What follows belongs to an exercise in optimizing a design on an open flow for small area; a production flow would make more cautious choices. At most, simulation tests tie the RTL to the original design; equivalence was not proved. Not every run is shown, and edits may drop behaviour that the tests do not exercise. For runs 4, 5, 7 and 10 to 12, only the layout was checked, not whether the RTL still works. In runs 6 to 12 the design's own scripts or RTL, not TritonCTS, make the clock network. The clock input has no modelled driver; a real chip could not lean on it and would need a root buffer or a full tree. Power figures rest on the tool's default switching activity, not on a simulated workload.

Run 1, wires at chosen ports, followed through buffers:
Scale: 4 px per um.
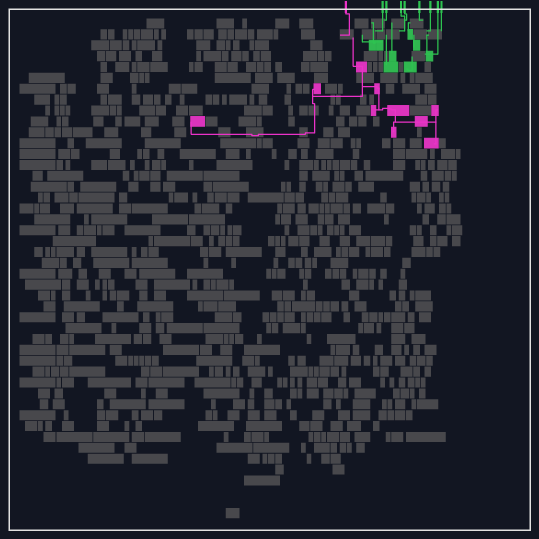
Run 1, where the registers sit:
Scale: 4 px per um.
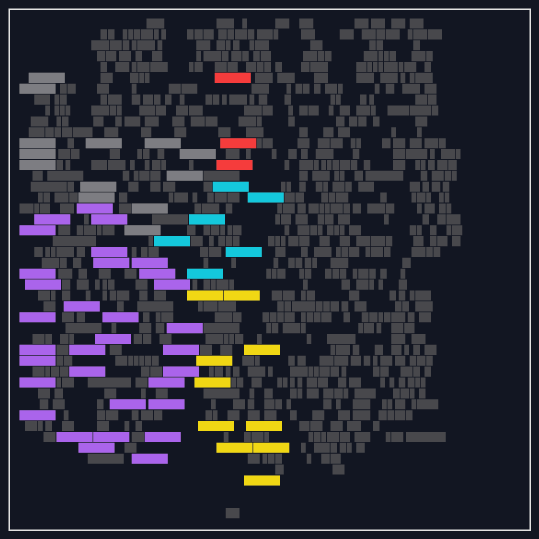
Run 1, the metal 4 layer:
Scale: 4 px per um. Supply wires on this layer in gray.
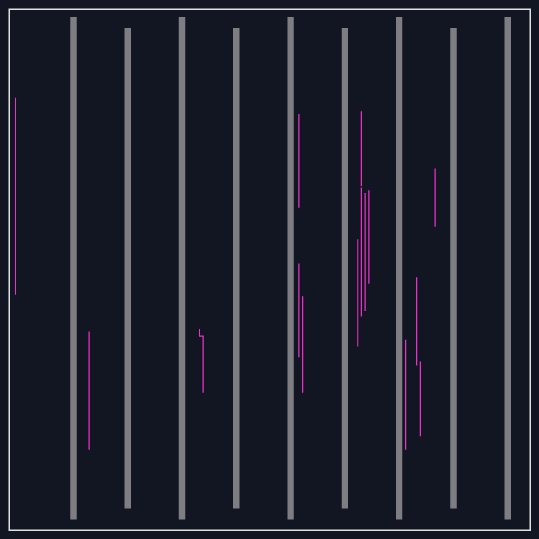
Run 1, critical path on the layout:
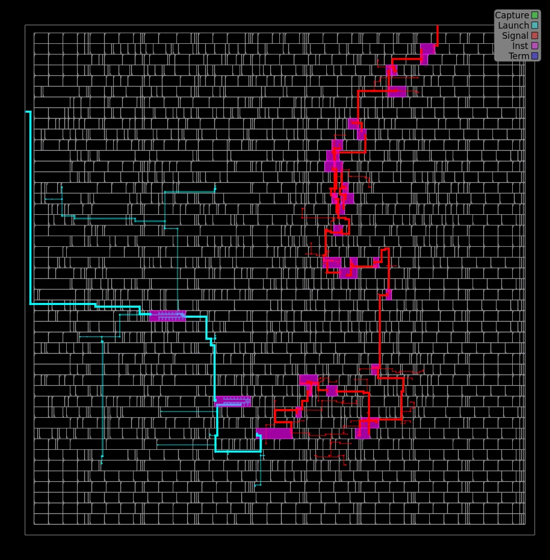
$ cat design/flow/config.mk
export PLATFORM = sky130hd
export DESIGN_NAME = top_time_clock
export DESIGN_NICKNAME = top_time_clock
export VERILOG_FILES = /design/flow/design.v
export SDC_FILE = /design/flow/constraint.sdc
export NUM_CORES = 4
export LEC_CHECK = 0
export CAP_MARGIN = 20
export CORE_MARGIN = 2
export CORE_UTILIZATION = 40
export SLEW_MARGIN = 20
$ cat design/flow/constraint.sdc
create_clock -name core_clock -period 12.0 [get_ports {i_clk}]
set_input_delay 2.4000 -clock core_clock [delete_from_list [all_inputs] [get_ports {i_clk}]]
set_output_delay 2.4000 -clock core_clock [all_outputs]
set_load 0.01 [all_outputs]
$ cat design/flow/design.v
`timescale 1ns / 1ps
module clock_divider(
    input i_clk,
    input i_reset,
    output o_clk,
    output o_tick
    );
    reg r_clk;
    reg [31:0] r_counter;
    assign o_clk = r_clk;
    assign o_tick = (r_counter == 5-1) && !r_clk;
    always @(posedge i_clk or posedge i_reset) begin
        if(i_reset) begin
            r_clk <= 1'b0;
            r_counter <= 0;
        end
        else begin
            if(r_counter == 5-1) begin
                r_counter <= 0;
                r_clk <= ~r_clk;
            end
            else begin
                r_counter <= r_counter + 1;
            end
        end
    end
endmodule
`timescale 1ns / 1ps
module counter_fnd(
    input i_clk,
    input i_reset,
    input i_en,
    output [2:0] o_counter
    );
    reg [2:0] r_counter;
    assign o_counter = r_counter;
    always @(posedge i_clk or posedge i_reset) begin
        if(i_reset) begin
            r_counter <= 0;
        end
        else if(i_en) begin
            r_counter <= r_counter + 1;
        end
    end
endmodule
`timescale 1ns / 1ps
module DecoderFndDigit(
    input [2:0] i_select,
    output [3:0] o_digitPosition
    );
    reg [3:0] r_digitPosition;
    assign o_digitPosition = r_digitPosition;
    always @(i_select) begin
        case(i_select)
            3'b000 : r_digitPosition = 4'b1110;
            3'b001 : r_digitPosition = 4'b1101;
            3'b010 : r_digitPosition = 4'b1011;
            3'b011 : r_digitPosition = 4'b0111;
            3'b100 : r_digitPosition = 4'b1110;
            3'b101 : r_digitPosition = 4'b1101;
            3'b110 : r_digitPosition = 4'b1011;
            3'b111 : r_digitPosition = 4'b0111;
        endcase
    end
endmodule
`timescale 1ns / 1ps
module time_clock_counter(
    input i_clk, i_reset, i_en,
    input i_inc_hour, i_inc_min, i_clr_sec,
    output [5:0] o_hour, o_min, o_sec,
    output [6:0] o_ms
    );
    reg [5:0] r_hour, r_min, r_sec;
    reg [9:0] r_ms;
    assign o_hour = r_hour;
    assign o_min = r_min;
    assign o_sec = r_sec;
    assign o_ms = r_ms/10;
    always @(posedge i_clk or posedge i_reset) begin
        if(i_reset) begin
            r_hour <= 0;
            r_min <= 0;
            r_sec <= 0;
            r_ms <= 0;
        end
        else begin
            if(i_en) begin
            if(r_ms == 999) begin
                r_ms <= 0;
                if(r_sec == 59) begin
                    r_sec <= 0;
                    if(r_min == 59) begin
                        r_min <= 0;
                        if(r_hour == 23) begin
                            r_hour <= 0;
                        end
                        else begin
                            r_hour <= r_hour + 1;
                        end
                    end
                    else begin
                        r_min <= r_min + 1;
                    end
                end
                else begin
                    r_sec <= r_sec + 1;
                end
            end
            else begin
                r_ms <= r_ms + 1;
            end
            end
            if(i_clr_sec) begin
                r_sec <= 0;
                r_ms <= 0;
            end
            if(i_inc_min) begin
                if(r_min == 59) r_min <= 0;
                else r_min <= r_min + 1;
            end
            if(i_inc_hour) begin
                if(r_hour == 23) r_hour <= 0;
                else r_hour <= r_hour + 1;
            end
        end
    end
endmodule
`timescale 1ns / 1ps
module digit_divider(
    input [5:0] i_a, i_b,
    output [3:0] o_four, o_three, o_two, o_one
    );
    assign o_four = i_a/10%10;
    assign o_three = i_a%10;
    assign o_two = i_b/10%10;
    assign o_one = i_b%10;
endmodule
`timescale 1ns / 1ps
module digit_divider_sec(
    input [5:0] i_a,
    input [6:0] i_b,
    output [3:0] o_four, o_three, o_two, o_one
    );
    assign o_four = i_a/10%10;
    assign o_three = i_a%10;
    assign o_two = i_b/10%10;
    assign o_one = i_b%10;
endmodule
`timescale 1ns / 1ps
module comparator(
    input [6:0] i_ms,
    output [3:0] o_fndDP
    );
    assign o_fndDP  = (i_ms < 50) ? 11 : 10;
endmodule
`timescale 1ns / 1ps
module Mux_8x1(
    input [3:0] i_a, i_b, i_c, i_d, i_a1, i_b1, i_c1, i_d1,
    input [2:0] i_sel,
    output [3:0] o_y
    );
    reg [3:0] r_y;
    assign o_y = r_y;
    always @(*) begin
        case (i_sel)
            3'b000 : r_y = i_a;
            3'b001 : r_y = i_b;
            3'b010 : r_y = i_c;
            3'b011 : r_y = i_d;
            3'b100 : r_y = i_a1;
            3'b101 : r_y = i_b1;
            3'b110 : r_y = i_c1;
            3'b111 : r_y = i_d1;
        endcase
    end
endmodule
`timescale 1ns / 1ps
module Mux_2x1(
    input [3:0] i_a, i_b,
    input i_mode, i_onOff,
    output [3:0] o_y
    );
    reg [3:0] r_y;
    assign o_y = r_y;
    always @(*) begin
        if(i_onOff) begin
            r_y = 8'hff;
        end
        else begin
            case (i_mode)
                1'b0 : r_y = i_a;
                1'b1 : r_y = i_b; 
            endcase
        end
    end
endmodule
`timescale 1ns / 1ps
module BCDtoFND_decoder(
    input [3:0] i_value,
    output [7:0] o_font
    );
    reg [7:0] r_font;
    assign o_font = r_font;
    always @(i_value) begin
        r_font = 8'hff;
        case (i_value)
            4'h0 : r_font = 8'hc0;
            4'h1 : r_font = 8'hf9;
            4'h2 : r_font = 8'ha4;
            4'h3 : r_font = 8'hb0;
            4'h4 : r_font = 8'h99;
            4'h5 : r_font = 8'h92;
            4'h6 : r_font = 8'h82;
            4'h7 : r_font = 8'hf8;
            4'h8 : r_font = 8'h80;
            4'h9 : r_font = 8'h90;
            4'ha : r_font = 8'h7f;
        endcase
    end
endmodule
`timescale 1ns / 1ps
module top_time_clock(
    input i_clk, i_reset, i_mode, i_onOff,
    input i_inc_hour, i_inc_min, i_clr_sec,
    output [7:0] o_font,
    output [3:0] o_digit
    );
    wire w_clk, w_tick;
    wire [2:0] w_fndCounter;
    wire [5:0] w_hour, w_min, w_sec;
    wire [6:0] w_ms;
    wire [3:0] w_four, w_three, w_two, w_one, w_hour_min, w_four_s, w_three_s, w_two_s, w_one_s, w_sec_ms, w_value;
    clock_divider clk_div(
        .i_clk(i_clk),
        .i_reset(i_reset),
        .o_clk(w_clk),
        .o_tick(w_tick)
    );
    counter_fnd cnt_fnd(
        .i_clk(i_clk),
        .i_reset(i_reset),
        .i_en(w_tick),
        .o_counter(w_fndCounter)
    );
    DecoderFndDigit fnd_decoder(
        .i_select(w_fndCounter),
        .o_digitPosition(o_digit)
    );
    time_clock_counter time_cnt(
        .i_clk(i_clk),
        .i_reset(i_reset),
        .i_en(w_tick),
        .i_inc_hour(i_inc_hour),
        .i_inc_min(i_inc_min),
        .i_clr_sec(i_clr_sec),
        .o_hour(w_hour),
        .o_min(w_min),
        .o_sec(w_sec),
        .o_ms(w_ms)
    );
    digit_divider hour_min_div(
        .i_a(w_hour),
        .i_b(w_min),
        .o_four(w_four),
        .o_three(w_three),
        .o_two(w_two),
        .o_one(w_one)
    );
    wire [3:0] w_fndDP;
    comparator cmp(
        .i_ms(w_ms),
        .o_fndDP(w_fndDP)
    );
    Mux_8x1 hour_min(
        .i_a(w_one),
        .i_b(w_two),
        .i_c(w_three),
        .i_d(w_four),
        .i_a1(11),
        .i_b1(11),
        .i_c1(w_fndDP),
        .i_d1(11),
        .i_sel(w_fndCounter),
        .o_y(w_hour_min)
    );
    digit_divider_sec sec_div(
        .i_a(w_sec),
        .i_b(w_ms),
        .o_four(w_four_s),
        .o_three(w_three_s),
        .o_two(w_two_s),
        .o_one(w_one_s)
    );
    Mux_8x1 sec(
        .i_a(w_one_s),
        .i_b(w_two_s),
        .i_c(w_three_s),
        .i_d(w_four_s),
        .i_a1(11),
        .i_b1(11),
        .i_c1(w_fndDP),
        .i_d1(11),
        .i_sel(w_fndCounter),
        .o_y(w_sec_ms)
    );
    Mux_2x1 hour_sec_mode(
        .i_onOff(i_onOff),
        .i_a(w_hour_min),
        .i_b(w_sec_ms),
        .i_mode(i_mode),
        .o_y(w_value)
    );
    BCDtoFND_decoder BCD(
        .i_value(w_value),
        .o_font(o_font)
    );
endmodule
$ cat design/flow/run.sh
#!/bin/bash
# synth_recipe.tcl (not shown) runs the flow's synth.tcl, then flattens the netlist and writes it again
# the make line also repeats each setting of config.mk as NAME=value (left out here)
make -C /OpenROAD-flow-scripts/flow DESIGN_CONFIG=/design/flow/config.mk WORK_HOME=/design/flow/orfs CLKGATE_MAP_FILE= SYNTH_SCRIPT=/design/flow/synth_recipe.tcl finish
==> impl_metrics.py, run 1 <==
metrics = {
    "status": {
        "run_status": "complete, no violations",
    },
    "floorplanning": {
        "die_h_um": 130,
        "nWellTaps": 216,
        "core_area_mm2": 0.0157,
        "dieArea_mm2": 0.0169,
        "start_util_pct": 40.5,
        "rows": 46,
        "die_w_um": 130,
    },
    "finish": {
        "reg_top3": "clk_div.r_counter: 32 flops, time_cnt.r_ms: 10 flops",
        "nClkBuffers": 13,
        "top_area_cell_class": "multi-input gates",
        "inverters": 41,
        "regMostFlops": "clk_div.r_counter",
        "fin_area_mm2": 0.00690,
        "layout-drive-gt1-share_pct": 8.96,
        "multi_input_area_share_pct": 62.9,
        "final_nets": 825,
        "final_cell_mix": "79 x nor2_1, 68 x nand2_1, 64 x dfrtp_1",
        "diodes": 0,
        "buf_share_pct": 3.16,
    },
    "placement": {
        "dpl.hpwl_um": 11800,
        "place_area_mm2": 0.00658,
        "dp_slack_ns": 2.70,
        "gp_congestion": 0.886,
        "place_inst": 992,
    },
    "synth": {
        "synth_area_leader_cell": "dfrtp_1",
        "synth_nets": 825,
        "synthTopCellsByArea": "dfrtp_1 25%, ha_1 6.1%, xnor2_1 5.8%",
        "yosysWarnings": 13,
        "async_flop_share_pct": 100,
        "synth_compound_area_share_pct": 26.4,
        "synth-adder-area-share_pct": 6.12,
        "synthMostInstantiatedCell": "nor2_1",
        "synth_mux_area_share_pct": 3.52,
        "syn_area_mm2": 0.00634,
        "synthSimpleGateAreaFrac_pct": 25.4,
        "synth-seq-area-share_pct": 25.3,
        "synth_top_family_by_area": "compound AO/OA/AOI/OAI gates",
        "yosysUniqueCellTypes": 101,
        "synth_cells": 787,
    },
    "timing": {
        "hold_viol": 0,
        "setup_violations": 0,
        "slew_headroom_pct": 46.1,
        "grt_setup_unrepaired": "false",
        "final_max_slew_viol_count": 0,
        "period_share_pct": 81.3,
        "hold_ws_ns": 0.480,
        "fmax_mhz": 102,
    },
    "worst_setup_path": {
        "endpoint_kind": "output pin",
        "cp-start-kind": "flip-flop",
        "crit_type": "flip-flop to output pin",
        "cp.required_ns": 9.60,
        "critPathCapture": "o_font[1]",
        "r2r_start": "clk_div.r_counter[6]",
        "critPathTopFamily": "compound AO/OA/AOI/OAI gates",
        "ff2ff_setup_slack_ns": 8.97,
        "cp.arrival_ns": 7.36,
        "r2r.worst_path.cells": 13,
        "cp-startpoint": "time_cnt.r_ms[7]",
    },
    "global_route": {
        "grt_max_degree": 65,
        "gr-usage-all-layers_pct": 19.0,
        "busiest_layer": "met2",
        "grtUsageMet1_pct": 27.1,
        "grt_overflow": 0,
        "antenna_found_initial": 0,
        "gr-usage-met3_pct": 2.50,
        "grt_pass1_vias": 5246,
    },
    "clock_network": {
        "clockBufferDepth": 2,
        "cts_tree": "yes",
        "cts_inserted_buffers": 9,
        "postCtsSetupRepairBufs": 0,
        "root_buffer": "clkbuf_16",
        "htreeDepth": 3,
        "post_cts_resized": 0,
        "clk_pin_slew_ns": 0.05,
        "hold_buffers": 0,
    },
    "min_path": {
        "min_from": "clk_div.r_counter[31]",
        "min_to": "clk_div.r_counter[31]",
        "holdPathStages": 1,
        "hold_path_class": "flip-flop to flip-flop",
    },
    "route": {
        "wl_met1_um": 7350,
        "highest_layer": "met4",
        "drt-vias-per-instance": 5.83,
        "dr_wl_met2_um": 7120,
    },
    "pwr": {
        "pwr-share-comb_pct": 34.8,
        "p_int_w": 0.000546,
        "seq_power_share_pct": 32.2,
        "comb-power_w": 0.000289,
        "power_clock_w": 0.000274,
        "pwr-share-clk_pct": 33.0,
    },
}
Back to the opening pictures, 'wires at chosen ports, followed through buffers':
`i_mode` -> magenta  # bits 1, direction input, edge top, end cells 10, buffers 1, wire 126 um
`o_font` -> green  # bits 8, direction output, edge top, end cells 8, buffers 8, wire 90.9 um
Top Ports: 19
I/O Buffers: 18

Back to the opening pictures, 'where the registers sit':
`time_cnt.r_ms` -> yellow  # placed flops 10, where bottom middle
`time_cnt.r_sec` -> cyan  # placed flops 6, where middle
`cnt_fnd.r_counter` -> red  # placed flops 3
`clk_div.r_counter` -> purple  # placed flops 32
not colored = 13
P_seq: 0.000268 W
Register Area: 0.00160 mm^2
Seq area share: 23.2%
final core occ: 44.1%

Back to the opening pictures, 'the metal 4 layer':
longest straight run = 49.0 um
main direction = vertical
nets with wire on the layer = 14

Back to the opening pictures, 'critical path on the layout':
setup tns final: 0 ns
Non-Filler Instances: 1,008
Final min period: 9.76 ns
PnR worst setup slack: 2.24 ns

Run 1, supply network:
Scale: 4 px per um. Pins as bars on the die edge.
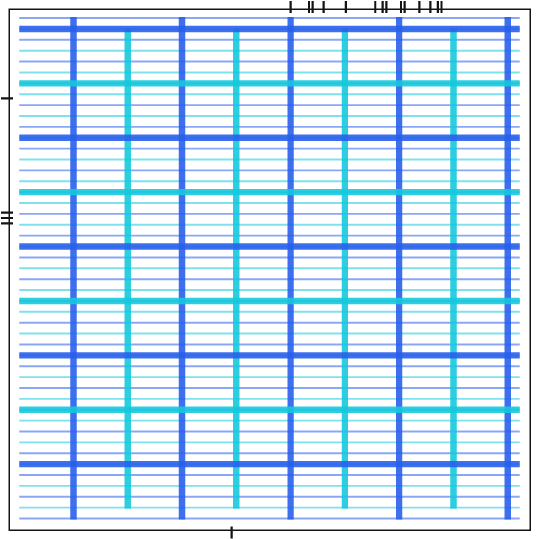

--- run 2 (diff from run 1) ---
==> design/flow/design.v (replaced) <==
`timescale 1ns / 1ps
module top_time_clock(
    input i_clk, i_reset, i_mode, i_onOff,
    input i_inc_hour, i_inc_min, i_clr_sec,
    output [7:0] o_font,
    output [3:0] o_digit
    );
    reg [3:0] r_p;                  
    reg [2:0] r_s;                  
    reg [3:0] r_u;                  
    reg [3:0] r_cu, r_ct;           
    reg [3:0] r_su;  reg [2:0] r_st;    
    reg [3:0] r_mu;  reg [2:0] r_mt;    
    reg [3:0] r_hu;  reg [1:0] r_ht;    
    wire tick   = (r_p == 4'd4);
    wire u9     = (r_u == 4'd9);
    wire cu9    = (r_cu == 4'd9);
    wire ct9    = (r_ct == 4'd9);
    wire su9    = (r_su == 4'd9);
    wire st5    = (r_st == 3'd5);
    wire mu9    = (r_mu == 4'd9);
    wire mt5    = (r_mt == 3'd5);
    wire hu9    = (r_hu == 4'd9);
    wire h23    = (r_ht == 2'd2) && (r_hu == 4'd3);
    wire cu_inc  = tick & u9;
    wire ct_inc  = cu_inc & cu9;
    wire su_inc  = ct_inc & ct9;
    wire st_inc  = su_inc & su9;
    wire m_carry = st_inc & st5;
    wire mu_inc  = i_inc_min | m_carry;
    wire mt_inc  = mu_inc & mu9;
    wire h_carry = m_carry & mu9 & mt5;
    wire hu_inc  = i_inc_hour | h_carry;
    always @(posedge i_clk or posedge i_reset) begin
        if (i_reset) begin
            r_p <= 0; r_s <= 0; r_u <= 0; r_cu <= 0; r_ct <= 0;
            r_su <= 0; r_st <= 0; r_mu <= 0; r_mt <= 0; r_hu <= 0; r_ht <= 0;
        end else begin
            r_p <= (r_p == 4'd9) ? 4'd0 : r_p + 4'd1;
            if (tick) r_s <= r_s + 3'd1;
            if (i_clr_sec) begin
                r_u <= 0; r_cu <= 0; r_ct <= 0; r_su <= 0; r_st <= 0;
            end else begin
                if (tick)   r_u  <= u9  ? 4'd0 : r_u + 4'd1;
                if (cu_inc) r_cu <= cu9 ? 4'd0 : r_cu + 4'd1;
                if (ct_inc) r_ct <= ct9 ? 4'd0 : r_ct + 4'd1;
                if (su_inc) r_su <= su9 ? 4'd0 : r_su + 4'd1;
                if (st_inc) r_st <= st5 ? 3'd0 : r_st + 3'd1;
            end
            if (mu_inc) r_mu <= mu9 ? 4'd0 : r_mu + 4'd1;
            if (mt_inc) r_mt <= mt5 ? 3'd0 : r_mt + 3'd1;
            if (hu_inc) begin
                if (h23) begin
                    r_hu <= 0; r_ht <= 0;
                end else if (hu9) begin
                    r_hu <= 0; r_ht <= r_ht + 2'd1;
                end else begin
                    r_hu <= r_hu + 4'd1;
                end
            end
        end
    end
    assign o_digit = ~(4'b0001 << r_s[1:0]);
    reg [3:0] digit;
    always @(*) begin
        case ({i_mode, r_s[1:0]})
            3'b000: digit = r_mu;
            3'b001: digit = {1'b0, r_mt};
            3'b010: digit = r_hu;
            3'b011: digit = {2'b00, r_ht};
            3'b100: digit = r_cu;
            3'b101: digit = r_ct;
            3'b110: digit = r_su;
            default: digit = {1'b0, r_st};
        endcase
    end
    reg [6:0] seg;
    always @(*) begin
        case (digit)
            4'd0: seg = 7'h40;
            4'd1: seg = 7'h79;
            4'd2: seg = 7'h24;
            4'd3: seg = 7'h30;
            4'd4: seg = 7'h19;
            4'd5: seg = 7'h12;
            4'd6: seg = 7'h02;
            4'd7: seg = 7'h78;
            4'd8: seg = 7'h00;
            default: seg = 7'h10;
        endcase
    end
    wire blank = i_onOff | r_s[2];
    assign o_font[6:0] = blank ? 7'h7f : seg;
    assign o_font[7] = ~(~i_onOff & (r_s == 3'd6) & (r_ct >= 4'd5));
endmodule
Run 2, supply network:
Scale: 6 px per um. Pins as bars on the die edge.
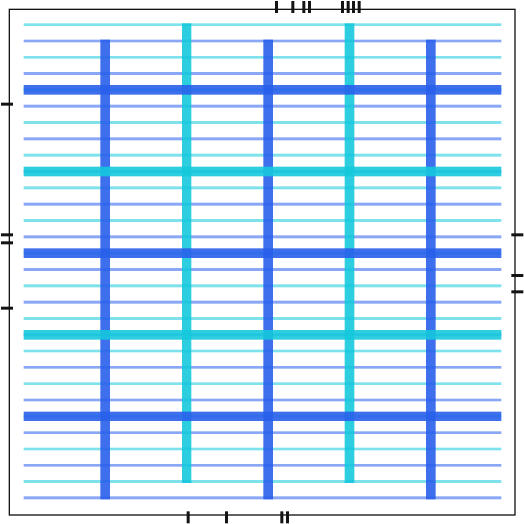
VDD -> cyan
VSS -> blue
met5 straps = 5
rows = 29
met4 straps = 5
signal pins = 19
met1 rails = 30
Die Ht: 84.0 um
Max VDD drop: 0.0752 mV
Die Width: 84.0 um
Core Area: 0.00628 mm^2

Run 2, wires at chosen ports, followed through buffers:
Scale: 6 px per um.
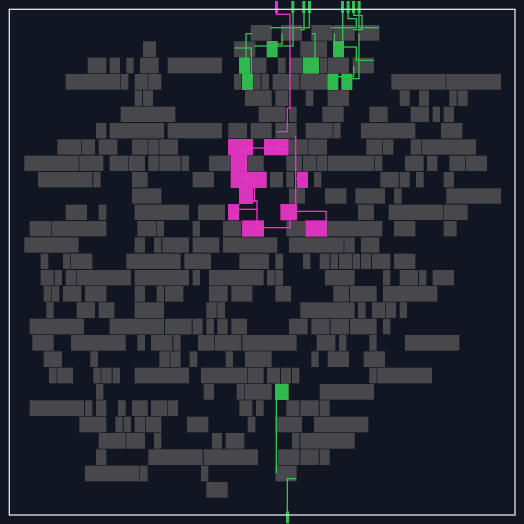
`o_font` -> green  # bits 8, direction output, edge 7 top, 1 bottom, end cells 8, buffers 8, wire 117 um
`i_mode` -> magenta  # bits 1, direction input, edge top, end cells 11, buffers 1, wire 84.2 um

==> run 2 against run 1 <==
Net effect:
- clock-buffer cell count down 8
- combinational power down 69%
- still clean on timing, DRC and antenna
- sequential power down about 30%
- maximum frequency up 30%
- via count down 65%
- critical endpoint is now o_font[3]
- critical path type is now input pin to output pin
- die area down 58%
- critical path depth down 19
- cell count down 63%
- global-route usage down 3.2 points
- non-clock buffer count down 3
- design area down 58%
- area after synthesis down 60%
==> impl_metrics.py, run 2 <==
metrics = {
    "status": {
        "run_status": "complete, no violations",
    },
    "synth": {
        "synthSimpleGateAreaFrac_pct": 20.1,
        "async_flop_share_pct": 100,
        "synth_mux_area_share_pct": 6.49,
        "yosysUniqueCellTypes": 52,
        "synth_top_family_by_area": "simple AND/OR/NAND/NOR gates",
        "synthMostInstantiatedCell": "dfrtp_1",
        "synth_compound_area_share_pct": 16.7,
        "synth_nets": 304,
        "synth_cells": 278,
        "synth_area_leader_cell": "dfrtp_1",
        "synth-adder-area-share_pct": 9.28,
    },
    "worst_setup_path": {
        "r2r_start": "r_p[1]",
        "ff2ff_setup_slack_ns": 8.87,
        "cp-start-kind": "input pin",
        "cp.required_ns": 9.60,
        "crit_type": "input pin to output pin",
        "r2r.worst_path.cells": 5,
        "critPathCapture": "o_font[3]",
        "endpoint_kind": "output pin",
        "cp-startpoint": "i_mode",
    },
    "placement": {
        "place_inst": 363,
        "place_area_mm2": 0.00280,
    },
    "min_path": {
        "holdPathStages": 1,
        "hold_path_class": "flip-flop to flip-flop",
        "min_to": "r_s[2]",
    },
    "clock_network": {
        "clockBufferDepth": 2,
        "htreeDepth": 2,
        "postCtsSetupRepairBufs": 0,
        "root_buffer": "clkbuf_8",
        "cts_tree": "yes",
        "clk_pin_slew_ns": 0.09,
        "hold_buffers": 0,
        "post_cts_resized": 0,
    },
    "timing": {
        "fin_crit_ns": 7.49,
        "setup_violations": 0,
        "setup_tns_ns": 0,
        "grt_setup_unrepaired": "false",
        "fmax_mhz": 134,
        "hold_ws_ns": 0.508,
        "period_share_pct": 62.4,
        "hold_viol": 0,
    },
    "global_route": {
        "grt_max_degree": 40,
        "gr-usage-met3_pct": 3.46,
        "busiest_layer": "met2",
        "grt_overflow": 0,
        "grt_pass1_vias": 1862,
        "grtUsageMet1_pct": 22.0,
    },
    "floorplanning": {
        "nWellTaps": 77,
        "ios": 19,
        "dieArea_mm2": 0.00706,
    },
    "finish": {
        "diodes": 0,
        "multi_input_area_share_pct": 50.5,
        "final_cell_mix": "39 x dfrtp_1, 27 x nand2_1, 23 x nor2_1",
        "nClkBuffers": 5,
        "fin_area_mm2": 0.00289,
        "layout-drive-gt1-share_pct": 7.48,
        "seq_cell_count": 39,
        "seqAreaFraction_pct": 33.7,
        "buf_share_pct": 6.75,
        "top_area_cell_class": "multi-input gates",
        "fin_util_pct": 46.1,
    },
    "route": {
        "drt-vias-per-instance": 5.48,
        "highest_layer": "met4",
        "wl_met1_um": 2550,
        "drtPass1Iterations": 4,
    },
    "pwr": {
        "pg_seq_w": 0.000188,
        "power_clock_w": 0.0000898,
        "pwr-share-comb_pct": 24.5,
        "comb-power_w": 0.0000903,
        "p_int_w": 0.000241,
    },
}
Run 2, wiring heat map:
Scale: 4 px per um. 17 x 17 tiles, from white (low) to dark blue (high), scaled to the fullest tile. Values are wire area over tile area, all layers added.
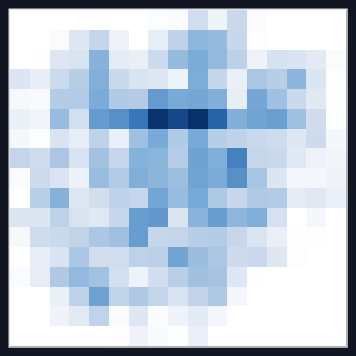

--- run 3 (diff from run 2) ---
==> design/flow/flow/run.sh (new file) <==
#!/bin/bash
# Own layout flow: the standard synthesis (standard.sh synth), then an area-oriented
# re-mapping of the combinational logic only (every register instance kept with its name
# and cell type), then the standard ORFS steps from floorplan to finish, with buf_1 port
# buffers and a small clock tree. Each tool writes its own log in this folder.
set -euo pipefail
source flow/params.sh
WORK=$PWD
RES=$WORK/orfs/results/$FLOW_PLATFORM/top_time_clock/base
export REMAP_LIB=$FLOW_HOME/platforms/$FLOW_PLATFORM/lib/sky130_fd_sc_hd__tt_025C_1v80.lib
export FLOW_TOP

bash standard.sh synth > 1_synth_standard.log 2>&1
cp $RES/1_2_yosys.v $WORK/synth_standard.v

best=""; best_area=""
for s in flow/abc_*.script; do
  n=$(basename $s .script)
  export REMAP_IN=$WORK/synth_standard.v REMAP_OUT=$WORK/remap_$n.v REMAP_SCRIPT=$WORK/$s
  if timeout 900 yosys -c flow/remap.tcl > remap_$n.log 2>&1; then
    a=$(awk '/Chip area/ {print $NF}' $REMAP_OUT.stat)
    echo "$n $a" >> remap_areas.log
    if [[ -z "$best" ]] || awk "BEGIN{exit !($a < $best_area)}"; then best=$REMAP_OUT; best_area=$a; fi
  fi
done
echo "best: $best $best_area" >> remap_areas.log
if [[ -n "$best" ]]; then
  cp $best $RES/1_2_yosys.v
  touch $RES/1_2_yosys.v
fi

bash standard.sh finish \
  "BUFFER_PORTS_ARGS=-buffer_cell sky130_fd_sc_hd__buf_1" \
  "CTS_ARGS=$CTS_ARGS" \
  > 2_finish_standard.log 2>&1
==> design/flow/flow/abc_a1.script (new file) <==
strash
&get -n
&st
&dch
&nf -a
&put
==> design/flow/flow/abc_b4.script (new file) <==
strash
&get -n
&deepsyn -T 20
&put
dch -f
amap
==> design/flow/flow/abc_b5.script (new file) <==
strash
&get -n
&deepsyn -T 20
&put
dch -f
map -a
topo
dnsize
==> design/flow/flow/params.sh (new file) <==
CTS_ARGS="-sink_clustering_enable -repair_clock_nets -buf_list sky130_fd_sc_hd__clkbuf_4 -dont_use_dummy_load"
==> design/flow/flow/remap.tcl (new file) <==
# Re-map the combinational logic of the standard synthesis netlist for area.
# Registers are kept as they are (instances, names and cell types).
yosys -import
set lib $::env(REMAP_LIB)
set du {}
foreach c {*probe* *lpflow* *clkdly* *dlygate* *dlymetal* *_16 *_12 *clkbuf* *clkinv* *bufbuf* *bufinv*} {
  lappend du -dont_use $c
}
read_liberty -ignore_miss_func $lib
read_verilog $::env(REMAP_IN)
hierarchy -top $::env(FLOW_TOP)
setattr -mod -set keep_hierarchy 1 sky130_fd_sc_hd__df*
flatten
setattr -mod -set blackbox 1 sky130_fd_sc_hd__df*
hierarchy -top $::env(FLOW_TOP)
yosys rename -hide w:*.*
opt_clean -purge
abc -liberty $lib {*}$du -script $::env(REMAP_SCRIPT)
opt_clean -purge
splitnets
opt_clean -purge
hilomap -singleton -hicell sky130_fd_sc_hd__conb_1 HI -locell sky130_fd_sc_hd__conb_1 LO
insbuf -buf sky130_fd_sc_hd__buf_1 A X
opt_clean -purge
tee -o $::env(REMAP_OUT).stat stat -liberty $lib
write_verilog -noattr -noexpr -nohex -nodec $::env(REMAP_OUT)
==> design/flow/standard.sh (new file) <==
#!/bin/bash
# synth_recipe.tcl (not shown) runs the flow's synth.tcl, then flattens the netlist and writes it again
# the make line also repeats each setting of config.mk as NAME=value (left out here)
make -C /OpenROAD-flow-scripts/flow DESIGN_CONFIG=/design/flow/config.mk WORK_HOME=/design/flow/orfs CLKGATE_MAP_FILE= SYNTH_SCRIPT=/design/flow/synth_recipe.tcl "${@:-finish}"
removed: design/flow/run.sh
Run 3, wiring heat map:
Scale: 4 px per um. 15 x 15 tiles, from white (low) to dark blue (high), scaled to the fullest tile. Values are wire area over tile area, all layers added.
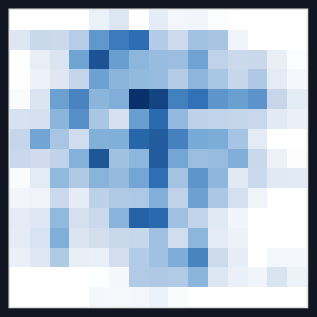
densest ninth of the die = middle
nearly empty tiles = 19%
emptiest ninth of the die = bottom right
tiles over half the peak = 16%
mean over tiles = 0.12
fullest tile = 0.46
Total GRT Usage: 17.2%
DR vias: 1,678

Run 3, critical path on the layout:
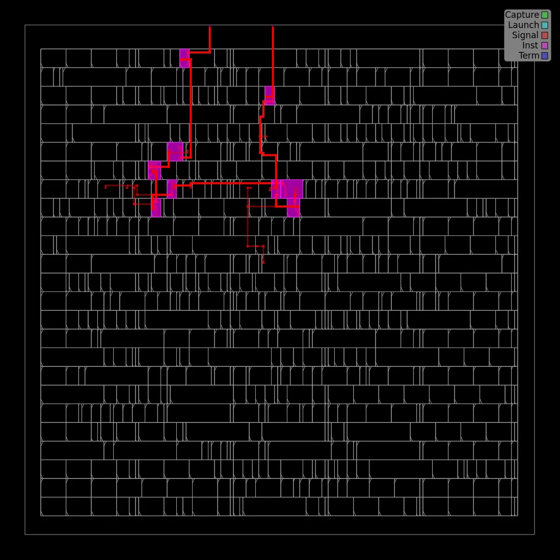
Non-Filler Instances: 338
final core occ: 45.9%
PnR worst setup slack: 5.59 ns

==> run 3 against run 2 <==
Net effect:
- core utilization decreased by 0.18 points
- hold slack got worse by 0.025 ns
- sequential share of layout area increased by 11 points
- combinational power decreased by about 40%
- still clean on timing, DRC and antenna
- first-iteration DRC count increased by 11%
- sequential power decreased by 14%
==> impl_metrics.py, run 3 <==
metrics = {
    "worst_setup_path": {
        "rr_endpoint": "r_hu[3]",
        "critPathCapture": "o_font[3]",
        "cp_num_cells": 9,
        "slowest_stage": "o41ai_1",
        "cp.arrival_ns": 4.01,
        "critPathTopFamily": "simple AND/OR/NAND/NOR gates",
        "cp_slowest_stage_delay_ns": 0.50,
        "path_max_fanout": 5,
        "endpoint_kind": "output pin",
        "r2r.worst_path.cells": 27,
        "ff2ff_setup_slack_ns": 7.65,
        "r2r_start": "r_p[1]",
        "cp-startpoint": "i_mode",
        "crit_chain": "buf_1 -> inv_1 -> o21ai_0 -> o41ai_1 -> nand2_1 -> nor2_1 -> nor3_1 -> or2_0 -> buf_1",
        "cp.required_ns": 9.60,
        "crit_type": "input pin to output pin",
        "cp-start-kind": "input pin",
        "path_common_cell": "buf_1",
    },
    "timing": {
        "period_share_pct": 53.4,
        "fmax_mhz": 156,
        "final_max_slew_viol_count": 0,
        "slew_headroom_pct": 49.4,
        "fin_skew_ns": 0.0164,
        "fin_crit_ns": 6.41,
        "setup_violations": 0,
        "setup_tns_ns": 0,
        "grt_setup_unrepaired": "false",
        "hold_ws_ns": 0.483,
        "hold_viol": 0,
    },
    "min_path": {
        "holdPathStages": 1,
        "min_from": "r_u[3]",
        "hold_path_class": "flip-flop to flip-flop",
        "min_to": "r_u[3]",
    },
    "clock_network": {
        "clk_latency_ns": 0.34,
        "post_cts_resized": 0,
        "postCtsSetupRepairBufs": 0,
        "htreeDepth": 2,
        "clk_pin_slew_ns": 0.09,
        "cts_inserted_buffers": 5,
        "clockBufferDepth": 2,
        "hold_buffers": 0,
        "cts_tree": "yes",
        "root_buffer": "clkbuf_4",
    },
    "floorplanning": {
        "start_util_pct": 41.7,
        "dieArea_mm2": 0.00551,
        "nWellTaps": 67,
        "die_h_um": 74.2,
        "rows": 25,
        "core_area_mm2": 0.00472,
        "die_w_um": 74.2,
        "ios": 19,
    },
    "pwr": {
        "comb-power_w": 0.0000542,
        "power_clock_w": 0.0000581,
        "pwr-share-comb_pct": 19.8,
        "p_int_w": 0.000189,
        "pwr-share-clk_pct": 21.2,
        "seq_power_share_pct": 59.0,
        "swShare_pct": 31.1,
        "p_total_w": 0.000274,
        "vdd_ir_drop_max_mv": 0.0713,
        "pg_seq_w": 0.000162,
        "leakage_nw": 0.970,
    },
    "global_route": {
        "gr-usage-met3_pct": 4.07,
        "grtUsageMet1_pct": 24.9,
        "grt_max_degree": 40,
        "antenna_found_initial": 0,
        "grt_pass1_wl_um": 7250,
        "met2_usage_pct": 26.2,
        "busiest_layer": "met2",
        "grt_pass1_vias": 1572,
        "grt_overflow": 0,
    },
    "placement": {
        "port_buffers": 18,
        "dpl.hpwl_um": 3250,
        "gp_congestion": 0.841,
        "place_inst": 333,
        "place_area_mm2": 0.00213,
        "dp_slack_ns": 5.64,
    },
    "finish": {
        "nClkBuffers": 5,
        "multi_input_cells": 159,
        "fin_area_mm2": 0.00217,
        "n_all_buffers": 19,
        "top_area_cell_class": "sequential cells",
        "seq_area_um2": 976,
        "buf_share_pct": 3.46,
        "final_nets": 280,
        "seq_cell_count": 39,
        "inverters": 49,
        "diodes": 0,
        "final_cell_mix": "54 x nor2_1, 49 x inv_1, 39 x dfrtp_1",
        "multi_input_area_um2": 812,
        "layout-drive-gt1-share_pct": 2.21,
        "area_share_clock_buf_inv_pct": 1.73,
        "mostFrequentLayoutCell": "nor2_1",
        "syn_to_final_growth_pct": 9.96,
        "seqAreaFraction_pct": 45.0,
        "num-fill-cells": 479,
        "multi_input_area_share_pct": 37.4,
    },
    "route": {
        "dr_wl_met2_um": 1830,
        "drtAntennaViolNets": 0,
        "drtPass1Iterations": 4,
        "routed_wl_um": 4220,
        "wl_met1_um": 2160,
        "highest_layer": "met4",
        "wire_per_inst_um": 12.5,
        "drt-vias-per-instance": 4.96,
        "wl_met3_um": 161,
    },
    "synth": {
        "synth_nets": 254,
        "synth_cells": 247,
        "syn_avg_cell_area_um2": 7.98,
        "yosysWarnings": 1,
        "syn_area_mm2": 0.00197,
    },
    "status": {
        "run_status": "complete, no violations",
    },
}
Run 3, wiring by layer:
Scale: 10 px per um.
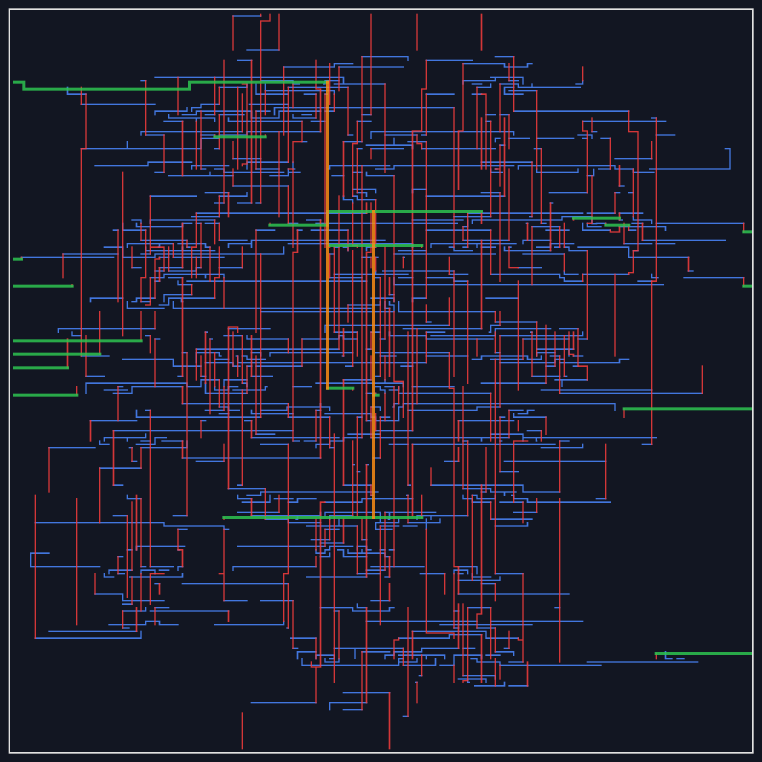

--- run 4 (diff from run 3) ---
==> design/flow/design.v (replaced) <==
`timescale 1ns / 1ps
module top_time_clock(
    input i_clk, i_reset, i_mode, i_onOff,
    input i_inc_hour, i_inc_min, i_clr_sec,
    output [7:0] o_font,
    output [3:0] o_digit
    );
    reg [2:0] r_q; reg r_t;
    reg [2:0] r_s;
    reg [3:0] r_u;
    reg [6:0] r_c;
    reg [5:0] r_sec, r_min;
    reg [4:0] r_hour;
    wire w = r_q[2] & ~r_q[1];
    wire tick = w & ~r_t;
    wire u9 = (r_u == 4'd9);
    wire c99 = (r_c == 7'd99);
    wire s59 = (r_sec == 6'd59);
    wire m59 = (r_min == 6'd59);
    wire h23 = (r_hour == 5'd23);
    wire c_inc = tick & u9;
    wire s_inc = c_inc & c99;
    wire m_carry = s_inc & s59;
    wire m_inc = i_inc_min | m_carry;
    wire h_inc = i_inc_hour | (m_carry & m59);
    always @(posedge i_clk or posedge i_reset) begin
        if (i_reset) begin
            r_q <= 0; r_t <= 0; r_s <= 0; r_u <= 0; r_c <= 0; r_sec <= 0; r_min <= 0; r_hour <= 0;
        end else begin
            r_q <= {r_q[1:0], ~(r_q[1] | r_q[2])};
            if (w) r_t <= ~r_t;
            if (tick) r_s <= r_s + 3'd1;
            if (i_clr_sec) begin
                r_u <= 0; r_c <= 0; r_sec <= 0;
            end else begin
                if (tick) r_u <= u9 ? 4'd0 : r_u + 4'd1;
                if (c_inc) r_c <= c99 ? 7'd0 : r_c + 7'd1;
                if (s_inc) r_sec <= s59 ? 6'd0 : r_sec + 6'd1;
            end
            if (m_inc) r_min <= m59 ? 6'd0 : r_min + 6'd1;
            if (h_inc) r_hour <= h23 ? 5'd0 : r_hour + 5'd1;
        end
    end
    assign o_digit = ~(4'b0001 << r_s[1:0]);
    reg [6:0] x;
    always @(*) begin
        case ({i_mode, r_s[1]})
            2'b00: x = {1'b0, r_min};
            2'b01: x = {2'b0, r_hour};
            2'b10: x = r_c;
            default: x = {1'b0, r_sec};
        endcase
    end
    wire [3:0] digit = r_s[0] ? x / 7'd10 : x % 7'd10;
    reg [6:0] seg;
    always @(*) begin
        case (digit)
            4'd0: seg = 7'h40;
            4'd1: seg = 7'h79;
            4'd2: seg = 7'h24;
            4'd3: seg = 7'h30;
            4'd4: seg = 7'h19;
            4'd5: seg = 7'h12;
            4'd6: seg = 7'h02;
            4'd7: seg = 7'h78;
            4'd8: seg = 7'h00;
            default: seg = 7'h10;
        endcase
    end
    wire blank = i_onOff | r_s[2];
    assign o_font[6:0] = blank ? 7'h7f : seg;
    assign o_font[7] = ~(~i_onOff & (r_s == 3'd6) & (r_c >= 7'd50));
endmodule
==> design/flow/flow/abc_c1.script (new file) <==
strash
&get -n
&deepsyn -T 15 -S 1
&put
dch -f
amap -m
==> design/flow/flow/abc_c2.script (new file) <==
strash
&get -n
&deepsyn -T 15 -S 2
&put
dch -f
amap -m
==> design/flow/flow/abc_c3.script (new file) <==
strash
&get -n
&deepsyn -T 15 -S 3
&put
dch -f
amap -m
removed: design/flow/flow/abc_a1.script
removed: design/flow/flow/abc_b5.script
Run 4, wiring by layer:
Scale: 10 px per um.
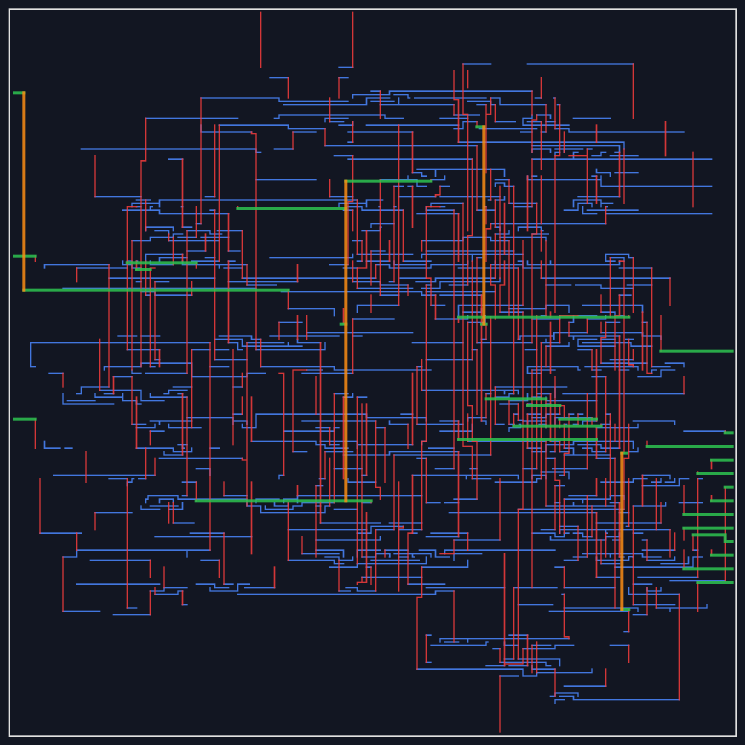
met3 -> green  # wire length 180 um
met4 -> orange  # wire length 87.0 um
met1 -> blue  # wire length 2,110 um
met2 -> red  # wire length 1,700 um
wire length per cell: 12.9 um
Total GRT Usage: 16.2%

Run 4, wires at chosen ports, followed through buffers:
Scale: 8 px per um.
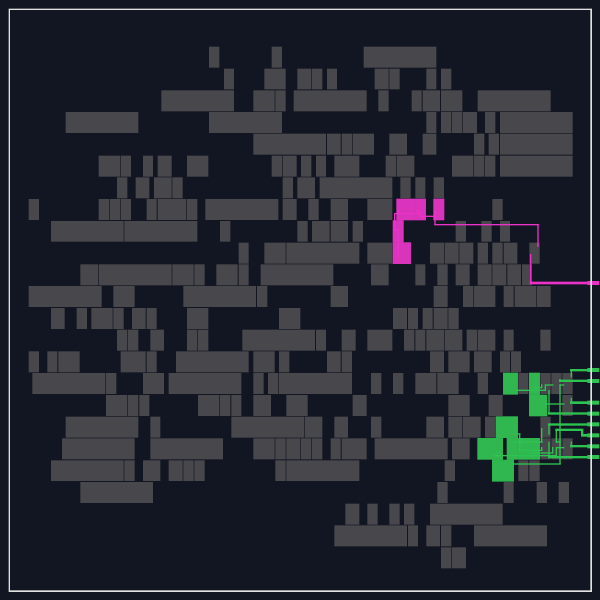
`o_font` -> green  # bits 8, direction output, edge right, end cells 8, buffers 8, wire 87.6 um
`i_mode` -> magenta  # bits 1, direction input, edge right, end cells 5, buffers 1, wire 40.4 um

==> run 4 against run 3 <==
Net effect:
- still clean
- maximum frequency is 27% lower
- combinational power is 54% higher
- setup slack worse by 2.4 ns
- first-iteration DRC count is 18% lower
- design area is 5.1% lower
- core utilization is 0.38 points higher
- largest cell class unchanged
- highest routed layer unchanged
==> impl_metrics.py, run 4 <==
metrics = {
    "status": {
        "run_status": "complete, no violations",
    },
    "worst_setup_path": {
        "cp-startpoint": "i_mode",
        "r2r.worst_path.cells": 21,
        "cp.arrival_ns": 6.40,
        "crit_chain": "buf_1 -> or2_0 -> o22ai_1 -> a31oi_1 -> o21ai_0 -> nor3_1 -> o21ai_0 -> a21oi_1 -> o21a_1 -> or2_0 -> a21boi_0 -> nand2_1 -> o21ai_0 -> o22ai_1 -> o21ai_0 -> a21oi_1 -> nor2b_1 -> o31ai_1 -> o21bai_1 -> buf_1",
        "r2r_start": "r_q[1]",
        "cp_num_cells": 20,
        "cp-start-kind": "input pin",
        "crit_type": "input pin to output pin",
        "crit_buf_inv": 2,
        "path_max_fanout": 6,
        "ff2ff_setup_slack_ns": 8.14,
        "cp_slowest_stage_delay_ns": 0.45,
        "endpoint_kind": "output pin",
        "path_common_cell": "o21ai_0",
        "cp.required_ns": 9.60,
        "rr_endpoint": "r_min[4]",
        "critPathCapture": "o_font[3]",
        "critPathTopFamily": "compound AO/OA/AOI/OAI gates",
        "slowest_stage": "o21ai_0",
    },
    "timing": {
        "timing.final.ws_setup_ns": 3.20,
        "final_max_slew_viol_count": 0,
        "tightest_slew_ns": 0.572,
        "hold_ws_ns": 0.363,
        "fmax_mhz": 114,
        "fin_crit_ns": 8.80,
        "grt_setup_unrepaired": "false",
        "slew_headroom_pct": 61.8,
        "setup_tns_ns": 0,
        "period_share_pct": 73.4,
        "fin_skew_ns": 0.0119,
        "hold_viol": 0,
        "setup_violations": 0,
    },
    "finish": {
        "regMostFlops": "r_c",
        "n_all_buffers": 19,
        "syn_to_final_growth_pct": 9.45,
        "top_area_cell_class": "sequential cells",
        "multi_input_area_um2": 872,
        "buf_share_pct": 3.65,
        "inverters": 35,
        "seq_area_um2": 876,
        "finalNonFillerCells": 315,
        "largest_reg_flops": 7,
        "fin_util_pct": 46.3,
        "mostFrequentLayoutCell": "nor2_1",
        "multi_input_cells": 169,
        "multi_input_area_share_pct": 42.4,
        "nClkBuffers": 5,
        "num-fill-cells": 464,
        "fin_area_mm2": 0.00206,
        "seq_cell_count": 35,
        "final_cell_mix": "51 x nor2_1, 35 x inv_1, 35 x dfrtp_1",
        "final_nets": 272,
        "layout-drive-gt1-share_pct": 2.28,
        "area_share_clock_buf_inv_pct": 1.82,
        "seqAreaFraction_pct": 42.6,
        "reg_top3": "r_c: 7 flops, r_min: 6 flops, r_sec: 6 flops",
        "diodes": 0,
    },
    "flow_run": {
        "cap_violations": 0,
    },
    "floorplanning": {
        "start_util_pct": 42.3,
        "rows": 24,
        "die_w_um": 72.5,
        "core_area_mm2": 0.00444,
        "die_h_um": 72.5,
        "ios": 19,
        "dieArea_mm2": 0.00526,
        "nWellTaps": 52,
    },
    "synth": {
        "synth_nets": 246,
        "syn_avg_cell_area_um2": 7.86,
        "yosysWarnings": 1,
        "syn_area_mm2": 0.00188,
        "synth_cells": 239,
    },
    "route": {
        "drtAntennaViolNets": 0,
        "vias": 1642,
        "routed_wl_um": 4080,
        "wl_met3_um": 180,
        "drt-vias-per-instance": 5.21,
        "drc_errors": 0,
        "wl_met1_um": 2110,
        "drt_iter0_drc": 93,
        "drtPass1Iterations": 5,
        "highest_layer": "met4",
        "dr_wl_met2_um": 1700,
    },
    "placement": {
        "place_area_mm2": 0.00202,
        "dp_slack_ns": 3.30,
        "port_buffers": 18,
        "place_inst": 310,
        "dpl.hpwl_um": 3100,
        "gp_congestion": 0.873,
    },
    "clock_network": {
        "cts.sinks": 35,
        "clk_latency_ns": 0.33,
        "post_cts_resized": 0,
        "cts_inserted_buffers": 5,
        "postCtsSetupRepairBufs": 0,
        "root_buffer": "clkbuf_4",
        "clk_pin_slew_ns": 0.10,
        "hold_buffers": 0,
        "htreeDepth": 2,
        "cts_tree": "yes",
        "clockBufferDepth": 2,
    },
    "pwr": {
        "power_density_mw_per_mm2": 137,
        "p_int_w": 0.000183,
        "leakage_nw": 0.892,
        "p_switching_w": 0.0000998,
        "power_clock_w": 0.0000546,
        "comb-power_w": 0.0000834,
        "p_total_w": 0.000283,
        "power-top-group": "sequential cells",
        "pwr-share-clk_pct": 19.3,
        "seq_power_share_pct": 51.2,
        "swShare_pct": 35.3,
        "pg_seq_w": 0.000145,
        "pwr-share-comb_pct": 29.5,
        "vdd_ir_drop_max_mv": 0.0697,
    },
    "global_route": {
        "gr-usage-met3_pct": 4.17,
        "antenna_found_initial": 0,
        "grt_overflow": 0,
        "met2_usage_pct": 22.8,
        "grt_pass1_wl_um": 6660,
        "grt_max_degree": 36,
        "busiest_layer": "met1",
        "grt_pass1_vias": 1438,
        "grtUsageMet1_pct": 23.7,
    },
    "min_path": {
        "min_from": "r_q[0]",
        "holdPathStages": 0,
        "hold_path_class": "flip-flop to flip-flop",
        "min_to": "r_q[1]",
    },
}
Run 4, where the registers sit:
Scale: 6 px per um.
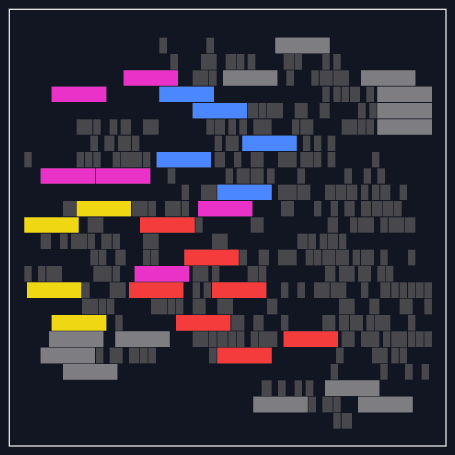

--- run 5 (diff from run 4) ---
==> design/flow/flow/params.sh (replaced) <==
CTS_ARGS="-sink_clustering_enable -repair_clock_nets -buf_list sky130_fd_sc_hd__clkbuf_8 -sink_clustering_size 50 -sink_clustering_max_diameter 1000 -dont_use_dummy_load"
Run 5, where the registers sit:
Scale: 6 px per um.
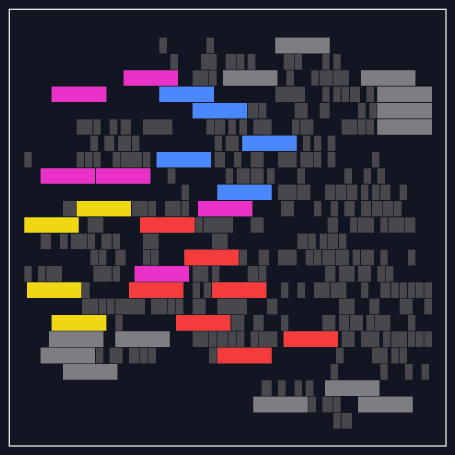
`r_sec` -> magenta  # placed flops 6
`r_c` -> red  # placed flops 7
`r_u` -> yellow  # placed flops 4, where left middle
`r_hour` -> blue  # placed flops 5
not colored = 13
Register Area: 876 um^2
final core occ: 47.0%
Seq area share: 41.9%

Run 5, supply network:
Scale: 6 px per um. Pins as bars on the die edge.
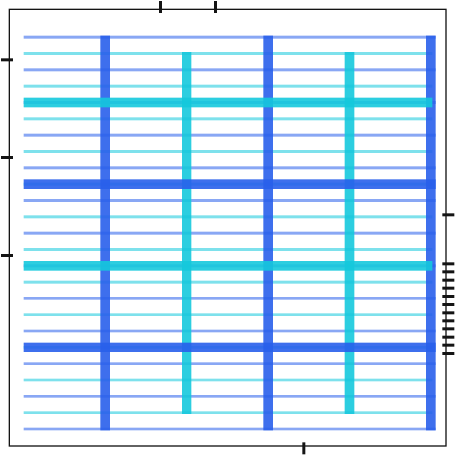
VSS -> blue
VDD -> cyan
met4 straps = 5
met1 rails = 25
rows = 24
met5 straps = 4
signal pins = 19

==> run 5 against run 4 <==
Net effect:
- synthesized cell count did not move
- still clean on timing, DRC and antenna
- via count barely moved
- clock skew fell by 0.0029 ns
- critical path depth did not move
- sequential share of layout area fell by 0.64 points
- global-route usage rose by 0.088 points
- flip-flop and latch count did not move
==> impl_metrics.py, run 5 <==
metrics = {
    "synth": {
        "yosysWarnings": 1,
        "syn_avg_cell_area_um2": 7.86,
        "synth_nets": 246,
    },
    "timing": {
        "grt_setup_unrepaired": "false",
        "hold_ws_ns": 0.356,
        "fin_skew_ns": 0.00898,
        "setup_tns_ns": 0,
        "final_max_slew_viol_count": 0,
        "setup_violations": 0,
        "timing.final.ws_setup_ns": 3.17,
        "period_share_pct": 73.5,
        "fin_crit_ns": 8.83,
        "tightest_slew_ns": 0.572,
    },
    "finish": {
        "final_nets": 272,
        "area_share_clock_buf_inv_pct": 3.30,
        "fin_area_mm2": 0.00209,
        "finalNonFillerCells": 315,
        "inverters": 35,
        "regMostFlops": "r_c",
        "n_all_buffers": 19,
        "layout-drive-gt1-share_pct": 2.28,
        "reg_top3": "r_c: 7 flops, r_min: 6 flops, r_sec: 6 flops",
        "multi_input_area_um2": 872,
        "syn_to_final_growth_pct": 11.1,
        "final_cell_mix": "51 x nor2_1, 35 x inv_1, 35 x dfrtp_1",
        "nClkBuffers": 5,
        "seq_cell_count": 35,
        "diodes": 0,
        "multi_input_area_share_pct": 41.8,
    },
    "worst_setup_path": {
        "crit_chain": "buf_1 -> or2_0 -> o22ai_1 -> a31oi_1 -> o21ai_0 -> nor3_1 -> o21ai_0 -> a21oi_1 -> o21a_1 -> or2_0 -> a21boi_0 -> nand2_1 -> o21ai_0 -> o22ai_1 -> o21ai_0 -> a21oi_1 -> nor2b_1 -> o31ai_1 -> o21bai_1 -> buf_1",
        "path_max_fanout": 6,
        "critPathTopFamily": "compound AO/OA/AOI/OAI gates",
        "cp-start-kind": "input pin",
        "ff2ff_setup_slack_ns": 8.14,
        "cp_slowest_stage_delay_ns": 0.45,
        "r2r.worst_path.cells": 21,
        "cp_num_cells": 20,
        "cp.arrival_ns": 6.43,
        "path_common_cell": "o21ai_0",
        "endpoint_kind": "output pin",
    },
    "route": {
        "drtPass1Iterations": 5,
        "wl_met3_um": 156,
        "dr_wl_met2_um": 1670,
        "drc_errors": 0,
        "drtAntennaViolNets": 0,
        "wl_met1_um": 2120,
    },
    "clock_network": {
        "clockBufferDepth": 2,
        "clk_latency_ns": 0.28,
        "hold_buffers": 0,
        "htreeDepth": 2,
    },
    "placement": {
        "dp_slack_ns": 3.30,
        "dpl.hpwl_um": 3100,
        "place_area_mm2": 0.00202,
    },
    "global_route": {
        "grtUsageMet1_pct": 23.7,
        "grt_pass1_vias": 1438,
        "gr-usage-met3_pct": 4.17,
        "grt_overflow": 0,
        "gr-usage-all-layers_pct": 16.3,
        "antenna_found_initial": 0,
        "busiest_layer": "met1",
    },
    "flow_run": {
        "cap_violations": 0,
    },
    "pwr": {
        "vdd_ir_drop_max_mv": 0.0663,
        "power_density_mw_per_mm2": 145,
        "leakage_nw": 0.905,
        "swShare_pct": 33.9,
        "pg_seq_w": 0.000145,
        "comb-power_w": 0.0000836,
    },
    "floorplanning": {
        "dieArea_mm2": 0.00526,
        "rows": 24,
        "core_area_mm2": 0.00444,
    },
    "min_path": {
        "min_to": "r_q[1]",
        "hold_path_class": "flip-flop to flip-flop",
    },
    "status": {
        "run_status": "complete, no violations",
    },
}
Run 5, critical path on the layout:
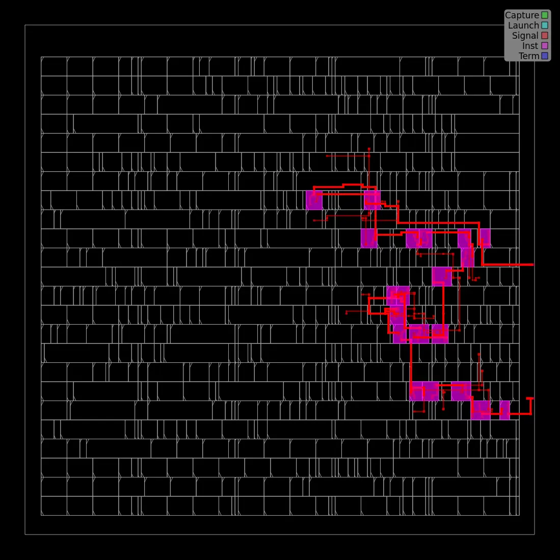

==> run 6: a larger rewrite; changed files in full <==
removed: design/flow/flow/abc_b4.script
removed: design/flow/flow/abc_c1.script
removed: design/flow/flow/abc_c2.script
removed: design/flow/flow/abc_c3.script
==> design/flow/design.v <==
`timescale 1ns / 1ps
module top_time_clock(
    input i_clk, i_reset, i_mode, i_onOff,
    input i_inc_hour, i_inc_min, i_clr_sec,
    output [7:0] o_font,
    output [3:0] o_digit
    );
    reg [2:0] r_q; reg r_t;
    reg [2:0] r_s;
    reg [3:0] r_u;
    reg [6:0] r_c;
    reg [5:0] r_sec, r_min;
    reg [4:0] r_hour;
    wire w = r_q[2] & ~r_q[1];
    wire tick = w & ~r_t;
    wire u9 = r_u[3] & r_u[0];
    wire c99 = r_c[6] & r_c[5] & r_c[1] & r_c[0];
    wire s59 = r_sec[5] & r_sec[4] & r_sec[3] & r_sec[1] & r_sec[0];
    wire m59 = r_min[5] & r_min[4] & r_min[3] & r_min[1] & r_min[0];
    wire h23 = r_hour[4] & r_hour[2] & r_hour[1] & r_hour[0];
    wire c_inc = tick & u9;
    wire s_inc = c_inc & c99;
    wire m_carry = s_inc & s59;
    wire m_inc = i_inc_min | m_carry;
    wire h_inc = i_inc_hour | (m_carry & m59);
    always @(posedge i_clk or posedge i_reset) begin
        if (i_reset) begin
            r_q <= 0; r_t <= 0; r_s <= 0; r_u <= 0; r_c <= 0; r_sec <= 0; r_min <= 0; r_hour <= 0;
        end else begin
            r_q <= {r_q[1:0], ~(r_q[1] | r_q[2])};
            if (w) r_t <= ~r_t;
            if (tick) r_s <= r_s + 3'd1;
            if (i_clr_sec) begin
                r_u <= 0; r_c <= 0; r_sec <= 0;
            end else begin
                if (tick) r_u <= u9 ? 4'd0 : r_u + 4'd1;
                if (c_inc) r_c <= c99 ? 7'd0 : r_c + 7'd1;
                if (s_inc) r_sec <= s59 ? 6'd0 : r_sec + 6'd1;
            end
            if (m_inc) r_min <= m59 ? 6'd0 : r_min + 6'd1;
            if (h_inc) r_hour <= h23 ? 5'd0 : r_hour + 5'd1;
        end
    end
    assign o_digit = ~(4'b0001 << r_s[1:0]);
    reg [6:0] x;
    always @(*) begin
        case ({i_mode, r_s[1]})
            2'b00: x = {1'b0, r_min};
            2'b01: x = {2'b0, r_hour};
            2'b10: x = r_c;
            default: x = {1'b0, r_sec};
        endcase
    end
    function [3:0] a3; input [3:0] v; a3 = (v >= 4'd5) ? v + 4'd3 : v; endfunction
    wire [3:0] dd_a = a3({1'b0, x[6:4]});
    wire [3:0] dd_b = a3({dd_a[2:0], x[3]});
    wire [3:0] dd_c = a3({dd_b[2:0], x[2]});
    wire [3:0] dd_d = a3({dd_c[2:0], x[1]});
    wire [3:0] ones = {dd_d[2:0], x[0]};
    wire [3:0] tens = {dd_a[3], dd_b[3], dd_c[3], dd_d[3]};
    wire [3:0] digit = r_s[0] ? tens : ones;
    reg [6:0] seg;
    always @(*) begin
        case (digit)
            4'd0: seg = 7'h40;
            4'd1: seg = 7'h79;
            4'd2: seg = 7'h24;
            4'd3: seg = 7'h30;
            4'd4: seg = 7'h19;
            4'd5: seg = 7'h12;
            4'd6: seg = 7'h02;
            4'd7: seg = 7'h78;
            4'd8: seg = 7'h00;
            default: seg = 7'h10;
        endcase
    end
    wire blank = i_onOff | r_s[2];
    assign o_font[6:0] = blank ? 7'h7f : seg;
    assign o_font[7] = ~(~i_onOff & (r_s == 3'd6) & (r_c >= 7'd50));
endmodule
==> design/flow/flow/run.sh <==
#!/bin/bash
# Own layout flow: the standard synthesis (standard.sh synth), then an area-oriented
# re-mapping of the combinational logic only (every register instance kept with its name
# and cell type), then the standard ORFS steps from floorplan to finish, with buf_1 port
# buffers and a small clock tree. Each tool writes its own log in this folder.
set -euo pipefail
source flow/params.sh
WORK=$PWD
RES=$WORK/orfs/results/$FLOW_PLATFORM/top_time_clock/base
export REMAP_LIB=$FLOW_HOME/platforms/$FLOW_PLATFORM/lib/sky130_fd_sc_hd__tt_025C_1v80.lib
export FLOW_TOP

bash standard.sh synth > 1_synth_standard.log 2>&1
cp $RES/1_2_yosys.v $WORK/synth_standard.v

for s in flow/abc_*.script; do
  n=$(basename $s .script)
  ( export REMAP_IN=$WORK/synth_standard.v REMAP_OUT=$WORK/remap_$n.v REMAP_SCRIPT=$WORK/$s
    timeout 900 yosys -c flow/remap.tcl > remap_$n.log 2>&1 || true ) &
  while (( $(jobs -r | wc -l) >= ${NUM_CORES:-4} )); do sleep 1; done
done
wait
best=""; best_area=""
for s in flow/abc_*.script; do
  n=$(basename $s .script)
  f=$WORK/remap_$n.v
  [[ -f $f.stat && -f $f ]] || continue
  a=$(awk '/Chip area/ {print $NF}' $f.stat)
  echo "$n $a" >> remap_areas.log
  if [[ -z "$best" ]] || awk "BEGIN{exit !($a < $best_area)}"; then best=$f; best_area=$a; fi
done
echo "best: $best $best_area" >> remap_areas.log
if [[ -n "$best" ]]; then
  cp $best $RES/1_2_yosys.v
  touch $RES/1_2_yosys.v
fi

bash standard.sh finish \
  "BUFFER_PORTS_ARGS=-buffer_cell sky130_fd_sc_hd__buf_1" \
  "CTS_ARGS=$CTS_ARGS" \
  "PRE_CTS_TCL=$PRE_CTS_TCL" \
  > 2_finish_standard.log 2>&1
==> design/flow/flow/abc_j1.script <==
strash
&get -n
&deepsyn -J 400 -T 240 -S 11
&put
dch -f
amap -m
==> design/flow/flow/abc_j2.script <==
strash
&get -n
&deepsyn -J 400 -T 240 -S 22
&put
dch -f
amap -m
==> design/flow/flow/abc_j3.script <==
strash
&get -n
&deepsyn -J 400 -T 240 -S 33
&put
dch -f
amap -m
==> design/flow/flow/abc_j4.script <==
strash
&get -n
&deepsyn -J 400 -T 240 -S 44
&put
dch -f
amap -m
==> design/flow/flow/abc_j5.script <==
strash
&get -n
&deepsyn -J 400 -T 240 -S 55
&put
dch -f
amap -m
==> design/flow/flow/abc_j6.script <==
strash
&get -n
&deepsyn -J 400 -T 240 -S 66
&put
dch -f
amap -m
==> design/flow/flow/abc_j7.script <==
strash
&get -n
&deepsyn -J 400 -T 240 -S 77
&put
dch -f
amap -m
==> design/flow/flow/abc_j8.script <==
strash
&get -n
&deepsyn -J 400 -T 240 -S 88
&put
dch -f
amap -m
==> design/flow/flow/abc_k1.script <==
strash
&get -n
&deepsyn -J 400 -T 240 -S 5
&put
dch -f
map -a
==> design/flow/flow/cts_single.tcl <==
# PRE_CTS hook: build the clock tree by hand and skip TritonCTS. The register clock pins
# are split into CLOCK_BUF_COUNT groups by x position; each group gets one clock buffer
# at its centre, and every buffer is driven straight from the clock port (one level of
# buffers, so all registers see the same clock arrival).
set block [ord::get_db_block]
set db [ord::get_db]
set master [$db findMaster $::env(CLOCK_BUF_CELL)]
set nbuf $::env(CLOCK_BUF_COUNT)
set clknet [[$block findBTerm $::env(CLOCK_PORT_NAME)] getNet]
set sinks {}
foreach it [$clknet getITerms] {
  set loc [[$it getInst] getLocation]
  lappend sinks [list [lindex $loc 0] [lindex $loc 1] $it]
}
set sinks [lsort -integer -index 0 $sinks]
set n [llength $sinks]
for {set b 0} {$b < $nbuf} {incr b} {
  set lo [expr {($b * $n) / $nbuf}]
  set hi [expr {(($b + 1) * $n) / $nbuf - 1}]
  set net [odb::dbNet_create $block clknet_$b]
  $net setSigType CLOCK
  set inst [odb::dbInst_create $block $master clkbuf_$b]
  set sx 0; set sy 0; set k 0
  foreach s [lrange $sinks $lo $hi] {
    lassign $s x y it
    set sx [expr {$sx + $x}]; set sy [expr {$sy + $y}]; incr k
    $it disconnect
    $it connect $net
  }
  [$inst findITerm A] connect $clknet
  [$inst findITerm X] connect $net
  $inst setLocation [expr {$sx / $k}] [expr {$sy / $k}]
  $inst setPlacementStatus PLACED
  puts "clock buffer clkbuf_$b ($::env(CLOCK_BUF_CELL)) drives $k clock pins"
}
rename clock_tree_synthesis orig_clock_tree_synthesis
proc clock_tree_synthesis { args } { puts "clock_tree_synthesis skipped: clock buffers built by hand" }
==> design/flow/flow/params.sh <==
CTS_ARGS="-sink_clustering_enable -repair_clock_nets -buf_list sky130_fd_sc_hd__clkbuf_4 -dont_use_dummy_load"
# one hand-made clock buffer instead of TritonCTS (empty PRE_CTS_TCL keeps TritonCTS)
PRE_CTS_TCL=$PWD/flow/cts_single.tcl
export CLOCK_BUF_CELL=sky130_fd_sc_hd__clkbuf_8
export CLOCK_BUF_COUNT=2
export CLOCK_PORT_NAME=i_clk
Run 6, critical path on the layout:
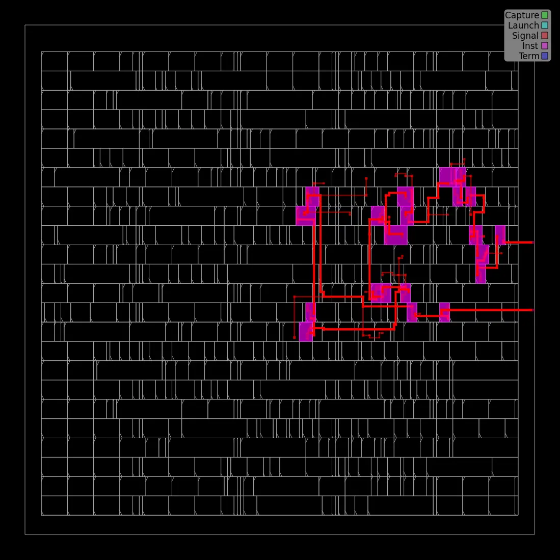
PnR worst setup slack: 4.16 ns
Final min period: 7.84 ns
final core occ: 45.7%

Run 6, supply network:
Scale: 6 px per um. Pins as bars on the die edge.
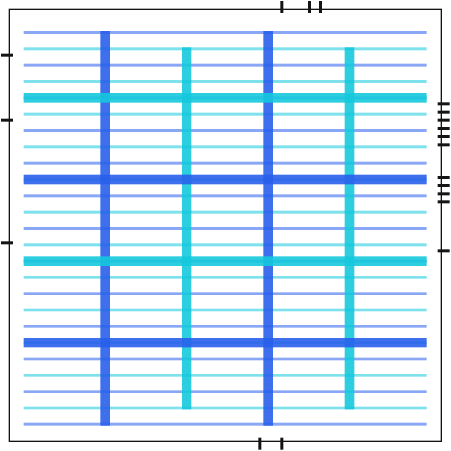
VDD -> cyan
VSS -> blue
met5 straps = 4
met1 rails = 25
Die Width: 71.8 um
Core Area: 0.00438 mm^2

==> run 6 against run 5 <==
Net effect:
- still clean on timing, DRC and antenna
- combinational power down about 20%
- clock power down 38%
- register-to-register slack better by 0.12 ns
- synthesized cell count down 0.42%
- critical endpoint is now o_font[0]
- highest routed layer unchanged
==> impl_metrics.py, run 6 <==
metrics = {
    "clock_network": {
        "clk_pin_slew_ns": 0.10,
        "postCtsSetupRepairBufs": 0,
        "post_cts_resized": 0,
        "clk_latency_ns": 0.17,
        "hold_buffers": 0,
    },
    "global_route": {
        "grtUsageMet1_pct": 20.9,
        "grt_pass1_vias": 1559,
        "met2_usage_pct": 26.4,
        "gr-usage-all-layers_pct": 15.3,
        "antenna_found_initial": 0,
        "gr-usage-met3_pct": 1.55,
        "grt_max_degree": 36,
        "grt_overflow": 0,
        "grt_pass1_wl_um": 6640,
        "busiest_layer": "met2",
    },
    "finish": {
        "reg_top3": "r_c: 7 flops, r_min: 6 flops, r_sec: 6 flops",
        "fin_area_mm2": 0.00200,
        "multi_input_area_share_pct": 40.1,
        "syn_to_final_growth_pct": 9.13,
        "largest_reg_flops": 7,
        "regMostFlops": "r_c",
        "diodes": 0,
        "final_cell_mix": "54 x nor2_1, 42 x inv_1, 35 x dfrtp_1",
        "finalNonFillerCells": 311,
        "layout-drive-gt1-share_pct": 1.16,
        "top_area_cell_class": "sequential cells",
        "seq_cell_count": 35,
        "final_nets": 268,
        "multi_input_cells": 161,
        "multi_input_area_um2": 803,
        "mostFrequentLayoutCell": "nor2_1",
        "seqAreaFraction_pct": 43.7,
        "inverters": 42,
        "num-fill-cells": 470,
        "seq_area_um2": 876,
    },
    "worst_setup_path": {
        "cp.arrival_ns": 5.44,
        "endpoint_kind": "output pin",
        "crit_buf_inv": 2,
        "cp_slowest_stage_delay_ns": 0.32,
        "cp.required_ns": 9.60,
        "slowest_stage": "o21ai_0",
        "r2r_start": "r_q[1]",
        "rr_endpoint": "r_min[5]",
        "critPathCapture": "o_font[0]",
        "crit_type": "input pin to output pin",
        "ff2ff_setup_slack_ns": 8.26,
        "cp-start-kind": "input pin",
        "critPathTopFamily": "simple AND/OR/NAND/NOR gates",
        "path_max_fanout": 7,
        "r2r.worst_path.cells": 18,
        "cp-startpoint": "i_mode",
        "cp_num_cells": 21,
        "crit_chain": "buf_1 -> nand2_1 -> a21oi_1 -> o21a_1 -> nor2_1 -> o21ai_0 -> nor2_1 -> nor2_1 -> nand2_1 -> o21ai_0 -> a31o_1 -> or2_0 -> o21ai_0 -> and3_1 -> nor2_1 -> nor2_1 -> nor2_1 -> a21oi_1 -> o21ai_0 -> nor2_1 -> buf_1",
        "path_common_cell": "nor2_1",
    },
    "pwr": {
        "p_total_w": 0.000258,
        "pg_seq_w": 0.000145,
        "leakage_nw": 0.879,
        "p_switching_w": 0.0000848,
        "power_density_mw_per_mm2": 129,
        "seq_power_share_pct": 56.3,
        "power_clock_w": 0.0000462,
        "comb-power_w": 0.0000667,
        "pwr-share-clk_pct": 17.9,
        "swShare_pct": 32.8,
        "power-top-group": "sequential cells",
        "p_int_w": 0.000173,
        "vdd_ir_drop_max_mv": 0.0684,
        "pwr-share-comb_pct": 25.8,
    },
    "synth": {
        "synth_nets": 245,
        "syn_avg_cell_area_um2": 7.72,
        "yosysWarnings": 1,
        "synth_cells": 238,
        "syn_area_mm2": 0.00184,
    },
    "timing": {
        "tightest_slew_ns": 0.589,
        "final_max_slew_viol_count": 0,
        "hold_viol": 0,
        "slew_headroom_pct": 60.4,
        "setup_violations": 0,
        "grt_setup_unrepaired": "false",
        "hold_ws_ns": 0.361,
        "period_share_pct": 65.3,
        "fmax_mhz": 128,
        "setup_tns_ns": 0,
        "fin_skew_ns": 0.0102,
    },
    "floorplanning": {
        "nWellTaps": 52,
        "start_util_pct": 41.9,
        "dieArea_mm2": 0.00515,
        "rows": 24,
        "ios": 19,
    },
    "route": {
        "wl_met1_um": 1910,
        "wire_per_inst_um": 12.1,
        "dr_wl_met2_um": 1680,
        "wl_met3_um": 149,
        "drt-vias-per-instance": 5.14,
        "drt_iter0_drc": 132,
        "routed_wl_um": 3770,
        "vias": 1598,
        "drc_errors": 0,
        "drtAntennaViolNets": 0,
        "highest_layer": "met4",
        "drtPass1Iterations": 4,
    },
    "status": {
        "run_status": "complete, no violations",
    },
    "placement": {
        "port_buffers": 18,
        "gp_congestion": 0.894,
        "dp_slack_ns": 4.21,
        "place_area_mm2": 0.00198,
        "dpl.hpwl_um": 2940,
        "place_inst": 309,
    },
    "min_path": {
        "min_to": "r_q[1]",
        "min_from": "r_q[0]",
        "holdPathStages": 0,
        "hold_path_class": "flip-flop to flip-flop",
    },
    "flow_run": {
        "cap_violations": 0,
    },
}
Run 6, wires at chosen ports, followed through buffers:
Scale: 8 px per um.
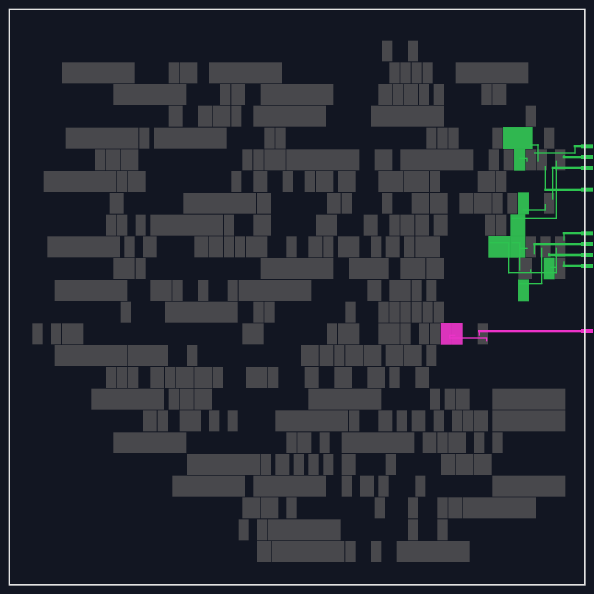

--- run 7 (diff from run 6) ---
--- a/design/flow/design.v
+++ b/design/flow/design.v
@@ -5,36 +5,37 @@
     output [7:0] o_font,
     output [3:0] o_digit
     );
-    reg [2:0] r_q; reg r_t;
-    reg [2:0] r_s;
-    reg [3:0] r_u;
-    reg [6:0] r_c;
+    reg [2:0] r_q; reg r_t;         
+    reg [2:0] r_s;                  
+    reg [6:0] r_m;                  
+    reg [3:0] r_ct;                 
     reg [5:0] r_sec, r_min;
     reg [4:0] r_hour;
     wire w = r_q[2] & ~r_q[1];
     wire tick = w & ~r_t;
-    wire u9 = r_u[3] & r_u[0];
-    wire c99 = r_c[6] & r_c[5] & r_c[1] & r_c[0];
+    wire m99 = r_m[6] & r_m[5] & r_m[1] & r_m[0];
+    wire ct9 = r_ct[3] & r_ct[0];
     wire s59 = r_sec[5] & r_sec[4] & r_sec[3] & r_sec[1] & r_sec[0];
     wire m59 = r_min[5] & r_min[4] & r_min[3] & r_min[1] & r_min[0];
     wire h23 = r_hour[4] & r_hour[2] & r_hour[1] & r_hour[0];
-    wire c_inc = tick & u9;
-    wire s_inc = c_inc & c99;
+    wire ct_inc = tick & m99;
+    wire s_inc = ct_inc & ct9;
     wire m_carry = s_inc & s59;
     wire m_inc = i_inc_min | m_carry;
     wire h_inc = i_inc_hour | (m_carry & m59);
     always @(posedge i_clk or posedge i_reset) begin
         if (i_reset) begin
-            r_q <= 0; r_t <= 0; r_s <= 0; r_u <= 0; r_c <= 0; r_sec <= 0; r_min <= 0; r_hour <= 0;
+            r_q <= 0; r_t <= 0; r_s <= 0; r_m <= 0; r_ct <= 0;
+            r_sec <= 0; r_min <= 0; r_hour <= 0;
         end else begin
             r_q <= {r_q[1:0], ~(r_q[1] | r_q[2])};
             if (w) r_t <= ~r_t;
             if (tick) r_s <= r_s + 3'd1;
             if (i_clr_sec) begin
-                r_u <= 0; r_c <= 0; r_sec <= 0;
+                r_m <= 0; r_ct <= 0; r_sec <= 0;
             end else begin
-                if (tick) r_u <= u9 ? 4'd0 : r_u + 4'd1;
-                if (c_inc) r_c <= c99 ? 7'd0 : r_c + 7'd1;
+                if (tick) r_m <= m99 ? 7'd0 : r_m + 7'd1;
+                if (ct_inc) r_ct <= ct9 ? 4'd0 : r_ct + 4'd1;
                 if (s_inc) r_sec <= s59 ? 6'd0 : r_sec + 6'd1;
             end
             if (m_inc) r_min <= m59 ? 6'd0 : r_min + 6'd1;
@@ -47,7 +48,7 @@
         case ({i_mode, r_s[1]})
             2'b00: x = {1'b0, r_min};
             2'b01: x = {2'b0, r_hour};
-            2'b10: x = r_c;
+            2'b10: x = r_m;
             default: x = {1'b0, r_sec};
         endcase
     end
@@ -58,7 +59,8 @@
     wire [3:0] dd_d = a3({dd_c[2:0], x[1]});
     wire [3:0] ones = {dd_d[2:0], x[0]};
     wire [3:0] tens = {dd_a[3], dd_b[3], dd_c[3], dd_d[3]};
-    wire [3:0] digit = r_s[0] ? tens : ones;
+    wire hund = i_mode & ~r_s[1];
+    wire [3:0] digit = (hund & r_s[0]) ? r_ct : ((r_s[0] | hund) ? tens : ones);
     reg [6:0] seg;
     always @(*) begin
         case (digit)
@@ -76,5 +78,5 @@
     end
     wire blank = i_onOff | r_s[2];
     assign o_font[6:0] = blank ? 7'h7f : seg;
-    assign o_font[7] = ~(~i_onOff & (r_s == 3'd6) & (r_c >= 7'd50));
+    assign o_font[7] = ~(~i_onOff & (r_s == 3'd6) & (r_ct[3] | (r_ct[2] & (r_ct[1] | r_ct[0]))));
 endmodule
==> design/flow/flow/abc_j10.script (new file) <==
strash
&get -n
&deepsyn -J 400 -T 240 -S 110
&put
dch -f
amap -m
==> design/flow/flow/abc_j11.script (new file) <==
strash
&get -n
&deepsyn -J 400 -T 240 -S 121
&put
dch -f
amap -m
==> design/flow/flow/abc_j12.script (new file) <==
strash
&get -n
&deepsyn -J 400 -T 240 -S 132
&put
dch -f
amap -m
==> design/flow/flow/abc_j9.script (new file) <==
strash
&get -n
&deepsyn -J 400 -T 240 -S 99
&put
dch -f
amap -m
removed: design/flow/flow/abc_k1.script
Run 7, wires at chosen ports, followed through buffers:
Scale: 8 px per um.
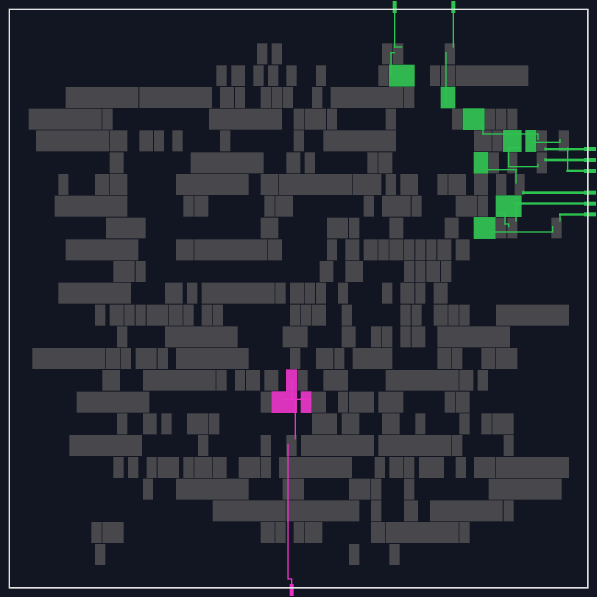
`i_mode` -> magenta  # bits 1, direction input, edge bottom, end cells 4, buffers 1, wire 28.8 um
`o_font` -> green  # bits 8, direction output, edge 6 right, 2 top, end cells 8, buffers 8, wire 93.3 um

==> run 7 against run 6 <==
Net effect:
- clock skew grew 0.014 ns
- hold slack lost 0.0010 ns
- combinational power grew 2%
- sequential power is essentially flat
==> impl_metrics.py, run 7 <==
metrics = {
    "status": {
        "run_status": "complete, no violations",
    },
    "finish": {
        "fin_area_mm2": 0.00202,
        "layout-drive-gt1-share_pct": 1.15,
        "final_nets": 269,
        "reg_top3": "r_m: 7 flops, r_min: 6 flops, r_sec: 6 flops",
        "finalNonFillerCells": 312,
        "final_cell_mix": "59 x nor2_1, 35 x dfrtp_1, 34 x inv_1",
        "multi_input_cells": 170,
        "mostFrequentLayoutCell": "nor2_1",
        "diodes": 0,
        "num-fill-cells": 469,
        "largest_reg_flops": 7,
        "seq_cell_count": 35,
        "seqAreaFraction_pct": 43.3,
        "inverters": 34,
        "syn_to_final_growth_pct": 9.03,
        "multi_input_area_um2": 853,
        "seq_area_um2": 876,
        "top_area_cell_class": "sequential cells",
        "fin_util_pct": 45.9,
        "regMostFlops": "r_m",
    },
    "timing": {
        "setup_tns_ns": 0,
        "grt_setup_unrepaired": "false",
        "final_max_slew_viol_count": 0,
        "slew_headroom_pct": 71.0,
        "fin_skew_ns": 0.0239,
        "hold_viol": 0,
        "fin_crit_ns": 8.28,
        "fmax_mhz": 121,
        "tightest_slew_ns": 0.430,
        "hold_ws_ns": 0.360,
        "period_share_pct": 69.0,
        "timing.final.ws_setup_ns": 3.72,
        "setup_violations": 0,
    },
    "global_route": {
        "met2_usage_pct": 27.1,
        "grt_overflow": 0,
        "gr-usage-met3_pct": 1.25,
        "grt_pass1_wl_um": 6900,
        "grt_max_degree": 36,
        "grt_pass1_vias": 1537,
        "busiest_layer": "met2",
    },
    "route": {
        "wire_per_inst_um": 12.7,
        "drt-vias-per-instance": 5.20,
        "highest_layer": "met4",
        "drt_iter0_drc": 69,
        "drc_errors": 0,
        "wl_met3_um": 138,
        "drtPass1Iterations": 4,
        "routed_wl_um": 3960,
        "dr_wl_met2_um": 1760,
    },
    "pwr": {
        "vdd_ir_drop_max_mv": 0.0837,
        "pwr-share-clk_pct": 17.9,
        "pwr-share-comb_pct": 26.2,
        "power-top-group": "sequential cells",
        "leakage_nw": 0.875,
        "power_density_mw_per_mm2": 129,
        "p_int_w": 0.000174,
        "comb-power_w": 0.0000681,
        "pg_seq_w": 0.000145,
        "p_switching_w": 0.0000857,
        "power_clock_w": 0.0000466,
        "p_total_w": 0.000260,
        "seq_power_share_pct": 55.9,
    },
    "synth": {
        "yosysWarnings": 1,
        "synth_cells": 239,
        "synth_nets": 246,
        "syn_area_mm2": 0.00186,
    },
    "flow_run": {
        "cap_violations": 0,
    },
    "placement": {
        "gp_congestion": 0.854,
        "port_buffers": 18,
        "dp_slack_ns": 3.78,
        "place_inst": 310,
        "dpl.hpwl_um": 3120,
        "place_area_mm2": 0.00200,
    },
    "floorplanning": {
        "core_area_mm2": 0.00441,
        "die_w_um": 72.1,
        "die_h_um": 72.1,
        "start_util_pct": 42.1,
        "nWellTaps": 52,
        "rows": 24,
    },
    "clock_network": {
        "post_cts_resized": 0,
        "clk_latency_ns": 0.18,
        "clk_pin_slew_ns": 0.10,
        "postCtsSetupRepairBufs": 0,
        "hold_buffers": 0,
    },
    "worst_setup_path": {
        "crit_buf_inv": 8,
        "rr_endpoint": "r_hour[4]",
        "cp-startpoint": "i_mode",
        "cp-start-kind": "input pin",
        "cp.arrival_ns": 5.88,
        "cp_slowest_stage_delay_ns": 0.34,
        "cp.required_ns": 9.60,
        "crit_type": "input pin to output pin",
        "critPathTopFamily": "compound AO/OA/AOI/OAI gates",
        "ff2ff_setup_slack_ns": 8.62,
        "r2r.worst_path.cells": 15,
        "slowest_stage": "a222oi_1",
        "critPathCapture": "o_font[1]",
    },
    "min_path": {
        "hold_path_class": "flip-flop to flip-flop",
        "min_to": "r_q[1]",
        "holdPathStages": 0,
    },
}
Run 7, wiring by layer:
Scale: 10 px per um.
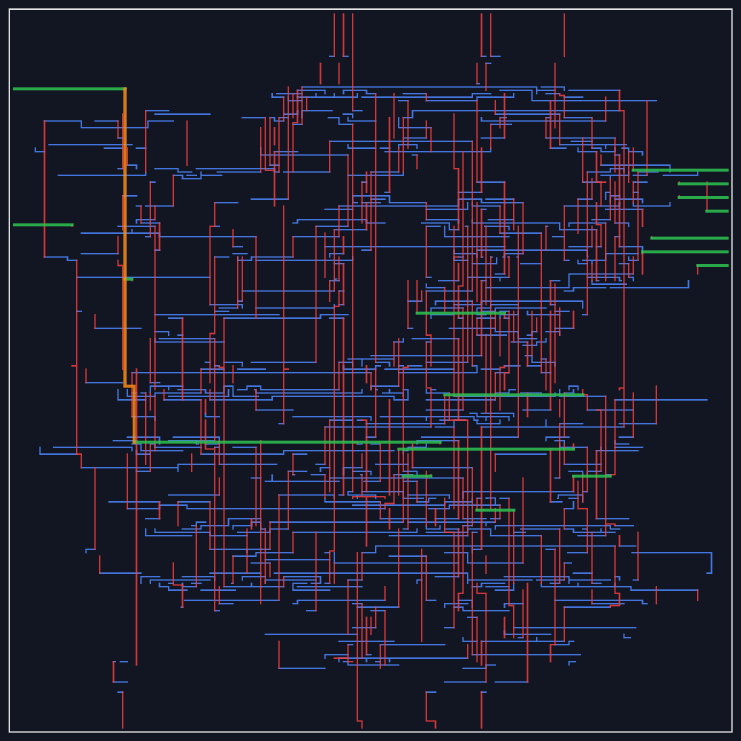
met3 -> green  # wire length 138 um
met2 -> red  # wire length 1,760 um
met4 -> orange  # wire length 36.3 um
met1 -> blue  # wire length 2,020 um
DR vias: 1,621
Total GRT Usage: 16.1%

Run 7, critical path on the layout:
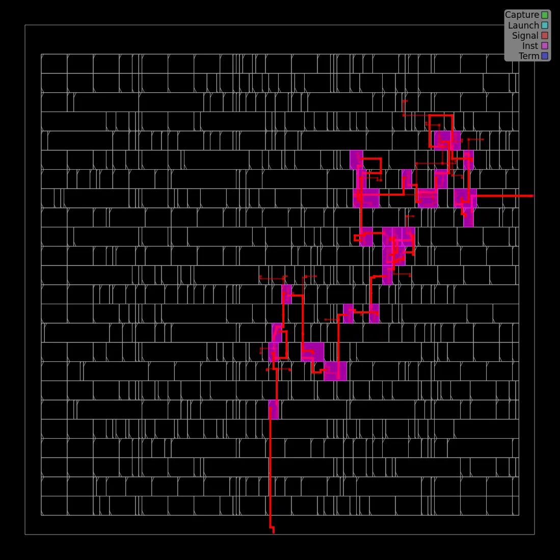

--- run 8 (diff from run 7) ---
==> design/flow/design.v (replaced) <==
`timescale 1ns / 1ps
module top_time_clock(
    input i_clk, i_reset, i_mode, i_onOff,
    input i_inc_hour, i_inc_min, i_clr_sec,
    output [7:0] o_font,
    output [3:0] o_digit
    );
    reg [2:0] r_q; reg r_t;         
    reg [2:0] r_s;                  
    reg [3:0] r_u;                  
    reg [3:0] r_cu, r_ct;           
    reg [5:0] r_sec, r_min;
    reg [4:0] r_hour;
    wire w = r_q[2] & ~r_q[1];
    wire tick = w & ~r_t;
    wire u9 = r_u[3] & r_u[0];
    wire cu9 = r_cu[3] & r_cu[0];
    wire ct9 = r_ct[3] & r_ct[0];
    wire s59 = r_sec[5] & r_sec[4] & r_sec[3] & r_sec[1] & r_sec[0];
    wire m59 = r_min[5] & r_min[4] & r_min[3] & r_min[1] & r_min[0];
    wire h23 = r_hour[4] & r_hour[2] & r_hour[1] & r_hour[0];
    wire cu_inc = tick & u9;
    wire ct_inc = cu_inc & cu9;
    wire s_inc = ct_inc & ct9;
    wire m_carry = s_inc & s59;
    wire m_inc = i_inc_min | m_carry;
    wire h_inc = i_inc_hour | (m_carry & m59);
    always @(posedge i_clk or posedge i_reset) begin
        if (i_reset) begin
            r_q <= 0; r_t <= 0; r_s <= 0; r_u <= 0; r_cu <= 0; r_ct <= 0;
            r_sec <= 0; r_min <= 0; r_hour <= 0;
        end else begin
            r_q <= {r_q[1:0], ~(r_q[1] | r_q[2])};
            if (w) r_t <= ~r_t;
            if (tick) r_s <= r_s + 3'd1;
            if (i_clr_sec) begin
                r_u <= 0; r_cu <= 0; r_ct <= 0; r_sec <= 0;
            end else begin
                if (tick) r_u <= u9 ? 4'd0 : r_u + 4'd1;
                if (cu_inc) r_cu <= cu9 ? 4'd0 : r_cu + 4'd1;
                if (ct_inc) r_ct <= ct9 ? 4'd0 : r_ct + 4'd1;
                if (s_inc) r_sec <= s59 ? 6'd0 : r_sec + 6'd1;
            end
            if (m_inc) r_min <= m59 ? 6'd0 : r_min + 6'd1;
            if (h_inc) r_hour <= h23 ? 5'd0 : r_hour + 5'd1;
        end
    end
    assign o_digit = ~(4'b0001 << r_s[1:0]);
    reg [5:0] x;
    always @(*) begin
        case ({i_mode, r_s[1]})
            2'b00: x = r_min;
            2'b01: x = {1'b0, r_hour};
            default: x = r_sec;
        endcase
    end
    function [3:0] a3; input [3:0] v; a3 = (v >= 4'd5) ? v + 4'd3 : v; endfunction
    wire [3:0] dd_a = a3({1'b0, x[5:3]});
    wire [3:0] dd_b = a3({dd_a[2:0], x[2]});
    wire [3:0] dd_c = a3({dd_b[2:0], x[1]});
    wire [3:0] ones = {dd_c[2:0], x[0]};
    wire [3:0] tens = {1'b0, dd_a[3], dd_b[3], dd_c[3]};
    wire [3:0] digit = (i_mode & ~r_s[1]) ? (r_s[0] ? r_ct : r_cu) : (r_s[0] ? tens : ones);
    reg [6:0] seg;
    always @(*) begin
        case (digit)
            4'd0: seg = 7'h40;
            4'd1: seg = 7'h79;
            4'd2: seg = 7'h24;
            4'd3: seg = 7'h30;
            4'd4: seg = 7'h19;
            4'd5: seg = 7'h12;
            4'd6: seg = 7'h02;
            4'd7: seg = 7'h78;
            4'd8: seg = 7'h00;
            default: seg = 7'h10;
        endcase
    end
    wire blank = i_onOff | r_s[2];
    assign o_font[6:0] = blank ? 7'h7f : seg;
    assign o_font[7] = ~(~i_onOff & (r_s == 3'd6) & (r_ct[3] | (r_ct[2] & (r_ct[1] | r_ct[0]))));
endmodule
Run 8, critical path on the layout:
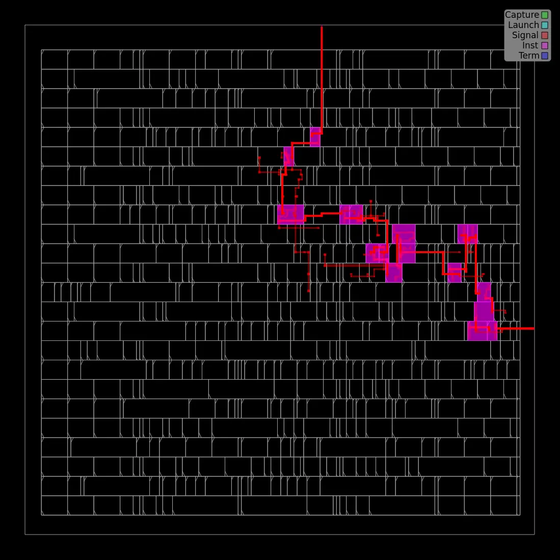
Final min period: 7.93 ns
Non-Filler Instances: 296

==> run 8 against run 7 <==
Net effect:
- highest routed layer unchanged
- first-iteration DRC count increased by 68%
- setup slack better by 0.35 ns
- largest power group unchanged
- via count down 3.9%
- still clean on timing, DRC and antenna
- global-route usage decreased by 1.7 points
- critical path depth down 9
- power up 12%
==> impl_metrics.py, run 8 <==
metrics = {
    "status": {
        "run_status": "complete, no violations",
    },
    "timing": {
        "fin_skew_ns": 0.0126,
        "fmax_mhz": 126,
        "setup_tns_ns": 0,
        "hold_viol": 0,
        "timing.final.ws_setup_ns": 4.07,
        "final_max_slew_viol_count": 0,
        "tightest_slew_ns": 0.688,
        "slew_headroom_pct": 54.1,
    },
    "pwr": {
        "pg_seq_w": 0.000152,
        "p_total_w": 0.000292,
        "swShare_pct": 35.2,
        "p_switching_w": 0.000103,
        "pwr-share-clk_pct": 16.1,
        "power_clock_w": 0.0000469,
        "leakage_nw": 0.848,
        "vdd_ir_drop_max_mv": 0.0855,
        "power_density_mw_per_mm2": 147,
        "seq_power_share_pct": 52.1,
        "comb-power_w": 0.0000930,
        "pwr-share-comb_pct": 31.9,
    },
    "route": {
        "drt_iter0_drc": 116,
        "drtPass1Iterations": 4,
        "wire_per_inst_um": 12.5,
        "drc_errors": 0,
        "highest_layer": "met4",
        "drt-vias-per-instance": 5.26,
        "wl_met1_um": 1890,
    },
    "finish": {
        "mostFrequentLayoutCell": "nor2_1",
        "multi_input_cells": 162,
        "reg_top3": "r_min: 6 flops, r_sec: 6 flops, r_hour: 5 flops",
        "seqAreaFraction_pct": 45.3,
        "seq_cell_count": 36,
        "num-fill-cells": 438,
        "diodes": 0,
        "final_nets": 253,
        "top_area_cell_class": "sequential cells",
        "multi_input_area_um2": 827,
        "multi_input_area_share_pct": 41.6,
        "fin_util_pct": 45.4,
        "layout-drive-gt1-share_pct": 1.23,
    },
    "worst_setup_path": {
        "cp.arrival_ns": 5.53,
        "rr_endpoint": "r_hour[3]",
        "cp_num_cells": 17,
        "crit_chain": "buf_1 -> nor2_1 -> a222oi_1 -> nand2_1 -> o21ai_0 -> nor2_1 -> o21ai_0 -> nor2b_1 -> a221oi_1 -> nor4_1 -> a21oi_1 -> inv_1 -> nand2_1 -> o21ai_0 -> o21a_1 -> o21a_1 -> buf_1",
        "crit_buf_inv": 3,
        "cp.required_ns": 9.60,
        "path_common_cell": "o21ai_0",
        "cp_slowest_stage_delay_ns": 0.46,
        "critPathCapture": "o_font[0]",
        "crit_type": "input pin to output pin",
        "critPathTopFamily": "compound AO/OA/AOI/OAI gates",
        "ff2ff_setup_slack_ns": 8.80,
        "cp-start-kind": "input pin",
        "slowest_stage": "nor4_1",
        "cp-startpoint": "i_mode",
        "path_max_fanout": 9,
    },
    "clock_network": {
        "hold_buffers": 0,
        "post_cts_resized": 0,
        "clk_pin_slew_ns": 0.10,
        "clk_latency_ns": 0.17,
    },
    "floorplanning": {
        "dieArea_mm2": 0.00511,
        "start_util_pct": 41.6,
        "rows": 24,
        "core_area_mm2": 0.00438,
        "nWellTaps": 52,
    },
    "global_route": {
        "gr-usage-all-layers_pct": 14.4,
        "antenna_found_initial": 0,
        "grtUsageMet1_pct": 22.1,
        "gr-usage-met3_pct": 0.563,
    },
    "placement": {
        "place_inst": 294,
        "dp_slack_ns": 4.10,
        "gp_congestion": 0.816,
        "place_area_mm2": 0.00196,
        "port_buffers": 18,
    },
    "min_path": {
        "holdPathStages": 0,
        "min_to": "r_q[1]",
        "hold_path_class": "flip-flop to flip-flop",
    },
    "synth": {
        "yosysWarnings": 1,
        "syn_area_mm2": 0.00182,
        "synth_cells": 223,
    },
    "flow_run": {
        "cap_violations": 0,
    },
}
Run 8, supply network:
Scale: 6 px per um. Pins as bars on the die edge.
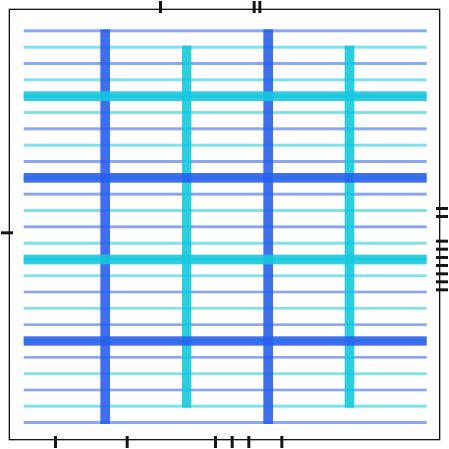
VDD -> cyan
VSS -> blue
met4 straps = 4
met5 straps = 4
rows = 24

--- run 9 (diff from run 8) ---
==> design/flow/flow/abc_k1.script (new file) <==
strash
&get -n
&deepsyn -J 400 -T 240 -S 5
&put
dch -f
map -a
removed: design/flow/flow/abc_j10.script
removed: design/flow/flow/abc_j11.script
removed: design/flow/flow/abc_j12.script
removed: design/flow/flow/abc_j9.script
Run 9, where the registers sit:
Scale: 6 px per um.
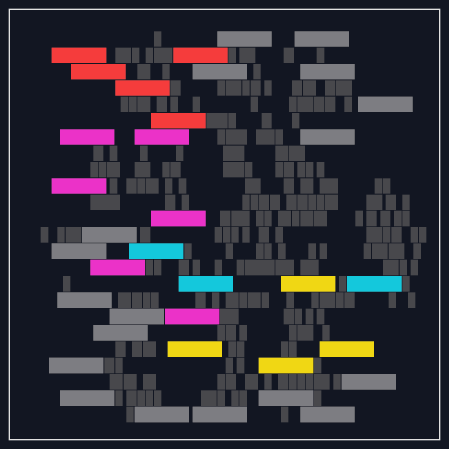
`r_hour` -> red  # placed flops 5
`r_ct` -> yellow  # placed flops 4
`r_sec` -> magenta  # placed flops 6
`r_s` -> cyan  # placed flops 3

Run 9, wires at chosen ports, followed through buffers:
Scale: 8 px per um.
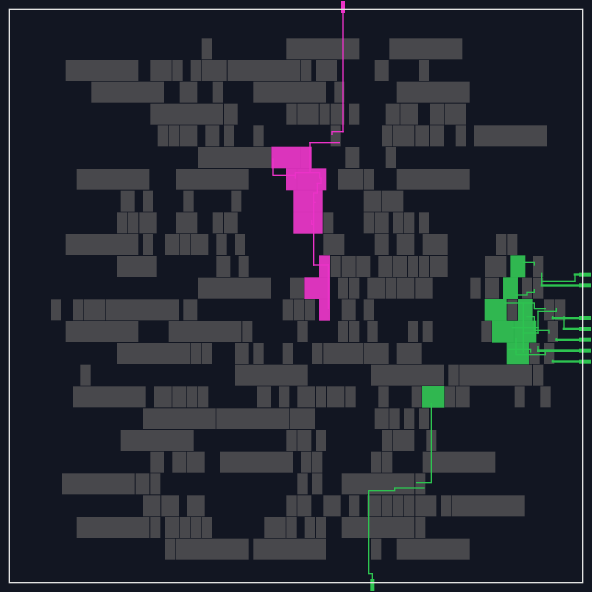
`o_font` -> green  # bits 8, direction output, edge 7 right, 1 bottom, end cells 8, buffers 8, wire 103 um
`i_mode` -> magenta  # bits 1, direction input, edge top, end cells 9, buffers 1, wire 53.2 um

==> run 9 against run 8 <==
Net effect:
- design area is the same
- critical path type unchanged
- highest routed layer unchanged
- register-to-register slack is essentially flat
- core utilization is the same
- via count is the same
- largest power group unchanged
- critical endpoint unchanged
- still clean
==> impl_metrics.py, run 9 <==
metrics = {
    "finish": {
        "multi_input_cells": 162,
        "seq_area_um2": 901,
        "top_area_cell_class": "sequential cells",
        "layout-drive-gt1-share_pct": 1.23,
        "reg_top3": "r_min: 6 flops, r_sec: 6 flops, r_hour: 5 flops",
        "multi_input_area_um2": 827,
        "finalNonFillerCells": 296,
        "inverters": 25,
        "multi_input_area_share_pct": 41.6,
        "final_nets": 253,
        "syn_to_final_growth_pct": 9.20,
        "num-fill-cells": 438,
        "seqAreaFraction_pct": 45.3,
        "fin_area_mm2": 0.00199,
        "mostFrequentLayoutCell": "nor2_1",
        "final_cell_mix": "56 x nor2_1, 36 x dfrtp_1, 25 x inv_1",
        "fin_util_pct": 45.4,
        "seq_cell_count": 36,
        "diodes": 0,
    },
    "flow_run": {
        "cap_violations": 0,
    },
    "floorplanning": {
        "rows": 24,
        "die_w_um": 71.5,
        "nWellTaps": 52,
        "dieArea_mm2": 0.00511,
        "start_util_pct": 41.6,
        "core_area_mm2": 0.00438,
        "ios": 19,
        "die_h_um": 71.5,
    },
    "pwr": {
        "pg_seq_w": 0.000152,
        "vdd_ir_drop_max_mv": 0.0855,
        "pwr-share-comb_pct": 31.9,
        "swShare_pct": 35.2,
        "p_total_w": 0.000292,
        "comb-power_w": 0.0000930,
        "power-top-group": "sequential cells",
        "power_density_mw_per_mm2": 147,
        "pwr-share-clk_pct": 16.1,
        "seq_power_share_pct": 52.1,
        "p_switching_w": 0.000103,
        "power_clock_w": 0.0000469,
        "leakage_nw": 0.848,
        "p_int_w": 0.000189,
    },
    "synth": {
        "yosysWarnings": 1,
        "synth_cells": 223,
        "syn_avg_cell_area_um2": 8.17,
        "syn_area_mm2": 0.00182,
        "synth_nets": 230,
    },
    "min_path": {
        "holdPathStages": 0,
        "hold_path_class": "flip-flop to flip-flop",
        "min_to": "r_q[1]",
        "min_from": "r_q[0]",
    },
    "worst_setup_path": {
        "path_common_cell": "o21ai_0",
        "critPathTopFamily": "compound AO/OA/AOI/OAI gates",
        "cp.arrival_ns": 5.53,
        "crit_buf_inv": 3,
        "crit_chain": "buf_1 -> nor2_1 -> a222oi_1 -> nand2_1 -> o21ai_0 -> nor2_1 -> o21ai_0 -> nor2b_1 -> a221oi_1 -> nor4_1 -> a21oi_1 -> inv_1 -> nand2_1 -> o21ai_0 -> o21a_1 -> o21a_1 -> buf_1",
        "cp.required_ns": 9.60,
        "cp-start-kind": "input pin",
        "slowest_stage": "nor4_1",
        "rr_endpoint": "r_hour[3]",
        "critPathCapture": "o_font[0]",
        "cp_num_cells": 17,
        "crit_type": "input pin to output pin",
        "cp_slowest_stage_delay_ns": 0.46,
        "path_max_fanout": 9,
        "ff2ff_setup_slack_ns": 8.80,
        "r2r.worst_path.cells": 16,
        "endpoint_kind": "output pin",
        "cp-startpoint": "i_mode",
        "r2r_start": "r_q[1]",
    },
    "global_route": {
        "gr-usage-all-layers_pct": 14.4,
        "grt_pass1_wl_um": 6130,
        "grt_overflow": 0,
        "grt_pass1_vias": 1310,
        "busiest_layer": "met2",
        "gr-usage-met3_pct": 0.563,
        "met2_usage_pct": 24.0,
        "antenna_found_initial": 0,
        "grtUsageMet1_pct": 22.1,
        "grt_max_degree": 37,
    },
    "route": {
        "routed_wl_um": 3700,
        "drt_iter0_drc": 116,
        "drtPass1Iterations": 4,
        "vias": 1558,
        "highest_layer": "met4",
        "wire_per_inst_um": 12.5,
        "wl_met1_um": 1890,
        "wl_met3_um": 130,
        "drtAntennaViolNets": 0,
        "drt-vias-per-instance": 5.26,
        "drc_errors": 0,
        "dr_wl_met2_um": 1650,
    },
    "timing": {
        "fmax_mhz": 126,
        "hold_ws_ns": 0.360,
        "setup_tns_ns": 0,
        "tightest_slew_ns": 0.688,
        "final_max_slew_viol_count": 0,
        "fin_crit_ns": 7.93,
        "grt_setup_unrepaired": "false",
        "timing.final.ws_setup_ns": 4.07,
        "period_share_pct": 66.1,
        "setup_violations": 0,
        "fin_skew_ns": 0.0126,
        "hold_viol": 0,
        "slew_headroom_pct": 54.1,
    },
    "clock_network": {
        "postCtsSetupRepairBufs": 0,
        "clk_pin_slew_ns": 0.10,
        "post_cts_resized": 0,
        "clk_latency_ns": 0.17,
        "hold_buffers": 0,
    },
    "placement": {
        "port_buffers": 18,
        "gp_congestion": 0.816,
        "dp_slack_ns": 4.10,
        "place_area_mm2": 0.00196,
        "place_inst": 294,
        "dpl.hpwl_um": 2900,
    },
    "status": {
        "run_status": "complete, no violations",
    },
}
Run 9, wiring by layer:
Scale: 10 px per um.
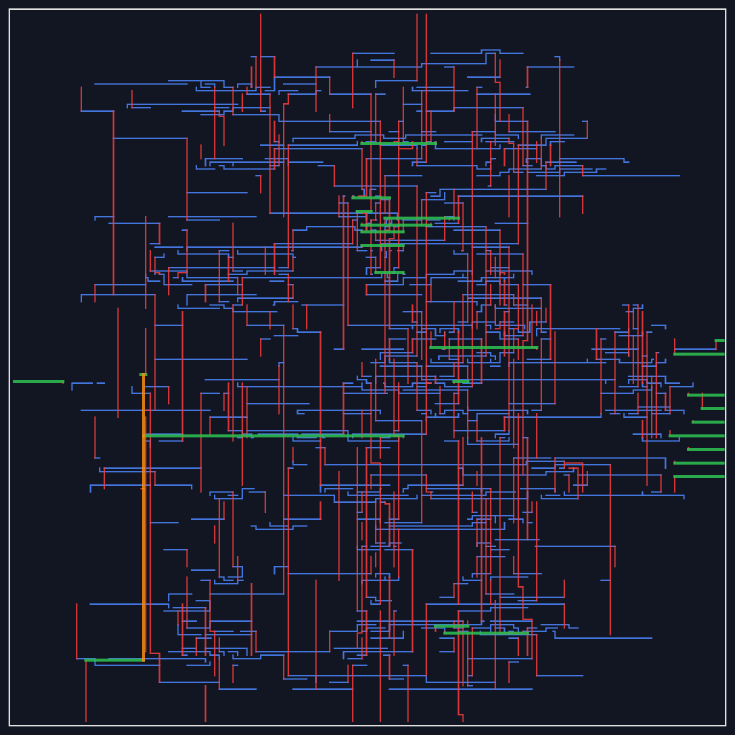

--- run 10 (diff from run 9) ---
--- a/design/flow/design.v
+++ b/design/flow/design.v
@@ -7,13 +7,14 @@
     );
     reg [2:0] r_q; reg r_t;         
     reg [2:0] r_s;                  
-    reg [3:0] r_u;                  
+    reg [2:0] r_uq; reg r_ut;       
     reg [3:0] r_cu, r_ct;           
     reg [5:0] r_sec, r_min;
     reg [4:0] r_hour;
     wire w = r_q[2] & ~r_q[1];
     wire tick = w & ~r_t;
-    wire u9 = r_u[3] & r_u[0];
+    wire u4 = r_uq[2] & ~r_uq[1];
+    wire u9 = u4 & r_ut;
     wire cu9 = r_cu[3] & r_cu[0];
     wire ct9 = r_ct[3] & r_ct[0];
     wire s59 = r_sec[5] & r_sec[4] & r_sec[3] & r_sec[1] & r_sec[0];
@@ -27,16 +28,19 @@
     wire h_inc = i_inc_hour | (m_carry & m59);
     always @(posedge i_clk or posedge i_reset) begin
         if (i_reset) begin
-            r_q <= 0; r_t <= 0; r_s <= 0; r_u <= 0; r_cu <= 0; r_ct <= 0;
+            r_q <= 0; r_t <= 0; r_s <= 0; r_uq <= 0; r_ut <= 0; r_cu <= 0; r_ct <= 0;
             r_sec <= 0; r_min <= 0; r_hour <= 0;
         end else begin
             r_q <= {r_q[1:0], ~(r_q[1] | r_q[2])};
             if (w) r_t <= ~r_t;
             if (tick) r_s <= r_s + 3'd1;
             if (i_clr_sec) begin
-                r_u <= 0; r_cu <= 0; r_ct <= 0; r_sec <= 0;
+                r_uq <= 0; r_ut <= 0; r_cu <= 0; r_ct <= 0; r_sec <= 0;
             end else begin
-                if (tick) r_u <= u9 ? 4'd0 : r_u + 4'd1;
+                if (tick) begin
+                    r_uq <= {r_uq[1:0], ~(r_uq[1] | r_uq[2])};
+                    if (u4) r_ut <= ~r_ut;
+                end
                 if (cu_inc) r_cu <= cu9 ? 4'd0 : r_cu + 4'd1;
                 if (ct_inc) r_ct <= ct9 ? 4'd0 : r_ct + 4'd1;
                 if (s_inc) r_sec <= s59 ? 6'd0 : r_sec + 6'd1;
==> design/flow/flow/abc_j10.script (new file) <==
strash
&get -n
&deepsyn -J 400 -T 240 -S 110
&put
dch -f
amap -m
==> design/flow/flow/abc_j11.script (new file) <==
strash
&get -n
&deepsyn -J 400 -T 240 -S 121
&put
dch -f
amap -m
==> design/flow/flow/abc_j12.script (new file) <==
strash
&get -n
&deepsyn -J 400 -T 240 -S 132
&put
dch -f
amap -m
==> design/flow/flow/abc_j9.script (new file) <==
strash
&get -n
&deepsyn -J 400 -T 240 -S 99
&put
dch -f
amap -m
removed: design/flow/flow/abc_k1.script
Run 10, wiring by layer:
Scale: 10 px per um.
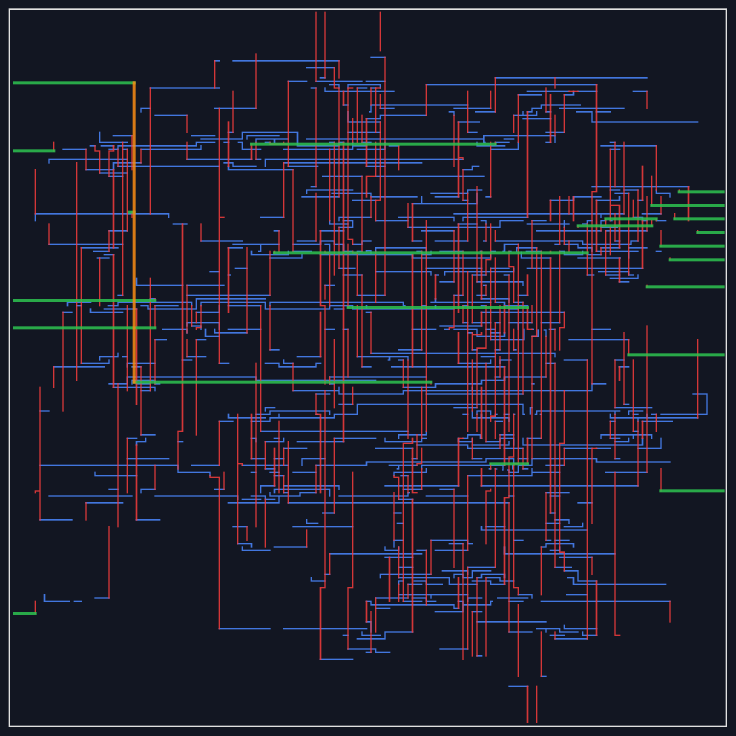
met2 -> red  # wire length 1,800 um
met3 -> green  # wire length 219 um
met4 -> orange  # wire length 29.9 um
met1 -> blue  # wire length 1,840 um

==> run 10 against run 9 <==
Net effect:
- still clean on timing, DRC and antenna
- combinational power is 14% lower
- cell count did not move
- die area up 0.20%
- sequential power about the same
- design area grew 0.19%
- sequential share of layout area shrank 0.085 points
- global-route usage rose by 1.8 points
- clock power shrank 3%
- synthesized cell count unchanged
- power shrank 4.9%
- setup slack got worse by 0.26 ns
==> impl_metrics.py, run 10 <==
metrics = {
    "worst_setup_path": {
        "path_max_fanout": 6,
        "endpoint_kind": "output pin",
        "slowest_stage": "a222oi_1",
        "rr_endpoint": "r_hour[4]",
        "cp-startpoint": "i_mode",
        "critPathCapture": "o_font[6]",
        "cp.required_ns": 9.60,
        "crit_chain": "buf_1 -> nor2_1 -> a222oi_1 -> nand2_1 -> o21ai_0 -> inv_1 -> a31oi_1 -> a21oi_1 -> a311oi_1 -> nand2_1 -> nor2_1 -> inv_1 -> and3_1 -> nor3_1 -> o21a_1 -> a21o_1 -> o21a_1 -> buf_1",
        "crit_buf_inv": 4,
        "cp_num_cells": 18,
        "cp_slowest_stage_delay_ns": 0.52,
    },
    "placement": {
        "dp_slack_ns": 3.89,
        "place_inst": 294,
        "dpl.hpwl_um": 3030,
        "gp_congestion": 0.800,
    },
    "route": {
        "drtAntennaViolNets": 0,
        "wire_per_inst_um": 13.1,
        "vias": 1554,
        "drt_iter0_drc": 171,
        "dr_wl_met2_um": 1800,
        "wl_met3_um": 219,
        "routed_wl_um": 3880,
        "drt-vias-per-instance": 5.25,
        "drtPass1Iterations": 4,
        "drc_errors": 0,
    },
    "pwr": {
        "pg_seq_w": 0.000152,
        "pwr-share-comb_pct": 28.8,
        "comb-power_w": 0.0000801,
        "power_density_mw_per_mm2": 139,
        "vdd_ir_drop_max_mv": 0.0930,
    },
    "global_route": {
        "met2_usage_pct": 28.4,
        "grt_pass1_vias": 1550,
        "gr-usage-all-layers_pct": 16.2,
        "grtUsageMet1_pct": 22.4,
        "gr-usage-met3_pct": 1.97,
    },
    "timing": {
        "tightest_slew_ns": 0.625,
        "fin_crit_ns": 8.19,
        "hold_ws_ns": 0.363,
        "setup_violations": 0,
        "hold_viol": 0,
        "grt_setup_unrepaired": "false",
        "fin_skew_ns": 0.0149,
        "setup_tns_ns": 0,
    },
    "finish": {
        "inverters": 32,
        "multi_input_area_um2": 805,
        "finalNonFillerCells": 296,
        "multi_input_area_share_pct": 40.4,
        "final_nets": 253,
        "top_area_cell_class": "sequential cells",
        "fin_area_mm2": 0.00199,
        "seqAreaFraction_pct": 45.2,
        "seq_cell_count": 36,
        "seq_area_um2": 901,
    },
    "floorplanning": {
        "start_util_pct": 41.6,
        "core_area_mm2": 0.00438,
        "nWellTaps": 52,
        "die_w_um": 71.6,
        "die_h_um": 71.6,
    },
    "synth": {
        "yosysWarnings": 1,
        "syn_avg_cell_area_um2": 8.19,
        "synth_cells": 223,
        "synth_nets": 230,
        "syn_area_mm2": 0.00183,
    },
    "status": {
        "run_status": "complete, no violations",
    },
    "clock_network": {
        "clk_latency_ns": 0.17,
        "postCtsSetupRepairBufs": 0,
    },
    "min_path": {
        "hold_path_class": "flip-flop to flip-flop",
    },
    "flow_run": {
        "cap_violations": 0,
    },
}
Run 10, wires at chosen ports, followed through buffers:
Scale: 8 px per um.
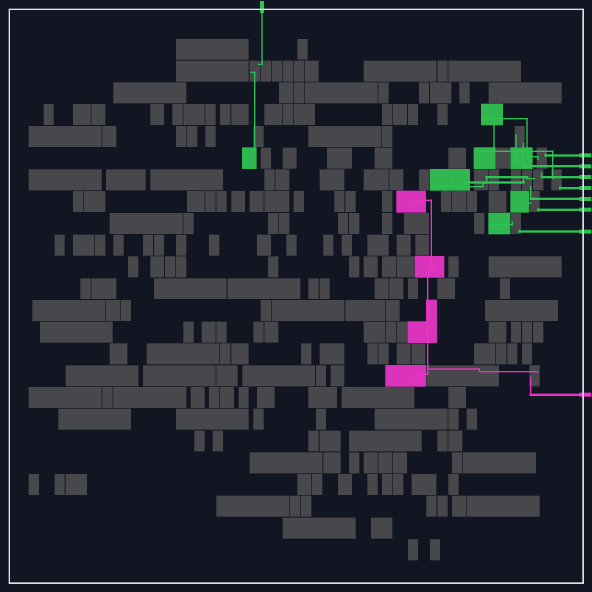
`o_font` -> green  # bits 8, direction output, edge 7 right, 1 top, end cells 8, buffers 8, wire 121 um
`i_mode` -> magenta  # bits 1, direction input, edge right, end cells 6, buffers 1, wire 52.7 um

Run 10, supply network:
Scale: 6 px per um. Pins as bars on the die edge.
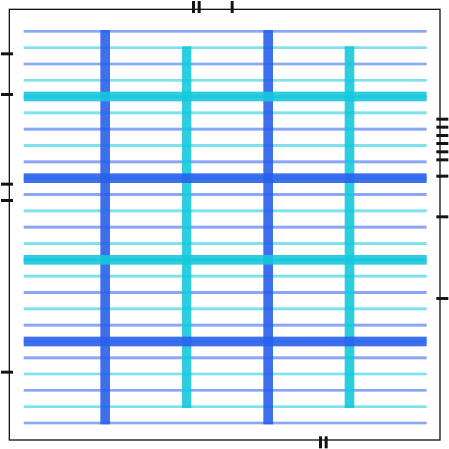

--- run 11 (diff from run 10) ---
--- a/design/flow/design.v
+++ b/design/flow/design.v
@@ -26,6 +26,12 @@
     wire m_carry = s_inc & s59;
     wire m_inc = i_inc_min | m_carry;
     wire h_inc = i_inc_hour | (m_carry & m59);
+    function [3:0] inc9; input [3:0] b;
+        inc9 = {(b[3] & ~b[0]) | (b[2] & b[1] & b[0]),
+                b[2] ^ (b[1] & b[0]),
+                (b[1] ^ b[0]) & ~b[3],
+                ~b[0]};
+    endfunction
     always @(posedge i_clk or posedge i_reset) begin
         if (i_reset) begin
             r_q <= 0; r_t <= 0; r_s <= 0; r_uq <= 0; r_ut <= 0; r_cu <= 0; r_ct <= 0;
@@ -41,8 +47,8 @@
                     r_uq <= {r_uq[1:0], ~(r_uq[1] | r_uq[2])};
                     if (u4) r_ut <= ~r_ut;
                 end
-                if (cu_inc) r_cu <= cu9 ? 4'd0 : r_cu + 4'd1;
-                if (ct_inc) r_ct <= ct9 ? 4'd0 : r_ct + 4'd1;
+                if (cu_inc) r_cu <= inc9(r_cu);
+                if (ct_inc) r_ct <= inc9(r_ct);
                 if (s_inc) r_sec <= s59 ? 6'd0 : r_sec + 6'd1;
             end
             if (m_inc) r_min <= m59 ? 6'd0 : r_min + 6'd1;
@@ -58,7 +64,12 @@
             default: x = r_sec;
         endcase
     end
-    function [3:0] a3; input [3:0] v; a3 = (v >= 4'd5) ? v + 4'd3 : v; endfunction
+    function [3:0] a3; input [3:0] v;
+        a3 = {v[3] | (v[2] & (v[1] | v[0])),
+              (v[2] & ~v[1] & ~v[0]) | (v[3] & v[0]),
+              (~v[2] & v[1]) | (v[2] & v[1] & v[0]) | (v[3] & ~v[0]),
+              (~v[3] & ~v[2] & v[0]) | (v[2] & v[1] & ~v[0]) | (v[3] & ~v[0])};
+    endfunction
     wire [3:0] dd_a = a3({1'b0, x[5:3]});
     wire [3:0] dd_b = a3({dd_a[2:0], x[2]});
     wire [3:0] dd_c = a3({dd_b[2:0], x[1]});
Run 11, supply network:
Scale: 6 px per um. Pins as bars on the die edge.
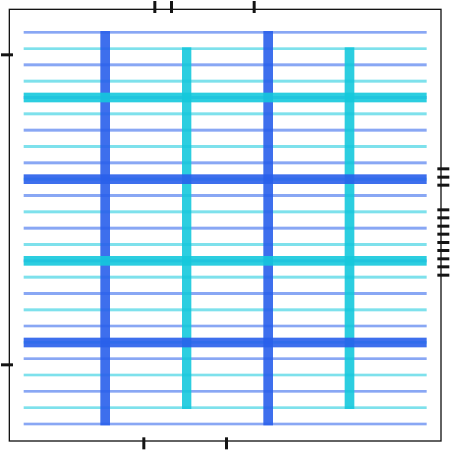
VSS -> blue
VDD -> cyan
signal pins = 19
met4 straps = 4
met1 rails = 25
rows = 24
Die Ht: 71.7 um
Die Width: 71.7 um

==> run 11 against run 10 <==
Net effect:
- largest power group unchanged
- design area grew 0.44%
- sequential share of layout area shrank 0.20 points
- still clean
- power grew 4.4%
- cell count grew 1.4%
- critical path depth shrank 3
- combinational power grew 14%
==> impl_metrics.py, run 11 <==
metrics = {
    "pwr": {
        "power_density_mw_per_mm2": 145,
        "power-top-group": "sequential cells",
        "vdd_ir_drop_max_mv": 0.0701,
        "p_total_w": 0.000290,
        "pwr-share-clk_pct": 16.6,
        "power_clock_w": 0.0000480,
        "comb-power_w": 0.0000915,
        "swShare_pct": 35.5,
    },
    "route": {
        "wl_met3_um": 158,
        "dr_wl_met2_um": 1730,
        "drtPass1Iterations": 4,
        "wl_met1_um": 1940,
        "wire_per_inst_um": 12.9,
        "drc_errors": 0,
        "highest_layer": "met4",
        "drtAntennaViolNets": 0,
        "drt_iter0_drc": 120,
    },
    "finish": {
        "fin_area_mm2": 0.00200,
        "inverters": 33,
        "multi_input_area_share_pct": 40.4,
        "syn_to_final_growth_pct": 9.14,
        "final_nets": 257,
        "seq_cell_count": 36,
        "layout-drive-gt1-share_pct": 1.21,
        "final_cell_mix": "56 x nor2_1, 36 x dfrtp_1, 33 x inv_1",
        "seqAreaFraction_pct": 45.0,
        "multi_input_cells": 158,
        "top_area_cell_class": "sequential cells",
        "finalNonFillerCells": 300,
        "num-fill-cells": 431,
        "multi_input_area_um2": 810,
    },
    "global_route": {
        "gr-usage-all-layers_pct": 15.8,
        "busiest_layer": "met2",
        "grt_pass1_wl_um": 6750,
        "grtUsageMet1_pct": 22.9,
        "grt_pass1_vias": 1463,
        "grt_overflow": 0,
        "met2_usage_pct": 26.9,
        "gr-usage-met3_pct": 1.13,
        "antenna_found_initial": 0,
    },
    "clock_network": {
        "clk_pin_slew_ns": 0.11,
        "postCtsSetupRepairBufs": 0,
        "post_cts_resized": 0,
        "clk_latency_ns": 0.17,
        "hold_buffers": 0,
    },
    "timing": {
        "hold_viol": 0,
        "slew_headroom_pct": 58.3,
        "grt_setup_unrepaired": "false",
        "fmax_mhz": 132,
        "timing.final.ws_setup_ns": 4.42,
        "hold_ws_ns": 0.368,
        "setup_violations": 0,
        "tightest_slew_ns": 0.617,
        "setup_tns_ns": 0,
        "fin_skew_ns": 0.0126,
        "fin_crit_ns": 7.58,
        "final_max_slew_viol_count": 0,
    },
    "floorplanning": {
        "dieArea_mm2": 0.00514,
        "rows": 24,
        "start_util_pct": 41.8,
        "nWellTaps": 52,
        "core_area_mm2": 0.00438,
        "ios": 19,
    },
    "worst_setup_path": {
        "ff2ff_setup_slack_ns": 8.05,
        "path_common_cell": "nor2_1",
        "endpoint_kind": "output pin",
        "cp.required_ns": 9.60,
        "crit_chain": "buf_1 -> nor2_1 -> a222oi_1 -> nor2_1 -> inv_1 -> nor2_1 -> a31oi_1 -> o221a_1 -> nand2_1 -> o21ai_0 -> nor2_1 -> a21oi_1 -> o32ai_1 -> o21bai_1 -> buf_1",
        "crit_buf_inv": 3,
        "cp_slowest_stage_delay_ns": 0.53,
        "cp-startpoint": "i_mode",
        "path_max_fanout": 7,
        "crit_type": "input pin to output pin",
        "slowest_stage": "a222oi_1",
        "rr_endpoint": "r_min[4]",
        "r2r_start": "r_q[1]",
        "critPathTopFamily": "compound AO/OA/AOI/OAI gates",
    },
    "flow_run": {
        "cap_violations": 0,
    },
    "placement": {
        "dp_slack_ns": 4.45,
        "dpl.hpwl_um": 2960,
        "place_inst": 298,
        "place_area_mm2": 0.00197,
        "port_buffers": 18,
    },
    "status": {
        "run_status": "complete, no violations",
    },
    "synth": {
        "syn_area_mm2": 0.00183,
        "synth_nets": 234,
        "yosysWarnings": 1,
    },
    "min_path": {
        "min_from": "r_q[0]",
        "min_to": "r_q[1]",
        "holdPathStages": 0,
    },
}
Run 11, where the registers sit:
Scale: 6 px per um.
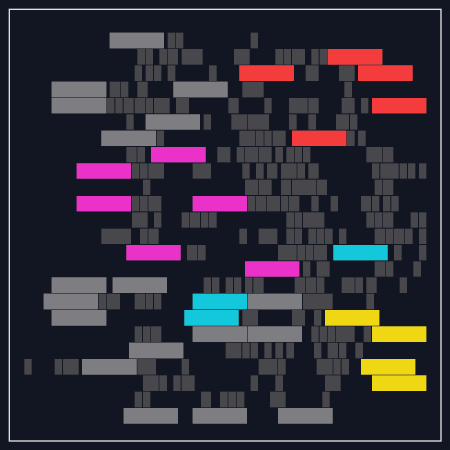
`r_sec` -> magenta  # placed flops 6
`r_s` -> cyan  # placed flops 3
`r_hour` -> red  # placed flops 5, where top right
`r_ct` -> yellow  # placed flops 4, where bottom right
final core occ: 45.7%
Register Area: 901 um^2
P_seq: 0.000150 W

Run 11, wires at chosen ports, followed through buffers:
Scale: 8 px per um.
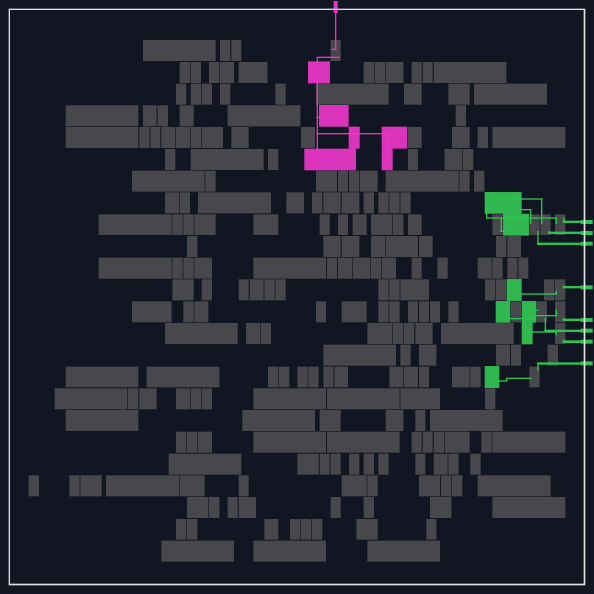

--- run 12 (diff from run 11) ---
--- a/design/flow/design.v
+++ b/design/flow/design.v
@@ -7,14 +7,13 @@
     );
     reg [2:0] r_q; reg r_t;         
     reg [2:0] r_s;                  
-    reg [2:0] r_uq; reg r_ut;       
+    reg [3:0] r_u;                  
     reg [3:0] r_cu, r_ct;           
     reg [5:0] r_sec, r_min;
     reg [4:0] r_hour;
     wire w = r_q[2] & ~r_q[1];
     wire tick = w & ~r_t;
-    wire u4 = r_uq[2] & ~r_uq[1];
-    wire u9 = u4 & r_ut;
+    wire u9 = r_u[3] & r_u[0];
     wire cu9 = r_cu[3] & r_cu[0];
     wire ct9 = r_ct[3] & r_ct[0];
     wire s59 = r_sec[5] & r_sec[4] & r_sec[3] & r_sec[1] & r_sec[0];
@@ -34,19 +33,16 @@
     endfunction
     always @(posedge i_clk or posedge i_reset) begin
         if (i_reset) begin
-            r_q <= 0; r_t <= 0; r_s <= 0; r_uq <= 0; r_ut <= 0; r_cu <= 0; r_ct <= 0;
+            r_q <= 0; r_t <= 0; r_s <= 0; r_u <= 0; r_cu <= 0; r_ct <= 0;
             r_sec <= 0; r_min <= 0; r_hour <= 0;
         end else begin
             r_q <= {r_q[1:0], ~(r_q[1] | r_q[2])};
             if (w) r_t <= ~r_t;
             if (tick) r_s <= r_s + 3'd1;
             if (i_clr_sec) begin
-                r_uq <= 0; r_ut <= 0; r_cu <= 0; r_ct <= 0; r_sec <= 0;
+                r_u <= 0; r_cu <= 0; r_ct <= 0; r_sec <= 0;
             end else begin
-                if (tick) begin
-                    r_uq <= {r_uq[1:0], ~(r_uq[1] | r_uq[2])};
-                    if (u4) r_ut <= ~r_ut;
-                end
+                if (tick) r_u <= inc9(r_u);
                 if (cu_inc) r_cu <= inc9(r_cu);
                 if (ct_inc) r_ct <= inc9(r_ct);
                 if (s_inc) r_sec <= s59 ? 6'd0 : r_sec + 6'd1;
Run 12, wires at chosen ports, followed through buffers:
Scale: 8 px per um.
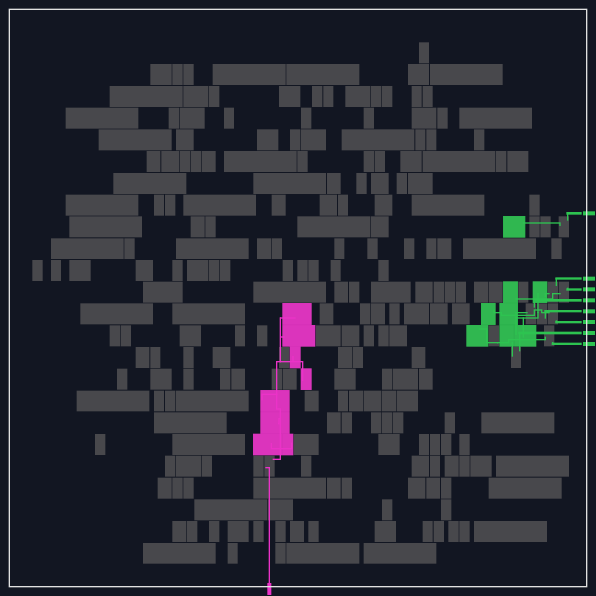
`o_font` -> green  # bits 8, direction output, edge right, end cells 8, buffers 8, wire 81.7 um
`i_mode` -> magenta  # bits 1, direction input, edge bottom, end cells 8, buffers 1, wire 49.7 um

==> run 12 against run 11 <==
Net effect:
- setup slack worse by 0.49 ns
- largest power group unchanged
- flip-flop and latch count unchanged
- design area increased by 0.75%
- cell count decreased by 1.0%
- clock skew grew 0.0014 ns
==> impl_metrics.py, run 12 <==
metrics = {
    "status": {
        "run_status": "complete, no violations",
    },
    "timing": {
        "final_max_slew_viol_count": 0,
        "hold_ws_ns": 0.363,
        "timing.final.ws_setup_ns": 3.93,
        "hold_viol": 0,
        "fin_skew_ns": 0.0140,
        "tightest_slew_ns": 0.716,
        "fmax_mhz": 124,
        "setup_violations": 0,
        "setup_tns_ns": 0,
        "fin_crit_ns": 8.07,
    },
    "worst_setup_path": {
        "path_common_cell": "o21ai_0",
        "crit_type": "input pin to output pin",
        "critPathTopFamily": "compound AO/OA/AOI/OAI gates",
        "r2r.worst_path.cells": 18,
        "cp.arrival_ns": 5.67,
        "crit_chain": "buf_1 -> nor2_1 -> a222oi_1 -> nand2_1 -> o21ai_0 -> o21ai_0 -> nor2b_1 -> inv_1 -> or2_0 -> a311oi_1 -> nor4_1 -> nor3_1 -> nor2b_1 -> o21ai_0 -> buf_1",
        "rr_endpoint": "r_min[5]",
        "ff2ff_setup_slack_ns": 8.29,
        "critPathCapture": "o_font[1]",
        "crit_buf_inv": 3,
        "cp_num_cells": 15,
        "endpoint_kind": "output pin",
        "cp_slowest_stage_delay_ns": 0.52,
        "path_max_fanout": 8,
        "cp.required_ns": 9.60,
        "slowest_stage": "a222oi_1",
    },
    "flow_run": {
        "cap_violations": 0,
    },
    "finish": {
        "mostFrequentLayoutCell": "nor2_1",
        "final_cell_mix": "50 x nor2_1, 36 x dfrtp_1, 32 x inv_1",
        "fin_area_mm2": 0.00202,
        "layout-drive-gt1-share_pct": 1.22,
        "syn_to_final_growth_pct": 9.07,
        "inverters": 32,
        "diodes": 0,
        "seq_area_um2": 901,
        "multi_input_area_um2": 828,
        "reg_top3": "r_min: 6 flops, r_sec: 6 flops, r_hour: 5 flops",
        "num-fill-cells": 460,
        "multi_input_cells": 156,
        "fin_util_pct": 45.7,
        "finalNonFillerCells": 297,
        "final_nets": 254,
        "seq_cell_count": 36,
        "top_area_cell_class": "sequential cells",
        "seqAreaFraction_pct": 44.7,
    },
    "placement": {
        "port_buffers": 18,
        "place_inst": 295,
        "dpl.hpwl_um": 3010,
        "gp_congestion": 0.902,
        "dp_slack_ns": 3.98,
    },
    "synth": {
        "yosysWarnings": 1,
        "synth_cells": 224,
        "syn_avg_cell_area_um2": 8.26,
        "syn_area_mm2": 0.00185,
    },
    "route": {
        "wire_per_inst_um": 12.9,
        "drtAntennaViolNets": 0,
        "drtPass1Iterations": 6,
        "dr_wl_met2_um": 1640,
        "drt-vias-per-instance": 5.25,
        "wl_met1_um": 2020,
        "highest_layer": "met4",
        "vias": 1560,
        "wl_met3_um": 125,
        "routed_wl_um": 3830,
    },
    "pwr": {
        "p_switching_w": 0.000103,
        "pg_seq_w": 0.000150,
        "seq_power_share_pct": 51.2,
        "power_density_mw_per_mm2": 145,
        "p_int_w": 0.000189,
        "leakage_nw": 0.824,
        "pwr-share-clk_pct": 16.0,
        "power_clock_w": 0.0000468,
        "swShare_pct": 35.2,
        "pwr-share-comb_pct": 32.8,
        "power-top-group": "sequential cells",
        "vdd_ir_drop_max_mv": 0.0770,
    },
    "floorplanning": {
        "start_util_pct": 41.9,
        "ios": 19,
        "nWellTaps": 52,
        "die_w_um": 72.0,
        "core_area_mm2": 0.00441,
        "dieArea_mm2": 0.00518,
        "rows": 24,
    },
    "min_path": {
        "holdPathStages": 0,
        "min_from": "r_q[0]",
        "min_to": "r_q[1]",
    },
    "global_route": {
        "grt_overflow": 0,
        "antenna_found_initial": 0,
        "gr-usage-met3_pct": 0.972,
        "met2_usage_pct": 25.7,
        "gr-usage-all-layers_pct": 16.1,
        "grt_pass1_wl_um": 6940,
        "grtUsageMet1_pct": 25.1,
    },
    "clock_network": {
        "clk_latency_ns": 0.17,
        "clk_pin_slew_ns": 0.10,
        "postCtsSetupRepairBufs": 0,
    },
}
Run 12, wiring by layer:
Scale: 10 px per um.
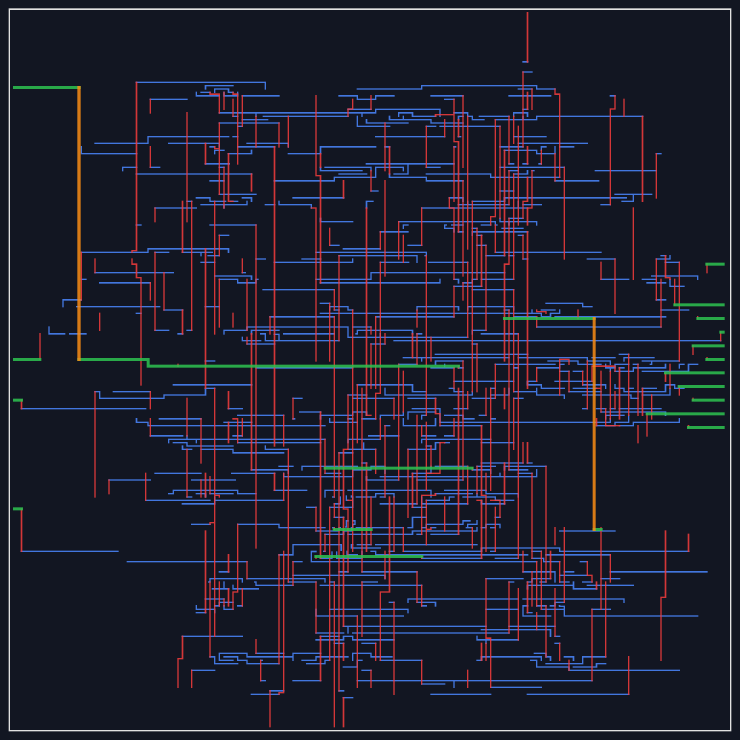
met1 -> blue  # wire length 2,020 um
met2 -> red  # wire length 1,640 um
met4 -> orange  # wire length 48.3 um
met3 -> green  # wire length 126 um

## what the ideal ports hide
How much do the figures lean on ideal ports? The routed layouts below were timed once more, with nothing changed but the port constraints. Step 1: set_driving_cell puts a clkbuf_16 on i_clk and a buf_2 on each other input, an assumption about the parent block. Step 2 times the ports against the registers' clock, not the clock port: input delays grow and output delays shrink by t, the midpoint of the rising clock arrivals with the driver on. Slacks: ideal ports / drivers / drivers and shift; pairs: ideal ports / drivers.
| run | t (ns) | slack for setup (ns) |
|---|---|---|
| run 1 | 0.354 | 2.241 / 2.207 / 2.562 |
| run 2 | 0.315 | 4.510 / 4.477 / 4.477 |
| run 3 | 0.360 | 5.594 / 5.571 / 5.571 |
| run 4 | 0.347 | 3.196 / 3.169 / 3.169 |
| run 5 | 0.305 | 3.175 / 3.147 / 3.147 |
| run 6 | 0.199 | 4.160 / 4.136 / 4.136 |
| run 7 | 0.200 | 3.720 / 3.687 / 3.687 |
| run 8 | 0.199 | 4.073 / 4.040 / 4.040 |
| run 9 | 0.199 | 4.073 / 4.040 / 4.040 |
| run 10 | 0.196 | 3.812 / 3.789 / 3.789 |
| run 11 | 0.202 | 4.422 / 4.400 / 4.400 |
| run 12 | 0.197 | 3.931 / 3.898 / 3.898 |
After both steps every run listed still meets setup and hold.
